What follows belongs to an exercise in optimizing a design on an open flow for a short achievable clock period and few clock cycles; a production flow would make more cautious choices. Function was checked by simulation only, so behaviour that the tests miss may differ from the original. Not every run is shown, and edits may drop behaviour that the tests do not exercise. No activity file was given, so power comes from the tool's default toggle rates.

`config.mk`:
```
export PLATFORM = sky130hd
export DESIGN_NAME = multi_cpu
export DESIGN_NICKNAME = multi_cpu
export VERILOG_FILES = /design/flow/design.v
export SDC_FILE = /design/flow/constraint.sdc
export NUM_CORES = 4
export LEC_CHECK = 0
export CAP_MARGIN = 20
export CORE_MARGIN = 2
export CORE_UTILIZATION = 30
export SLEW_MARGIN = 20
```
`constraint.sdc`:
```
create_clock -name core_clock -period 8.0 [get_ports {clk}]
set_input_delay 1.6000 -clock core_clock [delete_from_list [all_inputs] [get_ports {clk}]]
set_output_delay 1.6000 -clock core_clock [all_outputs]
set_load 0.01 [all_outputs]
```
`design.v`:
```
module ALU32(
	input wire [2:0] ALUopcode,
	input wire [31:0] rega,
	input wire [31:0] regb,
	output wire zero,
	output wire sign,
	output reg [31:0] result
	);
assign zero = (result==0)? 1:0;
assign sign = result[31];
always @(ALUopcode or rega or regb) begin
	case(ALUopcode)
		3'b000: result = rega + regb;
		3'b001: result = rega - regb;
		3'b010: result = (rega < regb)? 1:0;
        3'b011:begin
        if(rega < regb && (rega[31] == regb[31]))
            result = 1;
        else if(rega[31] == 1 && regb[31] == 0) result =  1;
        else result = 0;
        end
        3'b100: result = regb << rega;
		3'b101: result = rega | regb;
		3'b110: result = rega & regb;
		3'b111: result = (~rega & regb) | (rega & ~regb);
		default: begin
			result = 0;
		end
		endcase
end
endmodule
module Extend(
	input ExtSel, 
	input [15:0] OriData,
	output reg [31:0] ExtData
	);
always @(ExtSel or OriData) begin
	if(0 == ExtSel)
		ExtData <= {16'b0, OriData};
	 else if(1 == OriData[15])
	 	ExtData <= {16'hffff, OriData};
	 else ExtData <= {16'h0000, OriData}; 
end
endmodule
module Selector_Dst(
    input wire [4:0] In0,
    input wire [4:0] In1,
    input wire [4:0] In2,
    input wire [1:0] Selector,
    output reg [4:0] Out
    );
always @(Selector or In0 or In1 or In2) begin
        case(Selector)
        2'b00: Out <= In0;    
        2'b01: Out <= In1;    
        2'b10: Out <= In2;    
        default: Out <= 32'b0;
        endcase
    end   
endmodule
module Four_Way_Selector(
	input [31:0] In0,
	input [31:0] In1,
	input [31:0] In2,
	input [31:0] In3,
	input [1:0] Selector,
	output reg [31:0] Out
	);
always @(Selector or In0 or In1 or In2 or In3) begin
	case(Selector)
	2'b00: Out <= In0;	
	2'b01: Out <= In1;	
	2'b10: Out <= In2;	
	2'b11: Out <= In3;	
	default: Out <= 32'b0;
	endcase
end
endmodule
module PC(
	input CLK,
	input Reset, 
	input PCWre,  
	input [31:0] IAddrIn,
	output [31:0] IAddrOut
	);
reg [31:0] IAddrOut_reg; 
assign IAddrOut = IAddrOut_reg;
always @(posedge CLK or posedge Reset) begin
    if(Reset == 1)begin
        IAddrOut_reg <= 32'b0;
    end
    else begin
        if (PCWre == 1) begin
            IAddrOut_reg <= IAddrIn;
        end
        else begin 
            IAddrOut_reg <= IAddrOut_reg;
        end
    end
end
endmodule
module IR(
    input wire [31:0] in,
    input wire CLK,
    input wire IRWre,
    output reg [31:0] out
);
always @(posedge CLK) begin
    if (1 == IRWre)
        out <= in;
    else out <= out;
end
endmodule
module D_latch(
    input wire CLK,
    input wire [31:0] in,
    output reg [31:0] out
);
always @(posedge CLK) begin
    out <= in;
end 
endmodule
module RegisterFile(
    input wire Reset,
	input [4:0] Read_reg1, 
	input [4:0] Read_reg2, 
	input WE, 
	input CLK, 
	input [4:0] Write_reg, 
	input [31:0] Write_data, 
	output [31:0] Read_data1,
	output [31:0] Read_data2
	);
reg [31:0] regFile[1:31]; 
integer i;
assign Read_data1 = (Read_reg1 == 5'b0)? 0:regFile[Read_reg1];
assign Read_data2 = (Read_reg2 == 5'b0)? 0:regFile[Read_reg2];
always @(posedge CLK or posedge Reset) begin
    if (1 == Reset) begin 
        for(i = 1; i < 32; i=i+1)
        begin
            regFile[i] <= 32'b0;
        end
    end
    else begin
        if (1 == WE && Write_reg != 0) begin
            regFile[Write_reg] <= Write_data;
        end
    end
end
endmodule
module ControlUnit(
	input wire Reset, sign, zero, CLK,
	input wire [5:0] opcode,
	output reg PCWre, ALUSrcA, ALUSrcB, DBDataSrc, RegWre, 
		WrRegDSrc, InsMemRW, RD, WR, IRWre, ExtSel,
	output reg [1:0] PCSrc, RegDst,
	output reg [2:0] ALUOp,
	output reg Halted
	);
parameter [3:0] sIF = 4'b0000,
                sID = 4'b0001,
                EAL = 4'b1000,
                EBR = 4'b0100,
                ELS = 4'b0010,
                MLD = 4'b0011,
                MST = 4'b0101,
                WAL = 4'b1001,
                WLD = 4'b0110;
reg [3:0] state_now, state_next;
wire addop, subop, addiop, orop, andop, oriop, sllop,
	sltop, sltiop, swop, lwop, beqop, bneop, bgtzop, jop, jrop,
	jalop, haltop;
assign addop = (opcode == 6'b000000);
assign subop = (opcode == 6'b000001);
assign addiop = (opcode == 6'b000010);
assign orop = (opcode == 6'b010000);
assign andop = (opcode == 6'b010001);
assign oriop = (opcode == 6'b010010);
assign sllop = (opcode == 6'b011000);
assign sltop = (opcode == 6'b100110);
assign sltiop = (opcode == 6'b100111);
assign swop = (opcode == 6'b110000);
assign lwop = (opcode == 6'b110001);
assign beqop = (opcode == 6'b110100);
assign bneop = (opcode == 6'b110101);
assign bgtzop = (opcode == 6'b110110);
assign jop = (opcode == 6'b111000);
assign jrop = (opcode == 6'b111001);
assign jalop = (opcode == 6'b111010);
assign haltop = (opcode == 6'b111111);
always @(posedge CLK or posedge Reset) begin
	if(1 == Reset)
		state_now <= sIF;
	else 
		state_now <= state_next;
end
always @(posedge CLK or posedge Reset) begin
	if(1 == Reset)
		Halted <= 1'b0;
	else if (state_now == sID && haltop)
		Halted <= 1'b1;
end
always @(state_now or opcode) begin
	case(state_now)
		sIF: state_next = sID;
		sID: begin
			if (jop || jalop || jrop || haltop) begin
				state_next = sIF;
			end
			else if (addop || addiop || orop || oriop || subop ||
				sltop || sllop || sltiop || andop) begin
				state_next = EAL;	
			end
			else if (beqop || bneop || bgtzop) begin
				state_next = EBR;
			end
			else begin
				state_next = ELS;
			end
		end
		EAL: begin
			state_next = WAL;
		end
		EBR: begin
			state_next = sIF;
		end
		ELS: begin
			if (lwop) begin
				state_next = MLD;
			end
			else begin
				state_next = MST;
			end
		end
		MLD: begin
			state_next = WLD;
		end
		MST: begin
			state_next = sIF;
		end
		WLD: begin
			state_next = sIF;
		end
		WAL: begin
			state_next = sIF;
		end
		default: begin
			state_next = sIF;
		end
	endcase
end
always @(state_now or opcode or zero or sign) begin
	if ((state_now == sID &&  (jalop || jop || jrop)) || state_now == EBR ||
		state_now == MST || state_now == WLD || 
		state_now == WAL)
		PCWre = 1;
	else 
		PCWre = 0;
	if (state_now == EAL && sllop)
		ALUSrcA = 1;
	else 
	    ALUSrcA = 0;	
	if (state_now == EAL) begin
	   if (addiop || oriop || sltiop)
	       ALUSrcB = 1;
	   else ALUSrcB = 0;
	end
	else if (state_now == ELS)
	    ALUSrcB = 1;
	else 
		ALUSrcB = 0;
	if (state_now == MLD && lwop)
		DBDataSrc = 1;
	else 
		DBDataSrc = 0;
	if ((state_now == sID && jalop) || state_now == WLD ||
		state_now == WAL)
		RegWre = 1;
	else 
		RegWre = 0;
	if (state_now == WLD || state_now == WAL)
		WrRegDSrc = 1;
	else 
		WrRegDSrc = 0;
	if (state_now == sIF)
		InsMemRW = 1;
	else 
		InsMemRW = 0;
	RD = 0;
	if (state_now == MST)
		WR = 0;
	else 
		WR = 1;
	if (state_now == sIF)
		IRWre = 1;
	else 
		IRWre = 0;
	if (state_now == EAL && (addiop || sltiop) ||
		state_now == ELS || state_now == EBR)
		ExtSel = 1;
	else 
		ExtSel = 0;
	if (state_now == sID) begin
		if (jop || jalop)
			PCSrc = 2'b11;
		else if (jrop)
			PCSrc = 2'b10;
		else 
			PCSrc = 2'b00;
	end
	else if (state_now == EBR) begin
		if ((beqop && zero == 1) || (bneop && zero == 0) || (bgtzop && zero==0 && sign == 0))
			PCSrc = 2'b01;
		else PCSrc = 2'b00;
	end
	else
		PCSrc = 2'b00;
	if (state_now == sID && jalop)
		RegDst = 2'b00;
	else if (state_now == WLD)
		RegDst = 2'b01;
	else if (state_now == WAL) begin
		if (addiop || oriop || sltiop)
			RegDst = 2'b01;
		else 
			RegDst = 2'b10;
	end
	else 
		RegDst = 2'b00;
	if (state_now == EAL) begin
		if (addop) ALUOp = 3'b000;
		else if (subop) ALUOp = 3'b001;
		else if (addiop) ALUOp = 3'b000;
		else if (orop) ALUOp = 3'b101;
		else if (andop) ALUOp = 3'b110;
		else if (oriop) ALUOp = 3'b101;
		else if (sllop) ALUOp = 3'b100;
		else ALUOp = 3'b011;
	end
	else if (state_now == ELS)
		ALUOp = 3'b000;
	else if (state_now == EBR)
		ALUOp = 3'b001;
	else ALUOp = 3'b000;
end
endmodule
module multi_cpu(
    input wire clk,
    input wire reset,
    output wire [31:0] imem_addr,
    input wire [31:0] imem_rdata,
    output wire [31:0] dmem_addr,
    output wire [31:0] dmem_wdata,
    output wire dmem_we,
    input wire [31:0] dmem_rdata,
    output wire halted
    );
wire CLK;
wire Reset;
assign CLK = clk;
assign Reset = reset;
wire PCWre;
wire ALUSrcA;
wire ALUSrcB;
wire DBDataSrc;
wire RegWre;
wire WrRegDSrc;
wire InsMemRW;
wire RD;
wire WR;
wire IRWre;
wire ExtSel;
wire [1:0] RegDst;
wire [1:0] PCSrc;
wire [2:0] ALUOp;
wire [31:0] IAddrIn;  
wire [31:0] IAddrOut;
wire [31:0] IDataOut_IM;
wire [31:0] IDataOut;
PC pc_inst(
    .CLK(CLK),
    .Reset(Reset),
    .PCWre(PCWre),
    .IAddrIn(IAddrIn),
    .IAddrOut(IAddrOut)
);
wire [31:0] PCAddedFour;
assign PCAddedFour = IAddrOut + 4;
assign imem_addr = IAddrOut;
assign IDataOut_IM = imem_rdata;
IR ir_inst(
    .in(IDataOut_IM),
    .CLK(CLK),
    .IRWre(IRWre),
    .out(IDataOut)
);
wire [5:0] op;
wire [4:0] rs;
wire [4:0] rt;
wire [4:0] rd;
wire [4:0] sa;
wire [31:0] Ext_sa;
wire [15:0] immediate;
wire [31:0] Ext_immediate;
wire [25:0] address;
assign op = IDataOut[31:26]; 
assign rs = IDataOut[25:21]; 
assign rt = IDataOut[20:16]; 
assign rd = IDataOut[15:11];
assign sa = IDataOut[10:6]; 
assign Ext_sa = {27'b0000_0000_0000_0000_0000_0000_000,sa}; 
assign immediate = IDataOut[15:0]; 
assign address = IDataOut[25:0];
Extend ext_imm(
	.ExtSel(ExtSel),
	.OriData(immediate),
	.ExtData(Ext_immediate)
	);
wire [4:0] Write_reg;
parameter [4:0] thirty_one = 5'b11111;
Selector_Dst select_write_reg(
    .In0(thirty_one),
    .In1(rt),
    .In2(rd),
    .Selector(RegDst),
    .Out(Write_reg)
);
wire [31:0] Read_data1;
wire [31:0] Read_data2;
wire [31:0] Read_data1_Reg;
wire [31:0] Read_data2_Reg;
wire [31:0] DBData;  
wire [31:0] DBData_ram;
wire [31:0] Write_Data;
assign Write_Data = (WrRegDSrc == 0? PCAddedFour:DBData);
RegisterFile regFile(
    .Reset(Reset),
	.Read_reg1(rs),
	.Read_reg2(rt),
	.WE(RegWre),
	.CLK(CLK),
	.Write_reg(Write_reg),
	.Write_data(Write_Data),
	.Read_data1(Read_data1_Reg),
	.Read_data2(Read_data2_Reg)
	);
D_latch ADR(
    .CLK(CLK),
    .in(Read_data1_Reg),
    .out(Read_data1)
);
D_latch BDR(
    .CLK(CLK),
    .in(Read_data2_Reg),
    .out(Read_data2)
);
wire [31:0] result_alu;  
wire [31:0] result;
wire [31:0] DataOutFromRAM;
D_latch ALUoutDR(
    .CLK(CLK),
    .in(result_alu),
    .out(result)
);
assign dmem_addr = result;
assign dmem_wdata = Read_data2;
assign dmem_we = ~WR;
assign DataOutFromRAM = dmem_rdata;
assign DBData_ram = (0 == DBDataSrc)? result_alu:DataOutFromRAM;
D_latch DBDR(
    .CLK(CLK),
    .in(DBData_ram),
    .out(DBData)
);
wire [31:0] InALU_A;
wire [31:0] InALU_B;
assign InALU_A = (0 == ALUSrcA)? Read_data1:Ext_sa;
assign InALU_B = (0 == ALUSrcB)? Read_data2:Ext_immediate;
wire zero;
wire sign;
ALU32 alu32(
	.ALUopcode(ALUOp),
	.rega(InALU_A),
	.regb(InALU_B),
	.zero(zero),
	.sign(sign),
	.result(result_alu)
	);
ControlUnit control_unit(
    .CLK(CLK),
    .Reset(Reset),
	.opcode(op),
	.zero(zero),
	.sign(sign),
	.PCWre(PCWre),
	.ALUSrcA(ALUSrcA),
	.ALUSrcB(ALUSrcB),
	.DBDataSrc(DBDataSrc),
	.RegWre(RegWre),
	.WrRegDSrc(WrRegDSrc),
	.InsMemRW(InsMemRW),
	.RD(RD),
	.WR(WR),
	.IRWre(IRWre),
	.ExtSel(ExtSel),
	.RegDst(RegDst),
	.PCSrc(PCSrc),
	.ALUOp(ALUOp),
	.Halted(halted)
	);
wire [31:0] PCFromJIns;
wire [31:0] PCFromBranch;
assign PCFromBranch = (Ext_immediate << 2) + PCAddedFour;
assign PCFromJIns = {PCAddedFour[31:28], address, 1'b0, 1'b0};
Four_Way_Selector PCSel(
	.In0(PCAddedFour),
	.In1(PCFromBranch),
	.In2(Read_data1_Reg),
	.In3(PCFromJIns),
	.Selector(PCSrc),
	.Out(IAddrIn)
	);
endmodule
```
`run.sh`:
```
#!/bin/bash
# synth_recipe.tcl (not shown) runs the flow's synth.tcl, then flattens the netlist and writes it again
# the make line also repeats each setting of config.mk as NAME=value (left out here)
make -C /OpenROAD-flow-scripts/flow DESIGN_CONFIG=/design/flow/config.mk WORK_HOME=/design/flow/orfs CLKGATE_MAP_FILE= SYNTH_SCRIPT=/design/flow/synth_recipe.tcl finish
```
**Run 1: PDN straps and rails**

(1 px per micron) Pins as bars on the die edge.
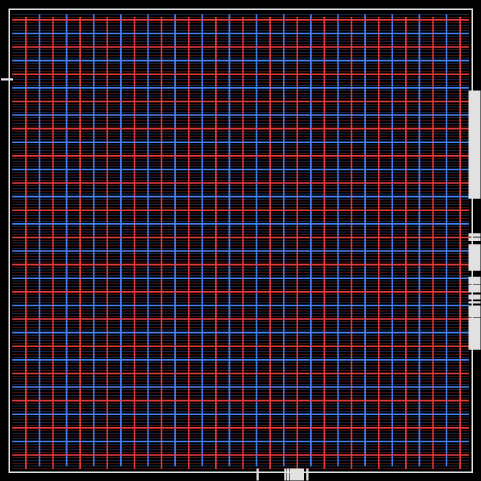
Key: red = VSS; blue = VDD
33 straps on met5. 164 signal pins sit on the boundary. 168 met1 rails follow the rows. 33 straps on met4. The core has 167 rows.
Die Wd: 461 microns
core area: 207,000 sq um
VDD IR-drop max: 0.260 mV
Die H: 461 microns

**Run 1: cells colored by class**

(1 px per micron)
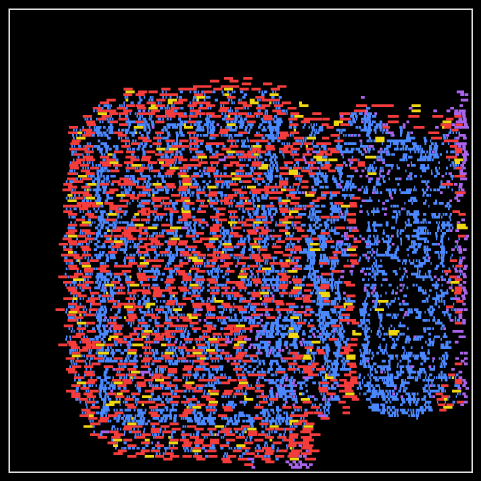
Key: yellow = clock drivers and dummy loads [cells 243, share of their area 6.7%]; blue = combinational and other logic [cells 5,355, share of their area 46%]; purple = remaining buffers and delay cells [cells 430, share of their area 5.4%]; red = sequential cells [cells 1,189, share of their area 42%]
Core Util, Final: 0.353
row count: 167
sequential cell area share: 0.399

**Run 1: clock wires, drivers and flops**

(1 px per micron)
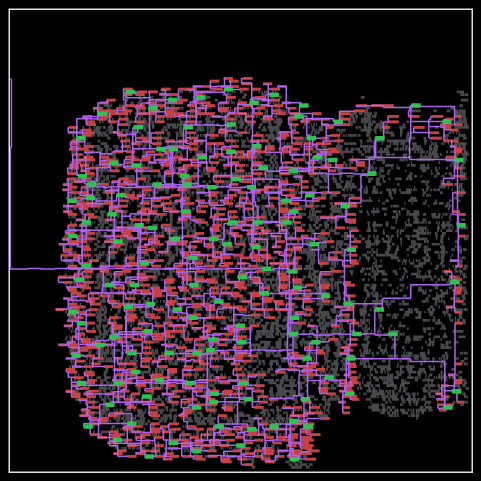
Key: purple = clock wires [length 16,500 microns]; green = clock drivers [count 135]; red = flip-flops [count 1,189]
There are 136 routed clock nets.

**Run 1: metal layers overlaid**

(1 px per micron) Only two layers are drawn.
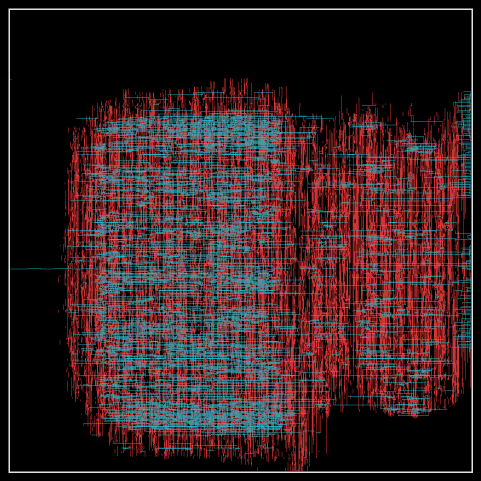
Key: cyan = metal 3 [wire length 51.0 mm]; red = metal 2 [wire length 140 mm]
total vias in the final route: 64,900
wire length per cell: 34.1 microns

==> impl_metrics.yaml, run 1 <==
run_status:
  outcome: "timing/DRC/antenna clean"
die:
  ios: 164
  die-area_sq_um: 213000
  start_util: 0.302
clocking:
  clk_pin_slew_ns: 0.06
  cts_tree: "done"
  holdBufCountCts: 0
  clkLatencyLatePin_ns: 0.83
  numCtsBuffers: 135
  post_cts_buffers: 0
  clock_path_buffers: 3
  cts-root-buf: "clkbuf_16"
  postCtsResizedCells: 2
  clkSinkCount: 1189
  htreeDepth: 4
worst_hold_path:
  hold_depth: 2
  hp-start: "regFile.regFile[1][1]"
  hold_end: "regFile.regFile[1][1]"
  hold_path.class: "reg -> reg"
worst_setup_path:
  critPathKind: "reg -> reg"
  reg2reg_from: "ir_inst.out[26]"
  critPathTopFamily: "compound AO/OA/AOI/OAI gates"
  r2r_end: "pc_inst.IAddrOut_reg[22]"
  startpoint: "ir_inst.out[26]"
  crit_path_max_fanout: 25
  r2r_setup_slack_ns: 0.24
  r2r_cells: 28
  cp.buffers_inverters: 7
  critPathSlowestCell: "edfxtp_1"
  critical_path.max_stage_delay_ns: 0.55
  cp-start-kind: "flip-flop"
  critical_path_required_ns: 8.67
  cp_data_arrival_time_ns: 8.43
  cp_common_cell: "buf_4"
  endpoint_kind: "flip-flop"
final_layout:
  fin_cells: 10000
  final_cell_mix: "nand2_1, o21ai_0, dfrtp_1, a22oi_1, a21oi_1"
  area_growth_pct: 16.8
  stdcell_area_sq_um: 73300
  layout-drive-gt1-share: 0.0964
  largest_reg_flops: 992
  nNetsFinal: 7306
  layout_commonest_cell: "nand2_1"
route:
  postRouteAntennaNets: 0
  drc: 0
  wirelength_mm: 341
  detail_route.iter0.violations: 12500
  vias_per_cell: 6.48
  firstDrtPassIters: 12
pwr:
  power_frac_comb: 0.415
  seq_cell_power_mw: 7.74
  swShare: 0.454
  comb_cell_power_mw: 10.2
  leakagePower_nw: 30.4
  power_leader: "combinational cells"
  p_int_mw: 13.4
  clockPowerShare: 0.269
  pwr.group.clock_mw: 6.60
  powerDensity_nw_per_um2: 334
  finalPower_mw: 24.5
  p_sw_mw: 11.1
sta:
  holdWs_ns: 0.498
  tightest_slew_ns: 1.33
  slew_headroom: 0.108
  max_freq_mhz: 129
  rsz0062_at_grt: "false"
  final-hold-violation-count: 0
  fin_skew_ns: 0.0538
  drv_slew: 0
  period_minus_slack_ns: 7.76
  period_share: 0.970
  setup_viol: 0
run:
  maxCapViolCount: 0
grt:
  grt_max_degree: 159
  antenna_found_initial: 26
  grt_pass1_vias: 61000
  grtUsageTotal: 0.311
  grt-ovfl-total: 0
  grt_pass1_wl_mm: 473
synthesis:
  synth_edf_count: 32
  ys_ff_latch: 1189
  synth_ff_type: "dfrtp_1"
  synth_fa_ha_area_frac: 0.0262
  yosys.area_share.simple: 0.156
  synth_fp_nets: 7369
  ys_seq_area_frac: 0.466
  avgSynthCellArea_sq_um: 8.75
  synth_top_area_share: 0.410
  yosysWarningCount: 10
  syn_inst: 7174
  synthTopCellsByArea: "dfrtp_1, o21ai_0, nand2_1, a22oi_1, dfxtp_1"
  synth.distinct_cells: 103
  muxShareOfSynthArea: 0.00807
  synth_top_family_by_area: "compound AO/OA/AOI/OAI gates"
  synth_common_cells: "nand2_1, o21ai_0, dfrtp_1"
  synth_compound_area_frac: 0.286
  netlist_area_sq_um: 62800
  synth_most_common_cell: "nand2_1"
place:
  hpwlAfterDp_mm: 212
  place_congestion: 1.01
  dp.cells: 9757
  portBuffers: 163
  placed_area_sq_um: 68400
Testbench counts for the RTL of run 1, summed over its fixed seeds: cycles 86,557.
-- run 1: metal layers --
metal	routed length (microns)	track usage	vias to the layer above
li1	-	-	26300
met1	125000	0.386	31400
met2	140000	0.448	5593
met3	51000	0.131	1629
met4	24400	0.178	44
met5	912	0.0133	-
-- run 1: layout make-up --
| cell class | instances | area (sq um) | area share |
|---|---|---|---|
| clock inverters | 50 | 693 | 0.00945 |
| diodes | 11 | 27.5 | 0.000375 |
| multi-input cells | 5206 | 31500 | 0.430 |
| flip-flops and latches | 1189 | 29300 | 0.399 |
| repair buffers | 430 | 3780 | 0.0516 |
| clock buffers | 193 | 3980 | 0.0543 |
| well taps | 2788 | 3490 | 0.0476 |
| inverters | 149 | 568 | 0.00775 |
-- run 1: stage by stage --
stage	setup slack (ns)	TNS (ns)
3_5_place_dp	-0.246	-1.29
3_3_place_gp	-0.387	-4.40
5_1_grt	0.00683	0
6_report	0.240	0
4_1_cts	0.102	0
2_1_floorplan	-7.78	-8009.60
-- run 1: worst reg2reg max path, delay by kind of cell, from the launching register on --
family,cells,cell delay (ns)
adders and majority gates,1,0.20
DFF,1,0.55
and+or+nand+nor,7,1.79
buffers and inverters,7,1.42
AOI/OAI and AO/OA,13,3.65
**Run 1: routing congestion map**

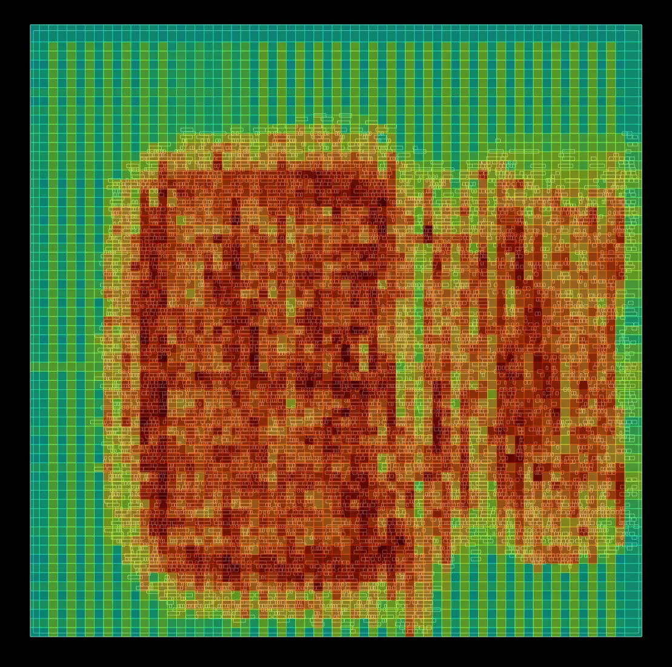

## Run 2: files that changed since run 1, shown whole
==> design.v <==
module multi_cpu(
    input wire clk,
    input wire reset,
    output wire [31:0] imem_addr,
    input wire [31:0] imem_rdata,
    output wire [31:0] dmem_addr,
    output wire [31:0] dmem_wdata,
    output wire dmem_we,
    input wire [31:0] dmem_rdata,
    output wire halted
    );
localparam R_ADD = 3'd0, R_OR = 3'd1, R_AND = 3'd2, R_SLL = 3'd3,
           R_SLT = 3'd4, R_IMM = 3'd5;
reg [31:0] pc;
reg        halt_r;
reg        x_valid;
reg [4:0]  x_dest;       
reg [31:0] x_a, x_b;     
reg        x_fam, x_faw, x_fbm, x_fbw;   
reg        x_lu;         
reg [31:0] x_imm;        
reg        x_bimm;       
reg        x_sub;
reg [2:0]  x_rsel;
reg [4:0]  x_sa;
reg [31:0] x_pc4;
reg        x_beq, x_bne, x_bgtz, x_jr, x_sw, x_lw, x_halt;
reg [4:0]  m_dest;
reg [31:0] m_res;
reg [31:0] m_wdata;
reg        m_we;
reg        m_lw;
reg [4:0]  w_dest;
reg [31:0] w_val;
reg [31:0] rf [1:31];
assign imem_addr  = pc;
assign dmem_addr  = m_res;
assign dmem_wdata = m_wdata;
assign dmem_we    = m_we;
assign halted     = halt_r;
wire [31:0] ins = imem_rdata;
wire [5:0] op = ins[31:26];
wire [4:0] f_rs = ins[25:21];
wire [4:0] f_rt = ins[20:16];
wire [4:0] f_rd = ins[15:11];
wire op_add  = (op == 6'b000000);
wire op_sub  = (op == 6'b000001);
wire op_addi = (op == 6'b000010);
wire op_or   = (op == 6'b010000);
wire op_and  = (op == 6'b010001);
wire op_ori  = (op == 6'b010010);
wire op_sll  = (op == 6'b011000);
wire op_slt  = (op == 6'b100110);
wire op_slti = (op == 6'b100111);
wire op_sw   = (op == 6'b110000);
wire op_lw   = (op == 6'b110001);
wire op_beq  = (op == 6'b110100);
wire op_bne  = (op == 6'b110101);
wire op_bgtz = (op == 6'b110110);
wire op_j    = (op == 6'b111000);
wire op_jr   = (op == 6'b111001);
wire op_jal  = (op == 6'b111010);
wire op_halt = (op == 6'b111111);
wire f_rtype = op_add | op_sub | op_or | op_and | op_slt | op_sll;
wire f_itype = op_addi | op_ori | op_slti | op_lw;
wire f_br    = op_beq | op_bne | op_bgtz;
wire [4:0] f_dest = f_rtype ? f_rd : f_itype ? f_rt : op_jal ? 5'd31 : 5'd0;
wire f_use_rs = (f_rtype & ~op_sll) | f_itype | op_sw | f_br | op_jr;
wire f_use_rt = f_rtype | op_sw | f_br;
wire [31:0] pc4 = pc + 32'd4;
wire [31:0] f_sext = {{16{ins[15]}}, ins[15:0]};
wire [31:0] f_imm  = op_jal ? pc4 : op_ori ? {16'b0, ins[15:0]} : f_sext;
wire [31:0] f_a = (f_rs == 5'd0) ? 32'd0 : rf[f_rs];
wire [31:0] f_b = (f_rt == 5'd0) ? 32'd0 : rf[f_rt];
wire stall = x_valid & x_lu;
wire [31:0] a = x_fam ? m_res : x_faw ? w_val : x_a;
wire [31:0] b = x_fbm ? m_res : x_fbw ? w_val : x_b;
wire [31:0] bop = x_bimm ? x_imm : b;
wire [31:0] sum = a + (x_sub ? ~bop : bop) + {31'b0, x_sub};
wire lt = (a[31] ^ bop[31]) ? a[31] : sum[31];
wire eq = (a == b);
reg [31:0] res;
always @(*) begin
    case (x_rsel)
        R_ADD:   res = sum;
        R_OR:    res = a | bop;
        R_AND:   res = a & bop;
        R_SLL:   res = b << x_sa;
        R_SLT:   res = {31'b0, lt};
        default: res = x_imm;
    endcase
end
wire br_taken = (x_beq & eq) | (x_bne & ~eq) | (x_bgtz & ~eq & ~sum[31]);
wire redirect = x_valid & ~x_lu & (br_taken | x_jr);
wire [31:0] br_target = x_pc4 + {x_imm[29:0], 2'b00};
wire [31:0] redir_pc = x_jr ? a : br_target;
wire x_go = x_valid & ~x_lu;           
wire kill_f = redirect | (x_valid & x_halt) | halt_r;
wire f_go = ~stall & ~kill_f;          
always @(posedge clk or posedge reset) begin
    if (reset)
        pc <= 32'd0;
    else if (redirect)
        pc <= redir_pc;
    else if (stall)
        pc <= pc;
    else if (op_j | op_jal)
        pc <= {pc4[31:28], ins[25:0], 2'b00};
    else
        pc <= pc4;
end
always @(posedge clk or posedge reset) begin
    if (reset)
        halt_r <= 1'b0;
    else if (x_valid & x_halt)
        halt_r <= 1'b1;
end
always @(posedge clk or posedge reset) begin
    if (reset)
        x_valid <= 1'b0;
    else if (stall)
        x_valid <= 1'b1;
    else
        x_valid <= f_go;
end
always @(posedge clk) begin
    if (stall) begin
        x_a   <= a;
        x_b   <= b;
        x_faw <= x_fam;
        x_fbw <= x_fbm;
        x_fam <= 1'b0;
        x_fbm <= 1'b0;
        x_lu  <= 1'b0;
    end else begin
        x_dest <= f_go ? f_dest : 5'd0;
        x_a    <= f_a;
        x_b    <= f_b;
        x_fam  <= (f_rs != 5'd0) & (f_rs == x_dest) & x_go;
        x_fbm  <= (f_rt != 5'd0) & (f_rt == x_dest) & x_go;
        x_faw  <= (f_rs != 5'd0) & (f_rs == m_dest);
        x_fbw  <= (f_rt != 5'd0) & (f_rt == m_dest);
        x_lu   <= x_go & x_lw & (x_dest != 5'd0) &
                  ((f_use_rs & (f_rs == x_dest)) | (f_use_rt & (f_rt == x_dest)));
        x_imm  <= f_imm;
        x_bimm <= f_itype | op_sw;
        x_sub  <= op_sub | op_slt | op_slti | f_br;
        x_rsel <= (op_or | op_ori) ? R_OR : op_and ? R_AND : op_sll ? R_SLL :
                  (op_slt | op_slti) ? R_SLT : op_jal ? R_IMM : R_ADD;
        x_sa   <= ins[10:6];
        x_pc4  <= pc4;
        x_beq  <= op_beq;
        x_bne  <= op_bne;
        x_bgtz <= op_bgtz;
        x_jr   <= op_jr;
        x_sw   <= op_sw;
        x_lw   <= op_lw;
        x_halt <= op_halt;
    end
end
always @(posedge clk or posedge reset) begin
    if (reset) begin
        m_we   <= 1'b0;
        m_dest <= 5'd0;
    end else begin
        m_we   <= x_go & x_sw;
        m_dest <= x_go ? x_dest : 5'd0;
    end
end
always @(posedge clk) begin
    m_res   <= res;
    m_wdata <= b;
    m_lw    <= x_lw;
end
wire [31:0] wb = m_lw ? dmem_rdata : m_res;
always @(posedge clk) begin
    w_dest <= m_dest;
    w_val  <= wb;
end
integer i;
always @(posedge clk or posedge reset) begin
    if (reset) begin
        for (i = 1; i < 32; i = i + 1)
            rf[i] <= 32'd0;
    end else if (m_dest != 5'd0) begin
        rf[m_dest] <= wb;
    end
end
endmodule
**Run 2: routing congestion map**

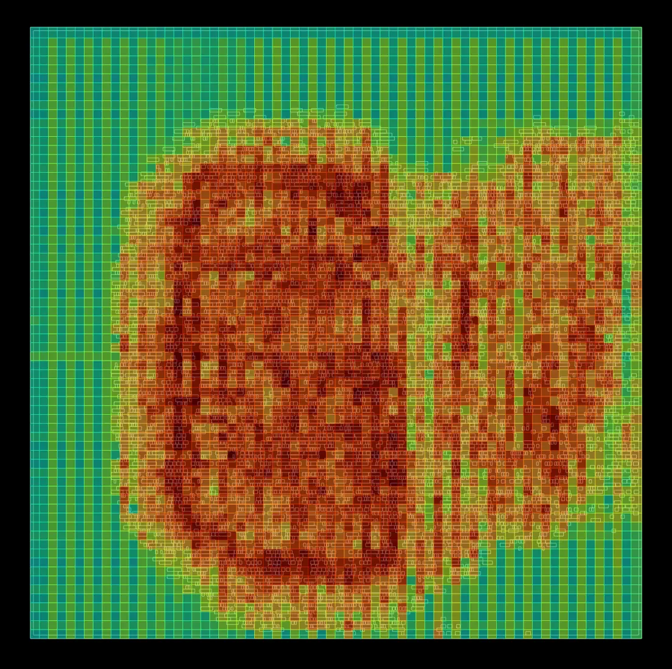
wire length per cell: 34.0 microns
M2 GR Usage: 0.429
Core Util, Final: 0.352

**Run 2: clock wires, drivers and flops**

(1 px per micron)
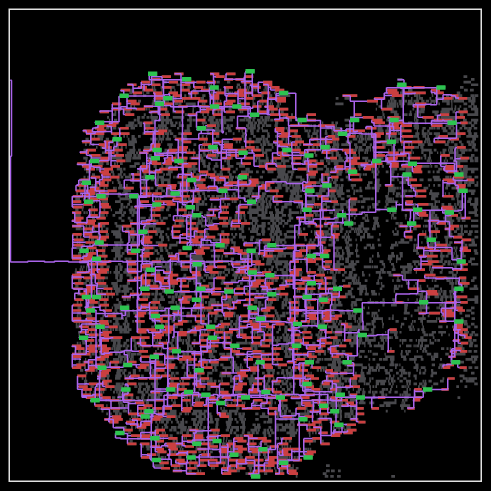
Key: green = clock drivers [count 147]; red = flip-flops [count 1,284]; purple = clock wires [length 17,600 microns]
There are 148 routed clock nets.

==> run 2 against run 1 <==
Hold slack got worse by 0.10 ns. Wire length increased by 0.67%. Via count increased by 0.58%. Non-clock buffer count decreased by 22. Combinational power decreased by 31%. Die area increased by 4.0%. Design area increased by 4.1%. Count of clock-buffer cells in the layout increased by 13. Synthesized area increased by 4.0%. Sequential power increased by about 20%. Utilization decreased by 0.12 points. Global-route usage decreased by 1.2 points.
==> impl_metrics.yaml, run 2 <==
place:
  hpwlAfterDp_mm: 215
  dp.cells: 9804
  placed_area_sq_um: 70900
  pre_cts_slack_ns: 1.77
  portBuffers: 163
  place_congestion: 1.00
final_layout:
  largest_reg_flops: 992
  buf_share: 0.0498
  layout-drive-gt1-share: 0.0997
  nClkBuffers: 206
  fillers: 22000
  area_growth_pct: 16.9
  signal_buffers: 408
  diodes: 17
  final_cell_mix: "dfrtp_1, a21oi_1, nor2_1, nand2_1, o21ai_0"
  dominant_cells: "registers"
  inv_count: 138
  multi_input_area_share: 0.412
  num-multi-input-gates: 5126
  clock_area_frac: 0.0679
  seq_cell_count: 1284
  seqCellArea_sq_um: 31700
  nNetsFinal: 7237
  multiInputGateArea_sq_um: 31500
  fin_cells: 10100
  layout_commonest_cell: "dfrtp_1"
grt:
  antenna_found_initial: 18
  grt.busiest_layer: "met2"
  grtUsageMet3: 0.126
  grt-ovfl-total: 0
  grt_max_degree: 178
  grt_pass1_vias: 60800
  grt_pass1_wl_mm: 475
  use_met1: 0.375
die:
  dieWidth_microns: 471
  start_util: 0.301
  taps: 2854
  die_h_microns: 471
  ios: 164
  die-area_sq_um: 221000
pwr:
  ir_drop_mv: 0.261
  finalPower_mw: 23.6
  comb_cell_power_mw: 7.07
  pwr.group.clock_mw: 7.29
  power_leader: "registers"
  seq_cell_power_mw: 9.29
  power_frac_comb: 0.299
  leakagePower_nw: 28.9
  clockPowerShare: 0.308
  powerDensity_nw_per_um2: 310
  swShare: 0.384
  p_int_mw: 14.6
  p_sw_mw: 9.08
route:
  detail_route.iter0.violations: 12200
  drc: 0
  firstDrtPassIters: 14
  wirelength_mm: 343
  highest_layer: "met5"
  postRouteAntennaNets: 0
  wl_met2_mm: 140
  drt-met1-wl_mm: 128
  met3WireLength_mm: 51.0
  vias_per_cell: 6.47
clocking:
  holdBufCountCts: 0
  clk_pin_slew_ns: 0.06
  clkSinkCount: 1284
  htreeDepth: 4
  post_cts_buffers: 0
  numCtsBuffers: 147
  postCtsResizedCells: 0
  clkLatencyLatePin_ns: 0.86
  clock_path_buffers: 3
  cts_tree: "done"
  cts-root-buf: "clkbuf_16"
worst_setup_path:
  critPathSlowestCell: "dfxtp_2"
  critical_path.max_stage_delay_ns: 1.03
  cp.buffers_inverters: 2
  critPathTopFamily: "compound AO/OA/AOI/OAI gates"
  critical_path_required_ns: 8.71
  cp-start-kind: "flip-flop"
  cp_data_arrival_time_ns: 7.13
  endpoint_kind: "flip-flop"
  crit_path_max_fanout: 35
  critPathKind: "reg -> reg"
  r2r_cells: 17
sta:
  period_minus_slack_ns: 6.42
  holdWs_ns: 0.395
  final-hold-violation-count: 0
  tightest_slew_ns: 1.35
  setup_tns_ns: 0
  slew_headroom: 0.0971
  fin_skew_ns: 0.0472
  setup_ws_ns: 1.58
  setup_viol: 0
  max_freq_mhz: 156
  rsz0062_at_grt: "false"
  period_share: 0.802
  drv_slew: 0
worst_hold_path:
  hold_depth: 0
  hold_path.class: "reg -> reg"
synthesis:
  ys_seq_area_frac: 0.486
  syn_inst: 7211
  synth-async-reset-ratio: 0.804
  synth_fp_nets: 7343
  ys_ff_latch: 1284
  synth_top_area_share: 0.396
  synth_most_common_cell: "dfrtp_1"
  synth_ff_type: "dfrtp_1"
  synth_edf_count: 86
  avgSynthCellArea_sq_um: 9.05
  synthTopCellsByArea: "dfrtp_1, a21oi_1, a22oi_1, dfxtp_1, nor2_1"
  yosys.area.top_type: "dfrtp_1"
  netlist_area_sq_um: 65300
  synth_common_cells: "dfrtp_1, a21oi_1, nor2_1"
  synth.distinct_cells: 85
  yosysWarningCount: 2
run_status:
  outcome: "timing/DRC/antenna clean"
run:
  maxCapViolCount: 0
Testbench counts for the RTL of run 2, summed over its fixed seeds: cycles 24,648.
**Run 2: cells colored by class**

(1 px per micron)
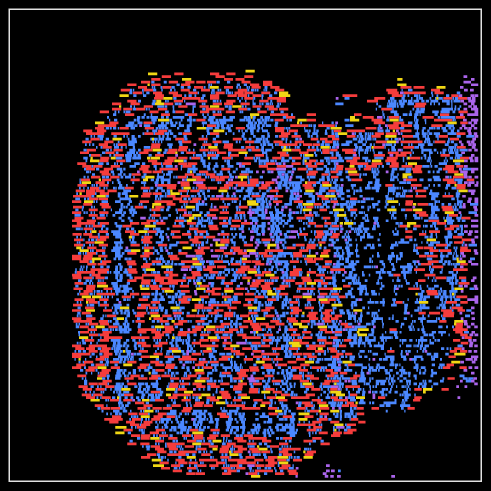
Key: purple = remaining buffers and delay cells [cells 408, share of their area 5.2%]; red = sequential cells [cells 1,284, share of their area 44%]; blue = combinational and other logic [cells 5,264, share of their area 44%]; yellow = clock drivers and dummy loads [cells 266, share of their area 7.1%]
core area: 217,000 sq um
sequential cell area share: 0.416
row count: 171
Finished Cell Area: 76,300 sq um

**Run 2: metal layers overlaid**

(1 px per micron) Only two layers are drawn.
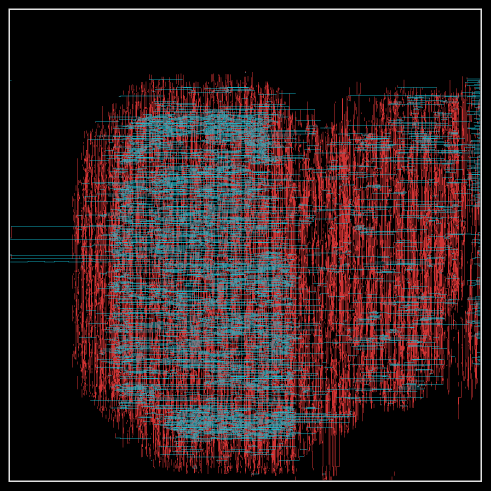
Key: cyan = metal 3 [wire length 51.0 mm]; red = metal 2 [wire length 140 mm]
Total GRT Usage: 0.299
total vias in the final route: 65,300

run 2: cell count changes in the layout (fill, tap and decap cells not counted), moves of 107 or more:
cell     before  now
nand2_1    1261  596
a21oi_1     260  921
o21ai_0    1134  589
nor2_1      243  771
a22oi_1     361  483
mux2i_1      10  119
nand3_1     195   88
run 2: cells by family (layout without fill, tap and decap cells):
family                   count (synthesis)  after routing  share of synthesized area
buffers and inverters                  801            812                     0.0476
adder cells (fa/ha/maj)                 66             66                     0.0129
flip-flops                            1284           1284                      0.486
AND/OR/NAND/NOR                       2001           2001                      0.133
multiplexers                           216            216                     0.0364
AO/OA/AOI/OAI                         2682           2682                      0.262
other                                    0             17                          0
XOR/XNOR                               161            161                     0.0216
run 2: path summary, 6_finish.rpt:
| kind | start | end | slack, ns |
|---|---|---|---|
| setup / recovery | x_fbm | pc[12] | 1.58 |
| hold / removal | x_lw | m_lw | 0.39 |
| setup reg to reg | x_fbm | pc[12] | 1.58 |
| hold reg to reg | x_lw | m_lw | 0.39 |
| max in group asynchronous | reset | pc[14] | 4.95 |
| min in group asynchronous | reset | rf[6][13] | 1.20 |
**Run 2: PDN straps and rails**

(1 px per micron) Pins as bars on the die edge.
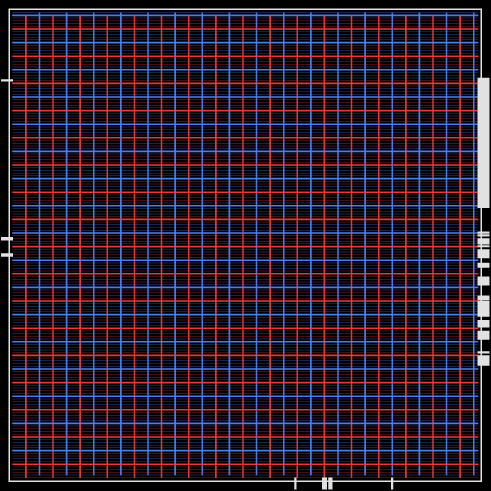

--- run 3 (changed files replaced; the others as in run 2) ---
==> design.v <==
module multi_cpu(
    input wire clk,
    input wire reset,
    output wire [31:0] imem_addr,
    input wire [31:0] imem_rdata,
    output wire [31:0] dmem_addr,
    output wire [31:0] dmem_wdata,
    output wire dmem_we,
    input wire [31:0] dmem_rdata,
    output wire halted
    );
reg [31:0] pc;
reg        halt_r;
reg        x_valid;
reg [4:0]  x_dest;       
reg [31:0] x_a;          
reg [31:0] x_op2;        
reg [31:0] x_sd;         
reg        x_sub;
reg        x_rsum, x_ror, x_rand, x_rsll, x_rslt;
reg [4:0]  x_sa;
reg [31:0] x_pc4;
reg [31:0] x_bt;         
reg        x_beq, x_bne, x_bgtz, x_jr, x_sw, x_lw, x_halt;
reg        x_pred;       
reg [31:0] x_jrpred;     
reg [4:0]  m_dest;
reg [31:0] m_res;
reg [31:0] m_sd;
reg        m_we;
reg        m_lw;
reg [31:0] rf [1:31];
assign imem_addr  = pc;
assign dmem_addr  = m_res;
assign dmem_wdata = m_sd;
assign dmem_we    = m_we;
assign halted     = halt_r;
wire [31:0] wb = m_lw ? dmem_rdata : m_res;    
wire [32:0] sum33 = {x_a, 1'b1} + {x_op2, x_sub};
wire [31:0] sum = sum33[32:1];
wire [31:0] bx = x_sub ? ~x_op2 : x_op2;       
wire lt = (x_a[31] ^ bx[31]) ? x_a[31] : sum[31];
wire eq = (x_a == bx);
wire [31:0] c31 = {1'b0, x_a[30:0]} + {1'b0, x_op2[30:0]} + 32'd1;
wire dneg = x_a[31] ^ x_op2[31] ^ c31[31];
wire [31:0] res_other = ({32{x_ror}}  & (x_a | bx)) |
                        ({32{x_rand}} & (x_a & bx)) |
                        ({32{x_rsll}} & (bx << x_sa)) |
                        {31'b0, x_rslt & lt};
wire [31:0] res = x_rsum ? sum : res_other;
wire br_taken = (x_beq & eq) | (x_bne & ~eq) | (x_bgtz & ~eq & ~dneg);
wire br_miss = (x_beq | x_bne | x_bgtz) & (br_taken ^ x_pred);
wire jr_miss = x_jr & (x_a != x_jrpred);
wire redirect = x_valid & (br_miss | jr_miss);
wire [31:0] redir_pc = x_jr ? x_a : x_pred ? x_pc4 : x_bt;
wire [31:0] ins = imem_rdata;
wire [5:0] op = ins[31:26];
wire [4:0] f_rs = ins[25:21];
wire [4:0] f_rt = ins[20:16];
wire [4:0] f_rd = ins[15:11];
wire op_add  = (op == 6'b000000);
wire op_sub  = (op == 6'b000001);
wire op_addi = (op == 6'b000010);
wire op_or   = (op == 6'b010000);
wire op_and  = (op == 6'b010001);
wire op_ori  = (op == 6'b010010);
wire op_sll  = (op == 6'b011000);
wire op_slt  = (op == 6'b100110);
wire op_slti = (op == 6'b100111);
wire op_sw   = (op == 6'b110000);
wire op_lw   = (op == 6'b110001);
wire op_beq  = (op == 6'b110100);
wire op_bne  = (op == 6'b110101);
wire op_bgtz = (op == 6'b110110);
wire op_j    = (op == 6'b111000);
wire op_jr   = (op == 6'b111001);
wire op_jal  = (op == 6'b111010);
wire op_halt = (op == 6'b111111);
wire f_rtype = op_add | op_sub | op_or | op_and | op_slt | op_sll;
wire f_itype = op_addi | op_ori | op_slti | op_lw;
wire f_br    = op_beq | op_bne | op_bgtz;
wire [4:0] f_dest = f_rtype ? f_rd : f_itype ? f_rt : op_jal ? 5'd31 : 5'd0;
wire f_use_rs = (f_rtype & ~op_sll) | f_itype | op_sw | f_br | op_jr;
wire f_use_rt = f_rtype | op_sw | f_br;
wire f_sub  = op_sub | op_slt | op_slti | f_br;
wire f_bimm = f_itype | op_sw;
wire [31:0] pc4 = pc + 32'd4;
wire [31:0] f_sext = {{16{ins[15]}}, ins[15:0]};
wire [31:0] f_imm  = op_jal ? pc4 : op_ori ? {16'b0, ins[15:0]} : f_sext;
wire [13:0] pc_hi = pc[31:18];
wire [13:0] pc_hi_inc = pc_hi + 14'd1;
wire [13:0] pc_hi_dec = pc_hi - 14'd1;
wire [17:0] bt_s = {1'b0, pc[17:2], 1'b1} + {1'b0, ins[15:0], 1'b1};
wire bt_c = bt_s[17];
wire [13:0] bt_hi = ins[15] ? (bt_c ? pc_hi : pc_hi_dec)
                            : (bt_c ? pc_hi_inc : pc_hi);
wire [31:0] f_bt = {bt_hi, bt_s[16:1], pc[1:0]};
wire dep_xa = x_valid & (x_dest != 5'd0) & (f_rs == x_dest);
wire dep_xb = x_valid & (x_dest != 5'd0) & (f_rt == x_dest);
wire dep_ma = (m_dest != 5'd0) & (f_rs == m_dest);
wire dep_mb = (m_dest != 5'd0) & (f_rt == m_dest);
wire [31:0] rf_a = (f_rs == 5'd0) ? 32'd0 : rf[f_rs];
wire [31:0] rf_b = (f_rt == 5'd0) ? 32'd0 : rf[f_rt];
wire [31:0] f_a = dep_xa ? res : dep_ma ? wb : rf_a;
wire [31:0] f_b = dep_xb ? res : dep_mb ? wb : rf_b;
wire f_stall = x_valid & x_lw & ((f_use_rs & dep_xa) | (f_use_rt & dep_xb));
wire f_pred = f_br & ins[15];
wire [31:0] f_jrpred = dep_xa ? sum : dep_ma ? wb : rf[31];
wire kill_f = redirect | (x_valid & x_halt) | halt_r;
wire f_go = ~kill_f & ~f_stall;
always @(posedge clk or posedge reset) begin
    if (reset)
        pc <= 32'd0;
    else if (redirect)
        pc <= redir_pc;
    else if (f_stall)
        pc <= pc;
    else if (op_j | op_jal)
        pc <= {pc4[31:28], ins[25:0], 2'b00};
    else if (f_pred)
        pc <= f_bt;
    else if (op_jr)
        pc <= f_jrpred;
    else
        pc <= pc4;
end
always @(posedge clk or posedge reset) begin
    if (reset)
        halt_r <= 1'b0;
    else if (x_valid & x_halt)
        halt_r <= 1'b1;
end
always @(posedge clk or posedge reset) begin
    if (reset)
        x_valid <= 1'b0;
    else
        x_valid <= f_go;
end
wire [31:0] f_op2v = f_bimm ? f_imm : f_b;
always @(posedge clk) begin
    x_dest <= f_dest;
    x_a    <= op_jal ? 32'd0 : f_a;
    x_op2  <= op_jal ? pc4 : (f_sub ? ~f_op2v : f_op2v);
    x_sd   <= f_b;
    x_sub  <= f_sub;
    x_rsum <= op_add | op_sub | op_addi | op_lw | op_sw | op_jal;
    x_ror  <= op_or | op_ori;
    x_rand <= op_and;
    x_rsll <= op_sll;
    x_rslt <= op_slt | op_slti;
    x_sa   <= ins[10:6];
    x_pc4  <= pc4;
    x_bt   <= f_bt;
    x_beq  <= op_beq;
    x_bne  <= op_bne;
    x_bgtz <= op_bgtz;
    x_jr   <= op_jr;
    x_sw   <= op_sw;
    x_lw   <= op_lw;
    x_halt <= op_halt;
    x_pred <= f_pred;
    x_jrpred <= f_jrpred;
end
always @(posedge clk or posedge reset) begin
    if (reset) begin
        m_we   <= 1'b0;
        m_dest <= 5'd0;
    end else begin
        m_we   <= x_valid & x_sw;
        m_dest <= x_valid ? x_dest : 5'd0;
    end
end
always @(posedge clk) begin
    m_res <= res;
    m_sd  <= x_sd;
    m_lw  <= x_lw;
end
integer i;
always @(posedge clk or posedge reset) begin
    if (reset) begin
        for (i = 1; i < 32; i = i + 1)
            rf[i] <= 32'd0;
    end else if (m_dest != 5'd0) begin
        rf[m_dest] <= wb;
    end
end
endmodule
==> config.mk <==
export PLATFORM = sky130hd
export DESIGN_NAME = multi_cpu
export DESIGN_NICKNAME = multi_cpu
export VERILOG_FILES = /design/flow/design.v
export SDC_FILE = /design/flow/constraint.sdc
export NUM_CORES = 4
export LEC_CHECK = 0
export ABC_CLOCK_PERIOD_IN_PS = 2800
export CAP_MARGIN = 20
export CORE_MARGIN = 2
export CORE_UTILIZATION = 30
export SETUP_SLACK_MARGIN = 5
export SLEW_MARGIN = 20
**Run 3: PDN straps and rails**

(1 px per micron) Pins as bars on the die edge.
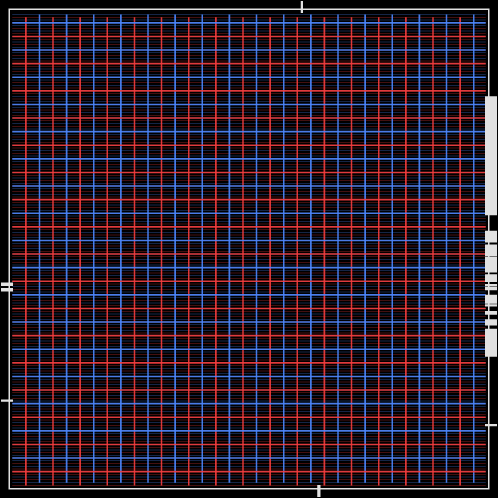
Key: blue = VDD; red = VSS
174 met1 rails follow the rows. The core has 173 rows.

**Run 3: metal layers overlaid**

(1 px per micron) Only two layers are drawn.
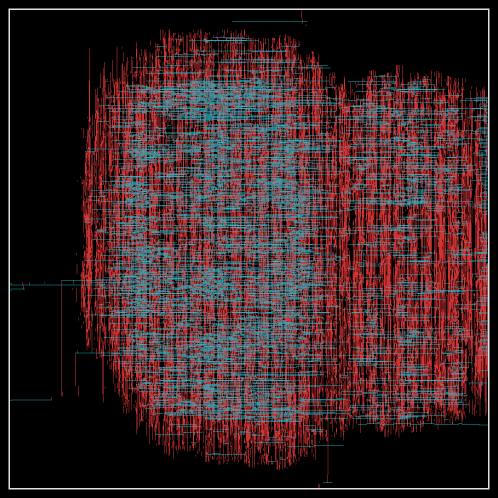
Key: cyan = metal 3 [wire length 61.4 mm]; red = metal 2 [wire length 172 mm]
drt total wl: 423 mm
total vias in the final route: 73,900
Total GRT Usage: 0.354
wire length per cell: 37.3 microns

**Run 3: routing congestion map**

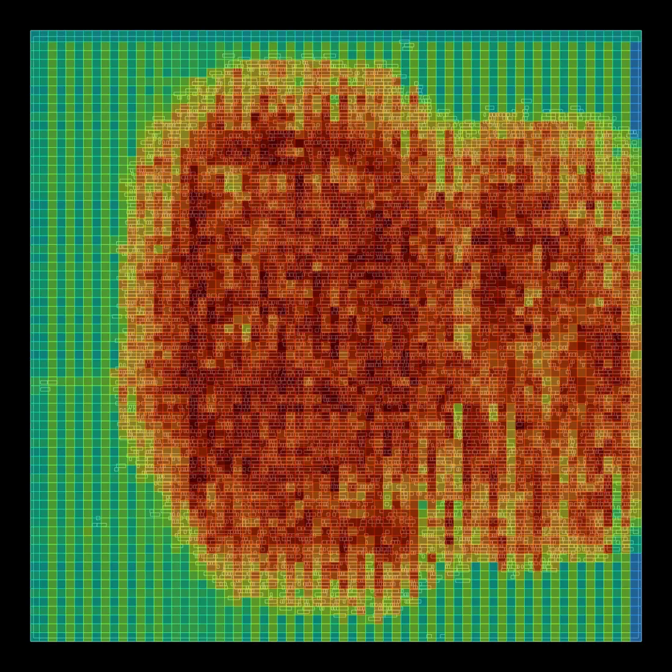
met1 usage: 0.422
M2 GR Usage: 0.509
Core Util, Final: 0.412
grt peak-use layer: met2
met3 usage: 0.136

**Run 3: cells colored by class**

(1 px per micron)
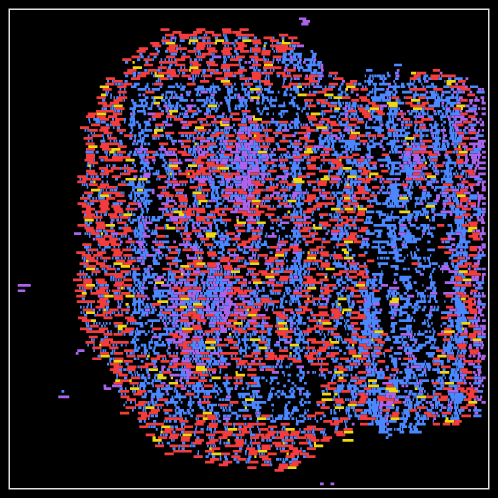
Key: blue = combinational and other logic [cells 5,660, share of their area 45%]; red = sequential cells [cells 1,311, share of their area 36%]; yellow = clock drivers and dummy loads [cells 269, share of their area 5.7%]; purple = remaining buffers and delay cells [cells 1,103, share of their area 14%]
Finished Cell Area: 91,700 sq um
row count: 173

==> run 3 against run 2 <==
Still clean. Die area up 3.2%. Critical path depth down 2. Hold slack worse by 0.069 ns. Count of clock-buffer cells in the layout up 2. Sequential share of layout area down 7.1 points. Combinational power up 5.8%. Sequential power about the same. Critical path type is now in -> reg.
==> impl_metrics.yaml, run 3 <==
final_layout:
  clock_area_frac: 0.0546
  seq_cell_count: 1311
  layout-drive-gt1-share: 0.274
  diodes: 23
  sh_seq_area: 0.345
  signal_buffers: 1103
  seqCellArea_sq_um: 31700
  fin_cells: 11300
  num-multi-input-gates: 5538
  multi_input_area_share: 0.423
  fillers: 21400
  inv_count: 122
clocking:
  numCtsBuffers: 149
  cts-root-buf: "clkbuf_16"
  clock_path_buffers: 3
  clkSinkCount: 1311
  htreeDepth: 4
  postCtsResizedCells: 1696
  clkLatencyLatePin_ns: 0.87
  clk_pin_slew_ns: 0.06
  holdBufCountCts: 0
synthesis:
  synth-async-reset-ratio: 0.787
  syn_inst: 7645
  synthXorXnorAreaFrac: 0.0281
  synth_common_cells: "dfrtp_1, a21oi_1, nor2_1"
  synth_edf_count: 0
  avgSynthCellArea_sq_um: 8.82
  yosys.area_share.simple: 0.152
  synth_ff_type: "dfrtp_1"
  yosys.area.top_type: "dfrtp_1"
  synth_fp_nets: 7828
  synth_fa_ha_area_frac: 0.0219
  ys_ff_latch: 1311
  yosysWarningCount: 2
sta:
  final-hold-violation-count: 0
  tightest_slew_ns: 1.27
  period_minus_slack_ns: 3.93
  holdWs_ns: 0.326
  setup_viol: 0
  setup_ws_ns: 4.07
  drv_slew: 0
  period_share: 0.491
  max_freq_mhz: 254
route:
  firstDrtPassIters: 14
  drt-met1-wl_mm: 146
  highest_layer: "met5"
  wl_met2_mm: 172
  detail_route.iter0.violations: 14400
  postRouteAntennaNets: 0
  vias_per_cell: 6.51
die:
  ios: 164
  core_sq_um: 223000
  start_util: 0.303
  taps: 2975
  die_h_microns: 478
worst_setup_path:
  critPathSlowestCell: "or4_4"
  r2r_cells: 9
  cp_data_arrival_time_ns: 4.64
  critical_path_required_ns: 8.71
  cp-start-kind: "input port"
  critPathKind: "in -> reg"
place:
  placed_area_sq_um: 73300
  pre_cts_slack_ns: 1.71
  hpwlAfterDp_mm: 259
  portBuffers: 163
  place_congestion: 1.04
pwr:
  power_frac_comb: 0.312
  powerDensity_nw_per_um2: 261
  clockPowerShare: 0.300
  finalPower_mw: 24.0
  ir_drop_mv: 0.205
grt:
  grt-ovfl-total: 0
  grt_pass1_wl_mm: 572
  grt_max_degree: 159
  grt_pass1_vias: 69000
worst_hold_path:
  hold_depth: 0
  hold_path.class: "reg -> reg"
run_status:
  outcome: "timing/DRC/antenna clean"
Testbench counts for the RTL of run 3, summed over its fixed seeds: cycles 23,293.
[run 3: cell types whose count changed in the layout (fill, tap and decap cells not counted), moves of 78 or more]
| cell | before | now |
|---|---|---|
| a21oi_1 | 921 | 839 |
| a221oi_1 | 183 | 12 |
| a22o_1 | 180 | 21 |
| a22oi_1 | 483 | 702 |
| and3_1 | 5 | 83 |
| buf_12 | 20 | 158 |
| buf_4 | 220 | 550 |
| buf_6 | 0 | 216 |
| clkdlybuf4s50_1 | 161 | 34 |
| edfxtp_1 | 86 | 0 |
| nand2_1 | 596 | 686 |
| nand4_1 | 190 | 108 |
[run 3: path summary, 6_finish.rpt]
path / from / to
max in group asynchronous: reset / rf[21][23]
min in group asynchronous: reset / rf[1][14]
worst min register to register: x_sd[29] / m_sd[29]
worst max register to register: pc[11] / pc[29]
worst max-delay path: imem_rdata[9] / pc[29]
worst min-delay path: x_sd[29] / m_sd[29]
[run 3: power groups by stage]
stage / registers [mW] / logic (mW) / clock network [mW]
after floorplan: 8.60 / 3.25 / 0
after global placement: 9.27 / 5.12 / 0
after detailed placement: 9.26 / 5.19 / 0
after CTS: 9.13 / 6.71 / 7.20
after global routing: 9.30 / 7.82 / 7.48
final: 9.29 / 7.48 / 7.20
**Run 3: clock wires, drivers and flops**

(1 px per micron)
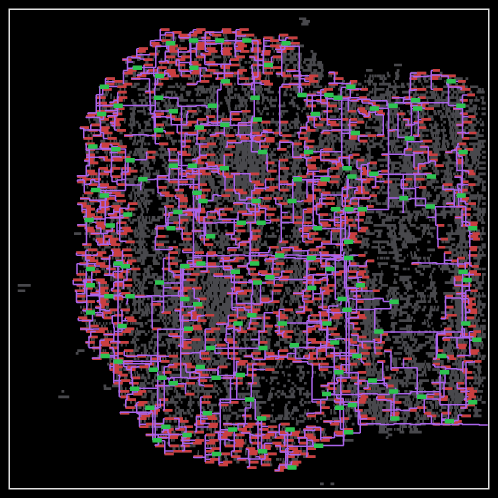

==> run 4: a larger rewrite; changed files in full <==
==> design.v <==
module multi_cpu(
    input wire clk,
    input wire reset,
    output wire [31:0] imem_addr,
    input wire [31:0] imem_rdata,
    output wire [31:0] dmem_addr,
    output wire [31:0] dmem_wdata,
    output wire dmem_we,
    input wire [31:0] dmem_rdata,
    output wire halted
    );
reg [31:0] pc;
reg        halt_r;
reg        x_valid;
reg [4:0]  x_dest;       
reg [31:0] x_a;          
reg [31:0] x_op2;        
reg [31:0] x_opn;        
reg [31:0] x_sd;         
reg        x_sub;
reg        x_rsum, x_ror, x_rand, x_rsll, x_rslt;
reg [4:0]  x_sa;
reg [31:0] x_pc4;
reg [31:0] x_imm;        
reg [31:0] x_pc;
reg        x_beq, x_bne, x_bgtz, x_jr, x_sw, x_lw, x_halt;
reg        x_pred;       
reg [31:0] x_jrpred;     
reg        btb_v;
reg [31:0] btb_pc, btb_tgt;
reg [4:0]  m_dest;
reg [31:1] m_wen;        
reg [31:0] m_res;
reg [31:0] m_sd;
reg        m_we;
reg        m_lw;
reg [31:0] rf [1:31];
assign imem_addr  = pc;
assign dmem_addr  = m_res;
assign dmem_wdata = m_sd;
assign dmem_we    = m_we;
assign halted     = halt_r;
wire [31:0] wb = m_lw ? dmem_rdata : m_res;    
wire [32:0] sum33 = {x_a, 1'b1} + {x_opn, x_sub};
wire [31:0] sum = sum33[32:1];
wire lt = (x_a[31] ^ x_op2[31]) ? x_a[31] : sum[31];
wire eq = (x_a == x_op2);
wire [31:0] c31 = {1'b0, x_a[30:0]} + {1'b0, x_opn[30:0]} + 32'd1;
wire dneg = x_a[31] ^ x_opn[31] ^ c31[31];
wire [31:0] res_other = ({32{x_ror}}  & (x_a | x_op2)) |
                        ({32{x_rand}} & (x_a & x_op2)) |
                        ({32{x_rsll}} & (x_op2 << x_sa)) |
                        {31'b0, x_rslt & lt};
wire [31:0] res = x_rsum ? sum : res_other;
wire br_taken = (x_beq & eq) | (x_bne & ~eq) | (x_bgtz & ~eq & ~dneg);
wire br_miss = (x_beq | x_bne | x_bgtz) & (br_taken ^ x_pred);
wire jr_miss = x_jr & (x_a != x_jrpred);
wire redirect = x_valid & (br_miss | jr_miss);
wire [31:0] x_bt = x_pc4 + {x_imm[29:0], 2'b00};
wire [31:0] redir_pc = x_jr ? x_a : x_pred ? x_pc4 : x_bt;
wire [31:0] ins = imem_rdata;
wire [5:0] op = ins[31:26];
wire [4:0] f_rs = ins[25:21];
wire [4:0] f_rt = ins[20:16];
wire [4:0] f_rd = ins[15:11];
wire op_add  = (op == 6'b000000);
wire op_sub  = (op == 6'b000001);
wire op_addi = (op == 6'b000010);
wire op_or   = (op == 6'b010000);
wire op_and  = (op == 6'b010001);
wire op_ori  = (op == 6'b010010);
wire op_sll  = (op == 6'b011000);
wire op_slt  = (op == 6'b100110);
wire op_slti = (op == 6'b100111);
wire op_sw   = (op == 6'b110000);
wire op_lw   = (op == 6'b110001);
wire op_beq  = (op == 6'b110100);
wire op_bne  = (op == 6'b110101);
wire op_bgtz = (op == 6'b110110);
wire op_j    = (op == 6'b111000);
wire op_jr   = (op == 6'b111001);
wire op_jal  = (op == 6'b111010);
wire op_halt = (op == 6'b111111);
wire f_rtype = op_add | op_sub | op_or | op_and | op_slt | op_sll;
wire f_itype = op_addi | op_ori | op_slti | op_lw;
wire f_br    = op_beq | op_bne | op_bgtz;
wire [4:0] f_dest = f_rtype ? f_rd : f_itype ? f_rt : op_jal ? 5'd31 : 5'd0;
wire f_use_rs = (f_rtype & ~op_sll) | f_itype | op_sw | f_br | op_jr;
wire f_use_rt = f_rtype | op_sw | f_br;
wire f_sub  = op_sub | op_slt | op_slti | f_br;
wire f_bimm = f_itype | op_sw | op_jal;
wire [31:0] pc4 = pc + 32'd4;
wire [31:0] f_sext = {{16{ins[15]}}, ins[15:0]};
wire [31:0] f_imm  = op_jal ? pc4 : op_ori ? {16'b0, ins[15:0]} : f_sext;
wire dep_xa = x_valid & (x_dest != 5'd0) & (f_rs == x_dest);
wire dep_xb = x_valid & (x_dest != 5'd0) & (f_rt == x_dest);
wire dep_ma = (m_dest != 5'd0) & (f_rs == m_dest);
wire dep_mb = (m_dest != 5'd0) & (f_rt == m_dest);
wire [31:0] rfz [0:31];            
assign rfz[0] = 32'd0;
genvar g;
generate
    for (g = 1; g < 32; g = g + 1) begin : rd
        assign rfz[g] = rf[g];
    end
endgenerate
wire [31:0] rf_a = rfz[f_rs];
wire [31:0] rf_b = rfz[f_rt];
wire [31:0] f_b = dep_xb ? res : dep_mb ? wb : rf_b;
wire a_res = ~op_jal & dep_xa;
wire a_wb  = ~op_jal & ~dep_xa & dep_ma;
wire a_rf  = ~op_jal & ~dep_xa & ~dep_ma;
wire b_imm = f_bimm;
wire b_res = ~f_bimm & dep_xb;
wire a_rs = a_res & x_rsum;
wire a_ro = a_res & ~x_rsum;
wire b_rs = b_res & x_rsum;
wire b_ro = b_res & ~x_rsum;
wire b_wb  = ~f_bimm & ~dep_xb & dep_mb;
wire b_rf  = ~f_bimm & ~dep_xb & ~dep_mb;
wire [31:0] f_a   = ({32{a_rs}} & sum) | ({32{a_ro}} & res_other) |
                    ({32{a_wb}} & wb) | ({32{a_rf}} & rf_a);
wire [31:0] f_op2 = ({32{b_imm}} & f_imm) | ({32{b_rs}} & sum) | ({32{b_ro}} & res_other) |
                    ({32{b_wb}} & wb) | ({32{b_rf}} & rf_b);
wire bp = ~f_sub;
wire bn = f_sub;
wire [31:0] f_opn = ({32{b_imm & bp}} & f_imm)     | ({32{b_imm & bn}} & ~f_imm) |
                    ({32{b_rs & bp}} & sum)        | ({32{b_rs & bn}} & ~sum) |
                    ({32{b_ro & bp}} & res_other)  | ({32{b_ro & bn}} & ~res_other) |
                    ({32{b_wb & bp}} & wb)         | ({32{b_wb & bn}} & ~wb) |
                    ({32{b_rf & bp}} & rf_b)       | ({32{b_rf & bn}} & ~rf_b);
wire f_stall = x_valid & x_lw & ((f_use_rs & dep_xa) | (f_use_rt & dep_xb));
wire f_pred = btb_v & (pc == btb_pc);
wire [31:0] f_jrpred = dep_xa ? sum : dep_ma ? wb : rf[31];
wire kill_f = redirect | (x_valid & x_halt) | halt_r;
wire f_go = ~kill_f & ~f_stall;
always @(posedge clk or posedge reset) begin
    if (reset)
        pc <= 32'd0;
    else if (redirect)
        pc <= redir_pc;
    else if (f_stall)
        pc <= pc;
    else if (op_j | op_jal)
        pc <= {pc4[31:28], ins[25:0], 2'b00};
    else if (f_pred)
        pc <= btb_tgt;
    else if (op_jr)
        pc <= f_jrpred;
    else
        pc <= pc4;
end
always @(posedge clk or posedge reset) begin
    if (reset)
        btb_v <= 1'b0;
    else if (x_valid & br_taken & ~x_pred & x_imm[31])
        btb_v <= 1'b1;
end
always @(posedge clk) begin
    if (x_valid & br_taken & ~x_pred & x_imm[31]) begin
        btb_pc  <= x_pc;
        btb_tgt <= x_bt;
    end
end
always @(posedge clk or posedge reset) begin
    if (reset)
        halt_r <= 1'b0;
    else if (x_valid & x_halt)
        halt_r <= 1'b1;
end
always @(posedge clk or posedge reset) begin
    if (reset)
        x_valid <= 1'b0;
    else
        x_valid <= f_go;
end
always @(posedge clk) begin
    x_dest <= f_dest;
    x_a    <= f_a;
    x_op2  <= f_op2;
    x_opn  <= f_opn;
    x_imm  <= f_sext;
    x_sd   <= f_b;
    x_sub  <= f_sub;
    x_rsum <= op_add | op_sub | op_addi | op_lw | op_sw | op_jal;
    x_ror  <= op_or | op_ori;
    x_rand <= op_and;
    x_rsll <= op_sll;
    x_rslt <= op_slt | op_slti;
    x_sa   <= ins[10:6];
    x_pc4  <= pc4;
    x_beq  <= op_beq;
    x_bne  <= op_bne;
    x_bgtz <= op_bgtz;
    x_jr   <= op_jr;
    x_sw   <= op_sw;
    x_lw   <= op_lw;
    x_halt <= op_halt;
    x_pred <= f_pred;
    x_pc   <= pc;
    x_jrpred <= f_jrpred;
end
integer i, j;
always @(posedge clk or posedge reset) begin
    if (reset) begin
        m_we   <= 1'b0;
        m_dest <= 5'd0;
        m_wen  <= 31'd0;
    end else begin
        m_we   <= x_valid & x_sw;
        m_dest <= x_valid ? x_dest : 5'd0;
        for (i = 1; i < 32; i = i + 1)
            m_wen[i] <= x_valid & (x_dest == i);
    end
end
always @(posedge clk) begin
    m_res <= res;
    m_sd  <= x_sd;
    m_lw  <= x_lw;
end
always @(posedge clk or posedge reset) begin
    if (reset) begin
        for (j = 1; j < 32; j = j + 1)
            rf[j] <= 32'd0;
    end else begin
        for (j = 1; j < 32; j = j + 1)
            if (m_wen[j])
                rf[j] <= wb;
    end
end
endmodule
**Run 4: clock wires, drivers and flops**

(1 px per micron)
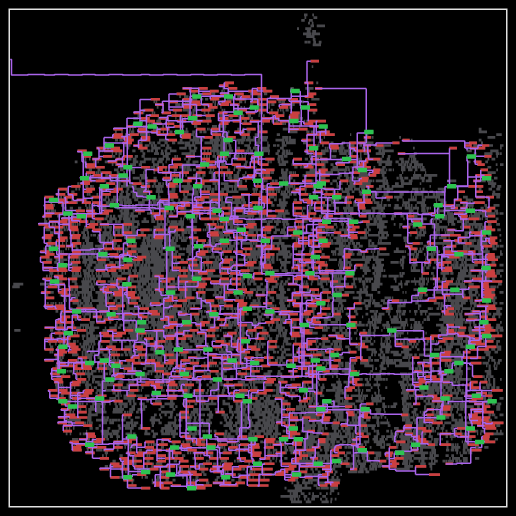
Key: red = flip-flops [count 1,448]; purple = clock wires [length 20.6 mm]; green = clock drivers [count 163]
Position of the flops: all over the die. There are 164 routed clock nets.
worst skew pair latency: 0.89 ns
Clock Skews: 0.0769 ns
clk pwr: 8.16 mW
Clock power frac: 0.307

**Run 4: PDN straps and rails**

(1 px per micron) Pins as bars on the die edge.
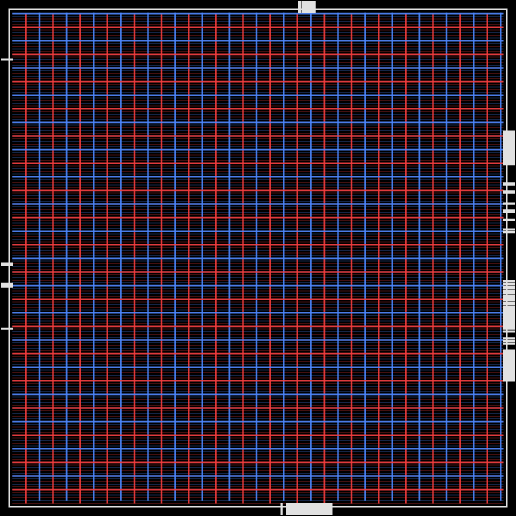
Key: blue = VDD; red = VSS
36 straps on met4. The core has 180 rows. 164 signal pins sit on the boundary.

**Run 4: routing congestion map**

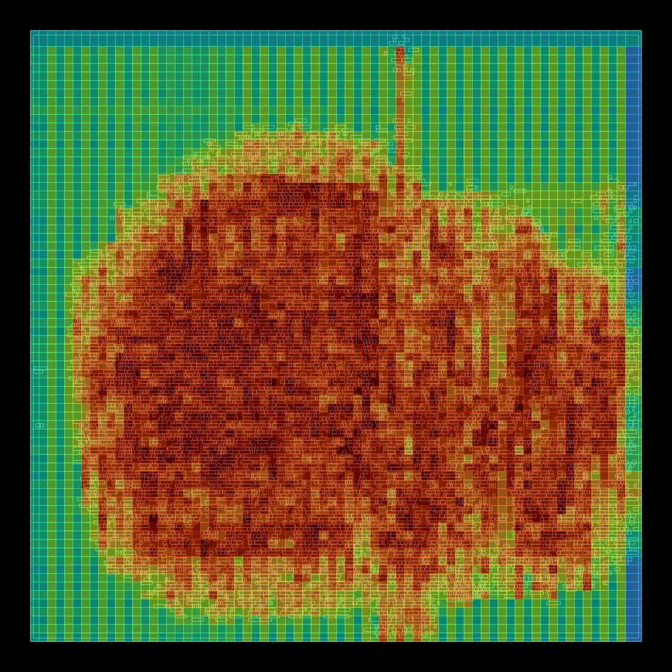
Total GRT Usage: 0.346
M2 GR Usage: 0.483
met1 usage: 0.403
met3 usage: 0.164

**Run 4: metal layers overlaid**

(1 px per micron) Only two layers are drawn.
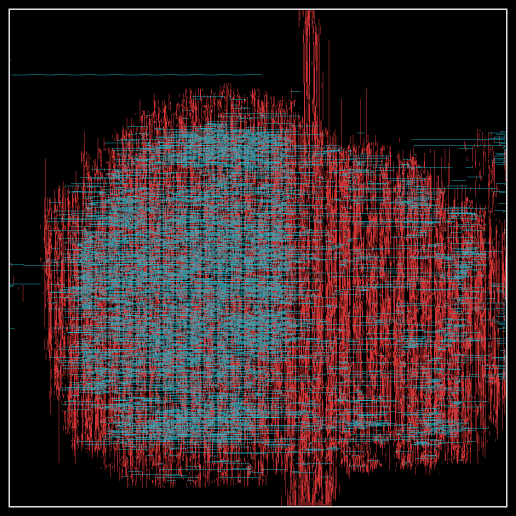
Key: red = metal 2 [wire length 177 mm]; cyan = metal 3 [wire length 69.6 mm]

==> run 4 against run 3 <==
Still clean on timing, DRC and antenna. Combinational power up 5.5%. Non-clock buffer count is 57 lower. Final cell count increased by 4.4%. Hold slack gained 0.0086 ns. Sequential power increased by 14%. Count of clock-buffer cells in the layout is 9 higher. Clock skew is 0.027 ns higher. Register-to-register slack better by 0.29 ns. Sequential share of layout area grew 1.6 points. Design area is 6.5% higher. Synthesized cell count rose by 4.4%. Setup slack improved by 0.13 ns.
==> impl_metrics.yaml, run 4 <==
worst_setup_path:
  cp-start-kind: "input port"
  cp_common_cell: "buf_4"
  reg2reg_from: "x_a[4]"
  crit_path_max_fanout: 13
  critPathKind: "in -> reg"
  critPathSlowestCell: "nor4_4"
  cp.buffers_inverters: 4
  startpoint: "imem_rdata[18]"
  endpoint_kind: "flip-flop"
final_layout:
  largest_reg_flops: 992
  nNetsFinal: 8664
  layout-drive-gt1-share: 0.262
  final_cell_mix: "nor2_1, a21oi_1, dfrtp_1, buf_4"
  seqCellArea_sq_um: 35300
  fin_cells: 11800
place:
  portBuffers: 163
  pre_cts_slack_ns: 1.55
  dp.cells: 10800
  hpwlAfterDp_mm: 268
synthesis:
  synth_top_area_share: 0.367
  synth_edf_count: 62
  synth-async-reset-ratio: 0.735
  synth_common_cells: "nor2_1, a21oi_1, dfrtp_1"
  netlist_area_sq_um: 72600
  yosys.area.top_type: "dfrtp_1"
  yosysWarningCount: 2
  synth_ff_type: "dfrtp_1"
  muxShareOfSynthArea: 0.0266
  synth_fp_nets: 8174
  avgSynthCellArea_sq_um: 9.10
  synth_most_common_cell: "nor2_1"
  synth_top_family_by_area: "compound AO/OA/AOI/OAI gates"
route:
  vias: 80000
  wl_met2_mm: 177
  firstDrtPassIters: 15
  highest_layer: "met5"
  detail_route.iter0.violations: 15700
  met3WireLength_mm: 69.6
pwr:
  power_frac_comb: 0.297
  p_int_mw: 16.6
  power_leader: "registers"
  swShare: 0.375
  finalPower_mw: 26.6
  p_sw_mw: 9.99
  powerDensity_nw_per_um2: 272
  comb_cell_power_mw: 7.89
sta:
  drv_slew: 0
  final-hold-violation-count: 0
  setup_viol: 0
  tightest_slew_ns: 1.20
  holdWs_ns: 0.334
  period_share: 0.475
  setup_tns_ns: 0
  max_freq_mhz: 263
  rsz0062_at_grt: "true"
  period_minus_slack_ns: 3.80
grt:
  antenna_found_initial: 50
  grt_pass1_wl_mm: 597
  grt-ovfl-total: 0
clocking:
  cts-root-buf: "clkbuf_16"
  clkSinkCount: 1448
  cts_tree: "done"
  htreeDepth: 4
die:
  start_util: 0.302
  dieWidth_microns: 496
  fp-row-count: 180
worst_hold_path:
  hold_path.class: "reg -> reg"
run_status:
  outcome: "timing/DRC/antenna clean"
Testbench counts for the RTL of run 4, summed over its fixed seeds: cycles 23,578.
-- run 4: cell types whose count changed in the layout (fill, tap and decap cells not counted), moves of 161 or more --
cell     previous run  this run
a22oi_1           702       359
nor2_1            800      1176
a22o_1             21       182
o21ai_0           527       102
nand2_1           686       359
a21oi_1           839      1134
-- run 4: layout make-up --
class	count	area share
tap	3185	0.0408
multi-input combinational	5665	0.408
clock inverter	89	0.0111
timing repair buffer	1046	0.124
clock buffer	217	0.0474
inverter	146	0.00590
antenna	48	0.00123
sequential	1448	0.361
-- run 4: final timing paths --
path	end	slack (ns)
min	m_sd[8]	0.33
max reg2reg	pc[1]	4.45
max	x_opn[31]	4.20
max in group asynchronous	rf[27][8]	5.16
min reg2reg	m_sd[8]	0.33
min in group asynchronous	rf[30][6]	1.07
-- run 4: repair_timing --
action,in CTS,in global routing
gates cloned,52,15
gates resized for setup,1655,425
pin swaps,292,261
endpoints found under the setup margin,396,343
buffers inserted,428,146
-- run 4: per-layer routing --
layer	vias up	GRT usage
li1	30500	-
met1	38500	0.403
met2	8114	0.483
met3	2955	0.164
met4	41	0.274
met5	-	0.0261
**Run 4: cells colored by class**

(1 px per micron)
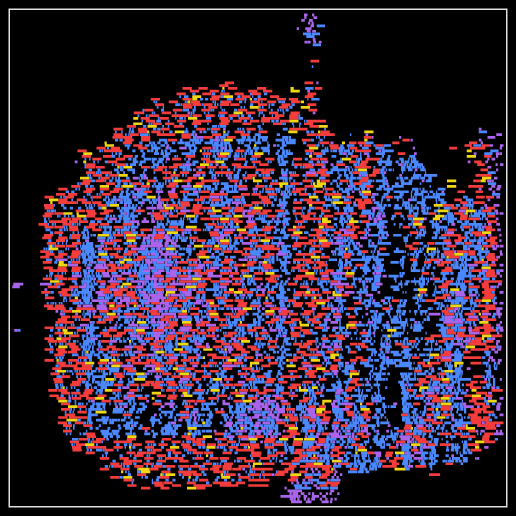

==> inputs of run 5 (changes only) <==
--- a/design.v
+++ b/design.v
@@ -16,6 +16,4 @@
 reg [31:0] x_a;          
 reg [31:0] x_op2;        
-reg [31:0] x_opn;        
-reg [31:0] x_sd;         
 reg        x_sub;
 reg        x_rsum, x_ror, x_rand, x_rsll, x_rslt;
@@ -26,4 +24,5 @@
 reg        x_beq, x_bne, x_bgtz, x_jr, x_sw, x_lw, x_halt;
 reg        x_pred;       
+reg        x_meq, x_mne, x_mgt, x_mgf;
 reg [31:0] x_jrpred;     
 reg        btb_v;
@@ -42,10 +41,11 @@
 assign halted     = halt_r;
 wire [31:0] wb = m_lw ? dmem_rdata : m_res;    
+wire [31:0] x_opn = x_sub ? ~x_op2 : x_op2;
 wire [32:0] sum33 = {x_a, 1'b1} + {x_opn, x_sub};
 wire [31:0] sum = sum33[32:1];
 wire lt = (x_a[31] ^ x_op2[31]) ? x_a[31] : sum[31];
 wire eq = (x_a == x_op2);
-wire [31:0] c31 = {1'b0, x_a[30:0]} + {1'b0, x_opn[30:0]} + 32'd1;
-wire dneg = x_a[31] ^ x_opn[31] ^ c31[31];
+wire [31:0] c31 = {1'b0, x_a[30:0]} + {1'b0, ~x_op2[30:0]} + 32'd1;
+wire dneg = x_a[31] ^ ~x_op2[31] ^ c31[31];
 wire [31:0] res_other = ({32{x_ror}}  & (x_a | x_op2)) |
                         ({32{x_rand}} & (x_a & x_op2)) |
@@ -53,8 +53,9 @@
                         {31'b0, x_rslt & lt};
 wire [31:0] res = x_rsum ? sum : res_other;
+wire [31:0] maddr = x_a + x_imm;               
 wire br_taken = (x_beq & eq) | (x_bne & ~eq) | (x_bgtz & ~eq & ~dneg);
-wire br_miss = (x_beq | x_bne | x_bgtz) & (br_taken ^ x_pred);
 wire jr_miss = x_jr & (x_a != x_jrpred);
-wire redirect = x_valid & (br_miss | jr_miss);
+wire redirect = x_valid & ((eq & x_meq) | (~eq & x_mne) | (~eq & ~dneg & x_mgt) |
+                           (~eq & dneg & x_mgf) | jr_miss);
 wire [31:0] x_bt = x_pc4 + {x_imm[29:0], 2'b00};
 wire [31:0] redir_pc = x_jr ? x_a : x_pred ? x_pc4 : x_bt;
@@ -89,5 +90,5 @@
 wire f_use_rt = f_rtype | op_sw | f_br;
 wire f_sub  = op_sub | op_slt | op_slti | f_br;
-wire f_bimm = f_itype | op_sw | op_jal;
+wire f_bimm = f_itype | op_jal;
 wire [31:0] pc4 = pc + 32'd4;
 wire [31:0] f_sext = {{16{ins[15]}}, ins[15:0]};
@@ -107,5 +108,4 @@
 wire [31:0] rf_a = rfz[f_rs];
 wire [31:0] rf_b = rfz[f_rt];
-wire [31:0] f_b = dep_xb ? res : dep_mb ? wb : rf_b;
 wire a_res = ~op_jal & dep_xa;
 wire a_wb  = ~op_jal & ~dep_xa & dep_ma;
@@ -123,13 +123,6 @@
 wire [31:0] f_op2 = ({32{b_imm}} & f_imm) | ({32{b_rs}} & sum) | ({32{b_ro}} & res_other) |
                     ({32{b_wb}} & wb) | ({32{b_rf}} & rf_b);
-wire bp = ~f_sub;
-wire bn = f_sub;
-wire [31:0] f_opn = ({32{b_imm & bp}} & f_imm)     | ({32{b_imm & bn}} & ~f_imm) |
-                    ({32{b_rs & bp}} & sum)        | ({32{b_rs & bn}} & ~sum) |
-                    ({32{b_ro & bp}} & res_other)  | ({32{b_ro & bn}} & ~res_other) |
-                    ({32{b_wb & bp}} & wb)         | ({32{b_wb & bn}} & ~wb) |
-                    ({32{b_rf & bp}} & rf_b)       | ({32{b_rf & bn}} & ~rf_b);
 wire f_stall = x_valid & x_lw & ((f_use_rs & dep_xa) | (f_use_rt & dep_xb));
-wire f_pred = btb_v & (pc == btb_pc);
+wire f_pred = btb_v & (pc == btb_pc) & f_br;
 wire [31:0] f_jrpred = dep_xa ? sum : dep_ma ? wb : rf[31];
 wire kill_f = redirect | (x_valid & x_halt) | halt_r;
@@ -179,9 +172,7 @@
     x_a    <= f_a;
     x_op2  <= f_op2;
-    x_opn  <= f_opn;
     x_imm  <= f_sext;
-    x_sd   <= f_b;
     x_sub  <= f_sub;
-    x_rsum <= op_add | op_sub | op_addi | op_lw | op_sw | op_jal;
+    x_rsum <= op_add | op_sub | op_addi | op_jal;
     x_ror  <= op_or | op_ori;
     x_rand <= op_and;
@@ -198,4 +189,8 @@
     x_halt <= op_halt;
     x_pred <= f_pred;
+    x_meq  <= (op_beq & ~f_pred) | (op_bne & f_pred) | (op_bgtz & f_pred);
+    x_mne  <= (op_bne & ~f_pred) | (op_beq & f_pred);
+    x_mgt  <= op_bgtz & ~f_pred;
+    x_mgf  <= op_bgtz & f_pred;
     x_pc   <= pc;
     x_jrpred <= f_jrpred;
@@ -215,6 +210,6 @@
 end
 always @(posedge clk) begin
-    m_res <= res;
-    m_sd  <= x_sd;
+    m_res <= (x_lw | x_sw) ? maddr : res;
+    m_sd  <= x_op2;
     m_lw  <= x_lw;
 end
**Run 5: cells colored by class**

(1 px per micron)
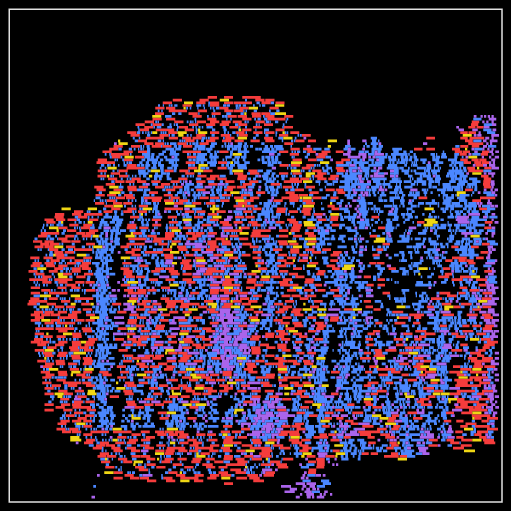
Key: red = sequential cells [cells 1,388, share of their area 38%]; yellow = clock drivers and dummy loads [cells 273, share of their area 5.7%]; blue = combinational and other logic [cells 5,662, share of their area 44%]; purple = remaining buffers and delay cells [cells 984, share of their area 12%]

**Run 5: PDN straps and rails**

(1 px per micron) Pins as bars on the die edge.
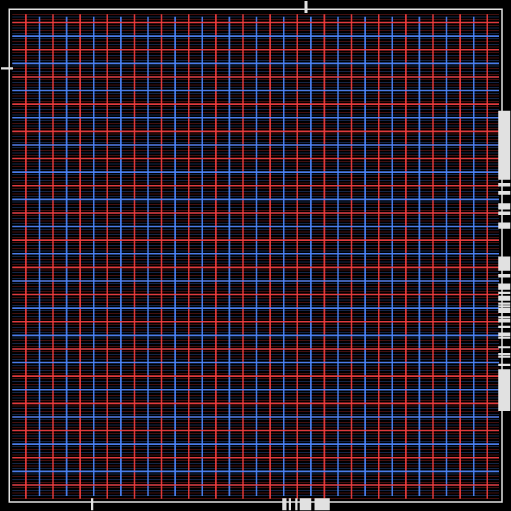
Key: red = VSS; blue = VDD
35 straps on met4. 179 met1 rails follow the rows.
Die Wd: 491 microns
Die H: 491 microns

**Run 5: routing congestion map**

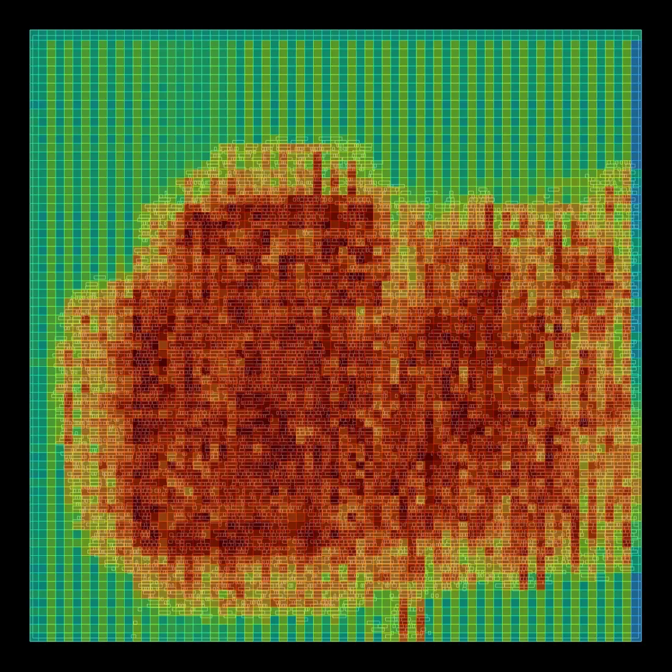
met1 usage: 0.408
Core Util, Final: 0.402
wire length per cell: 37.6 microns

**Run 5: clock wires, drivers and flops**

(1 px per micron)
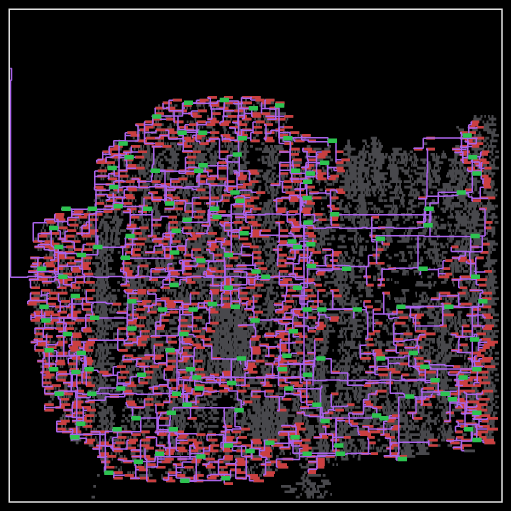
Key: red = flip-flops [count 1,388]; purple = clock wires [length 18,900 microns]; green = clock drivers [count 148]
There are 149 routed clock nets.
worst skew pair latency: 0.87 ns
Clock power frac: 0.276
Clock Skews: 0.0681 ns
clk pwr: 7.40 mW

==> run 5 against run 4 <==
Global-route usage fell by 0.60 points. Sequential share of layout area barely moved. Largest power group unchanged. Utilization shrank 0.47 points. Non-clock buffer count decreased by 62. Final cell count shrank 3.0%. Still clean.
==> impl_metrics.yaml, run 5 <==
clocking:
  clock_path_buffers: 3
  holdBufCountCts: 0
  clk_pin_slew_ns: 0.06
  cts_tree: "done"
  cts-root-buf: "clkbuf_16"
  htreeDepth: 4
  numCtsBuffers: 148
  clkSinkCount: 1388
synthesis:
  yosys.area.top_type: "dfrtp_1"
  syn_inst: 7730
  synthTopCellsByArea: "dfrtp_1, a21oi_1, dfxtp_1, nor2_1, a221oi_1"
  netlist_area_sq_um: 71200
  synth_edf_count: 62
  synth_common_cells: "nor2_1, a21oi_1, dfrtp_1"
  ys_ff_latch: 1388
  ys_seq_area_frac: 0.474
  synth_most_common_cell: "nor2_1"
  synth.distinct_cells: 94
  synth_top_area_share: 0.374
  yosysWarningCount: 2
  synth-async-reset-ratio: 0.767
sta:
  setup_tns_ns: 0
  tightest_slew_ns: 1.35
  holdWs_ns: 0.381
  max_freq_mhz: 259
  final-hold-violation-count: 0
  period_minus_slack_ns: 3.86
  period_share: 0.483
  setup_viol: 0
  rsz0062_at_grt: "true"
  setup_ws_ns: 4.14
  slew_headroom: 0.0999
worst_setup_path:
  cp.buffers_inverters: 5
  critPathTopFamily: "compound AO/OA/AOI/OAI gates"
  cp_data_arrival_time_ns: 4.59
  worstSetupEndpoint: "pc[26]"
  critPathKind: "reg -> reg"
  critPathSlowestCell: "dfxtp_2"
  startpoint: "x_a[6]"
  cp-start-kind: "flip-flop"
  critical_path.max_stage_delay_ns: 0.57
die:
  fp-row-count: 178
  die-area_sq_um: 241000
  core_sq_um: 236000
  start_util: 0.302
place:
  pre_cts_slack_ns: 2.02
  hpwlAfterDp_mm: 255
  placed_area_sq_um: 77400
route:
  firstDrtPassIters: 18
  detail_route.iter0.violations: 17100
  vias: 77700
worst_hold_path:
  hold_path.class: "reg -> reg"
  hold_depth: 0
grt:
  grtUsageTotal: 0.340
  grt-ovfl-total: 0
  grt_pass1_wl_mm: 581
  grt_max_degree: 159
  antenna_found_initial: 34
pwr:
  p_int_mw: 16.3
  leakagePower_nw: 36.6
  power_leader: "registers"
  p_sw_mw: 10.5
  finalPower_mw: 26.9
  comb_cell_power_mw: 9.17
  powerDensity_nw_per_um2: 284
  ir_drop_mv: 0.258
final_layout:
  nNetsFinal: 8439
  layout_commonest_cell: "nor2_1"
  largest_reg_flops: 992
run_status:
  outcome: "timing/DRC/antenna clean"
Testbench counts for the RTL of run 5, summed over its fixed seeds: cycles 23,578.
## run 5: final cells by class
cell class	instances	area [sq um]
Antenna cell	26	65.1
Tap cell	3150	3940
Multi-Input combinational cell	5543	39800
Timing Repair Buffer	984	11100
Inverter	119	467
Clock buffer	202	4150
Fill cell	22800	141000
Sequential cell	1388	34100
Clock inverter	71	972
## run 5: layer usage
metal  GRT usage  share of wire  up-vias
met5      0.0169         0.0029        -
met4       0.251           0.10       42
met3       0.172           0.17     2724
met2       0.462           0.39     8100
met1       0.408           0.34    37200
li1            -              -    29600
## run 5: logic make-up after synthesis
group                      after synthesis  synth area share
and+or+nand+nor                       2208             0.135
DFF                                   1388             0.474
xor gates and xnor gates               216            0.0266
buffers and inverters                  808            0.0432
AOI/OAI and AO/OA                     2783             0.264
muxes                                  138            0.0245
adders and majority gates              189            0.0334
## run 5: what timing repair did
item / in CTS / in global routing
setup buffers: 411 / 110
gates resized for setup: 1576 / 325
gates cloned: 44 / 10
pin swaps: 276 / 228
setup endpoints to repair: 369 / 286
endpoints found under the hold margin: 0 / 0

[separate check: timing with driven ports]
Ports are ideal in the flow. The routed layouts listed here were re-timed in OpenROAD.
Step 1 assumes that a clkbuf_16 drives the clock port and a buf_2 every other input.
Step 2, shift: input delay + t, output delay - t, t = (earliest + latest rising clock arrival at the registers) / 2. This alone moves slack from input paths to output paths.
a / b / c = ideal ports / drivers / drivers and shift; a / b = the first two.
run | shift t [ns] | setup WS [ns] | clock arrival spread, ns
run 1 | 0.885 | 0.240 / 0.240 / 0.240 | 0.057 / 0.058
run 2 | 0.920 | 1.585 / 1.585 / 1.585 | 0.052 / 0.051
run 3 | 0.932 | 4.069 / 4.059 / 3.126 | 0.058 / 0.059
run 4 | 0.941 | 4.197 / 4.062 / 3.121 | 0.077 / 0.077
run 5 | 0.938 | 4.135 / 4.135 / 3.253 | 0.077 / 0.077
After both steps setup and hold are still met in every run listed. The setup slack of run 4, which loses most, moves by -0.135 ns with the drivers and by -1.076 ns with both steps.
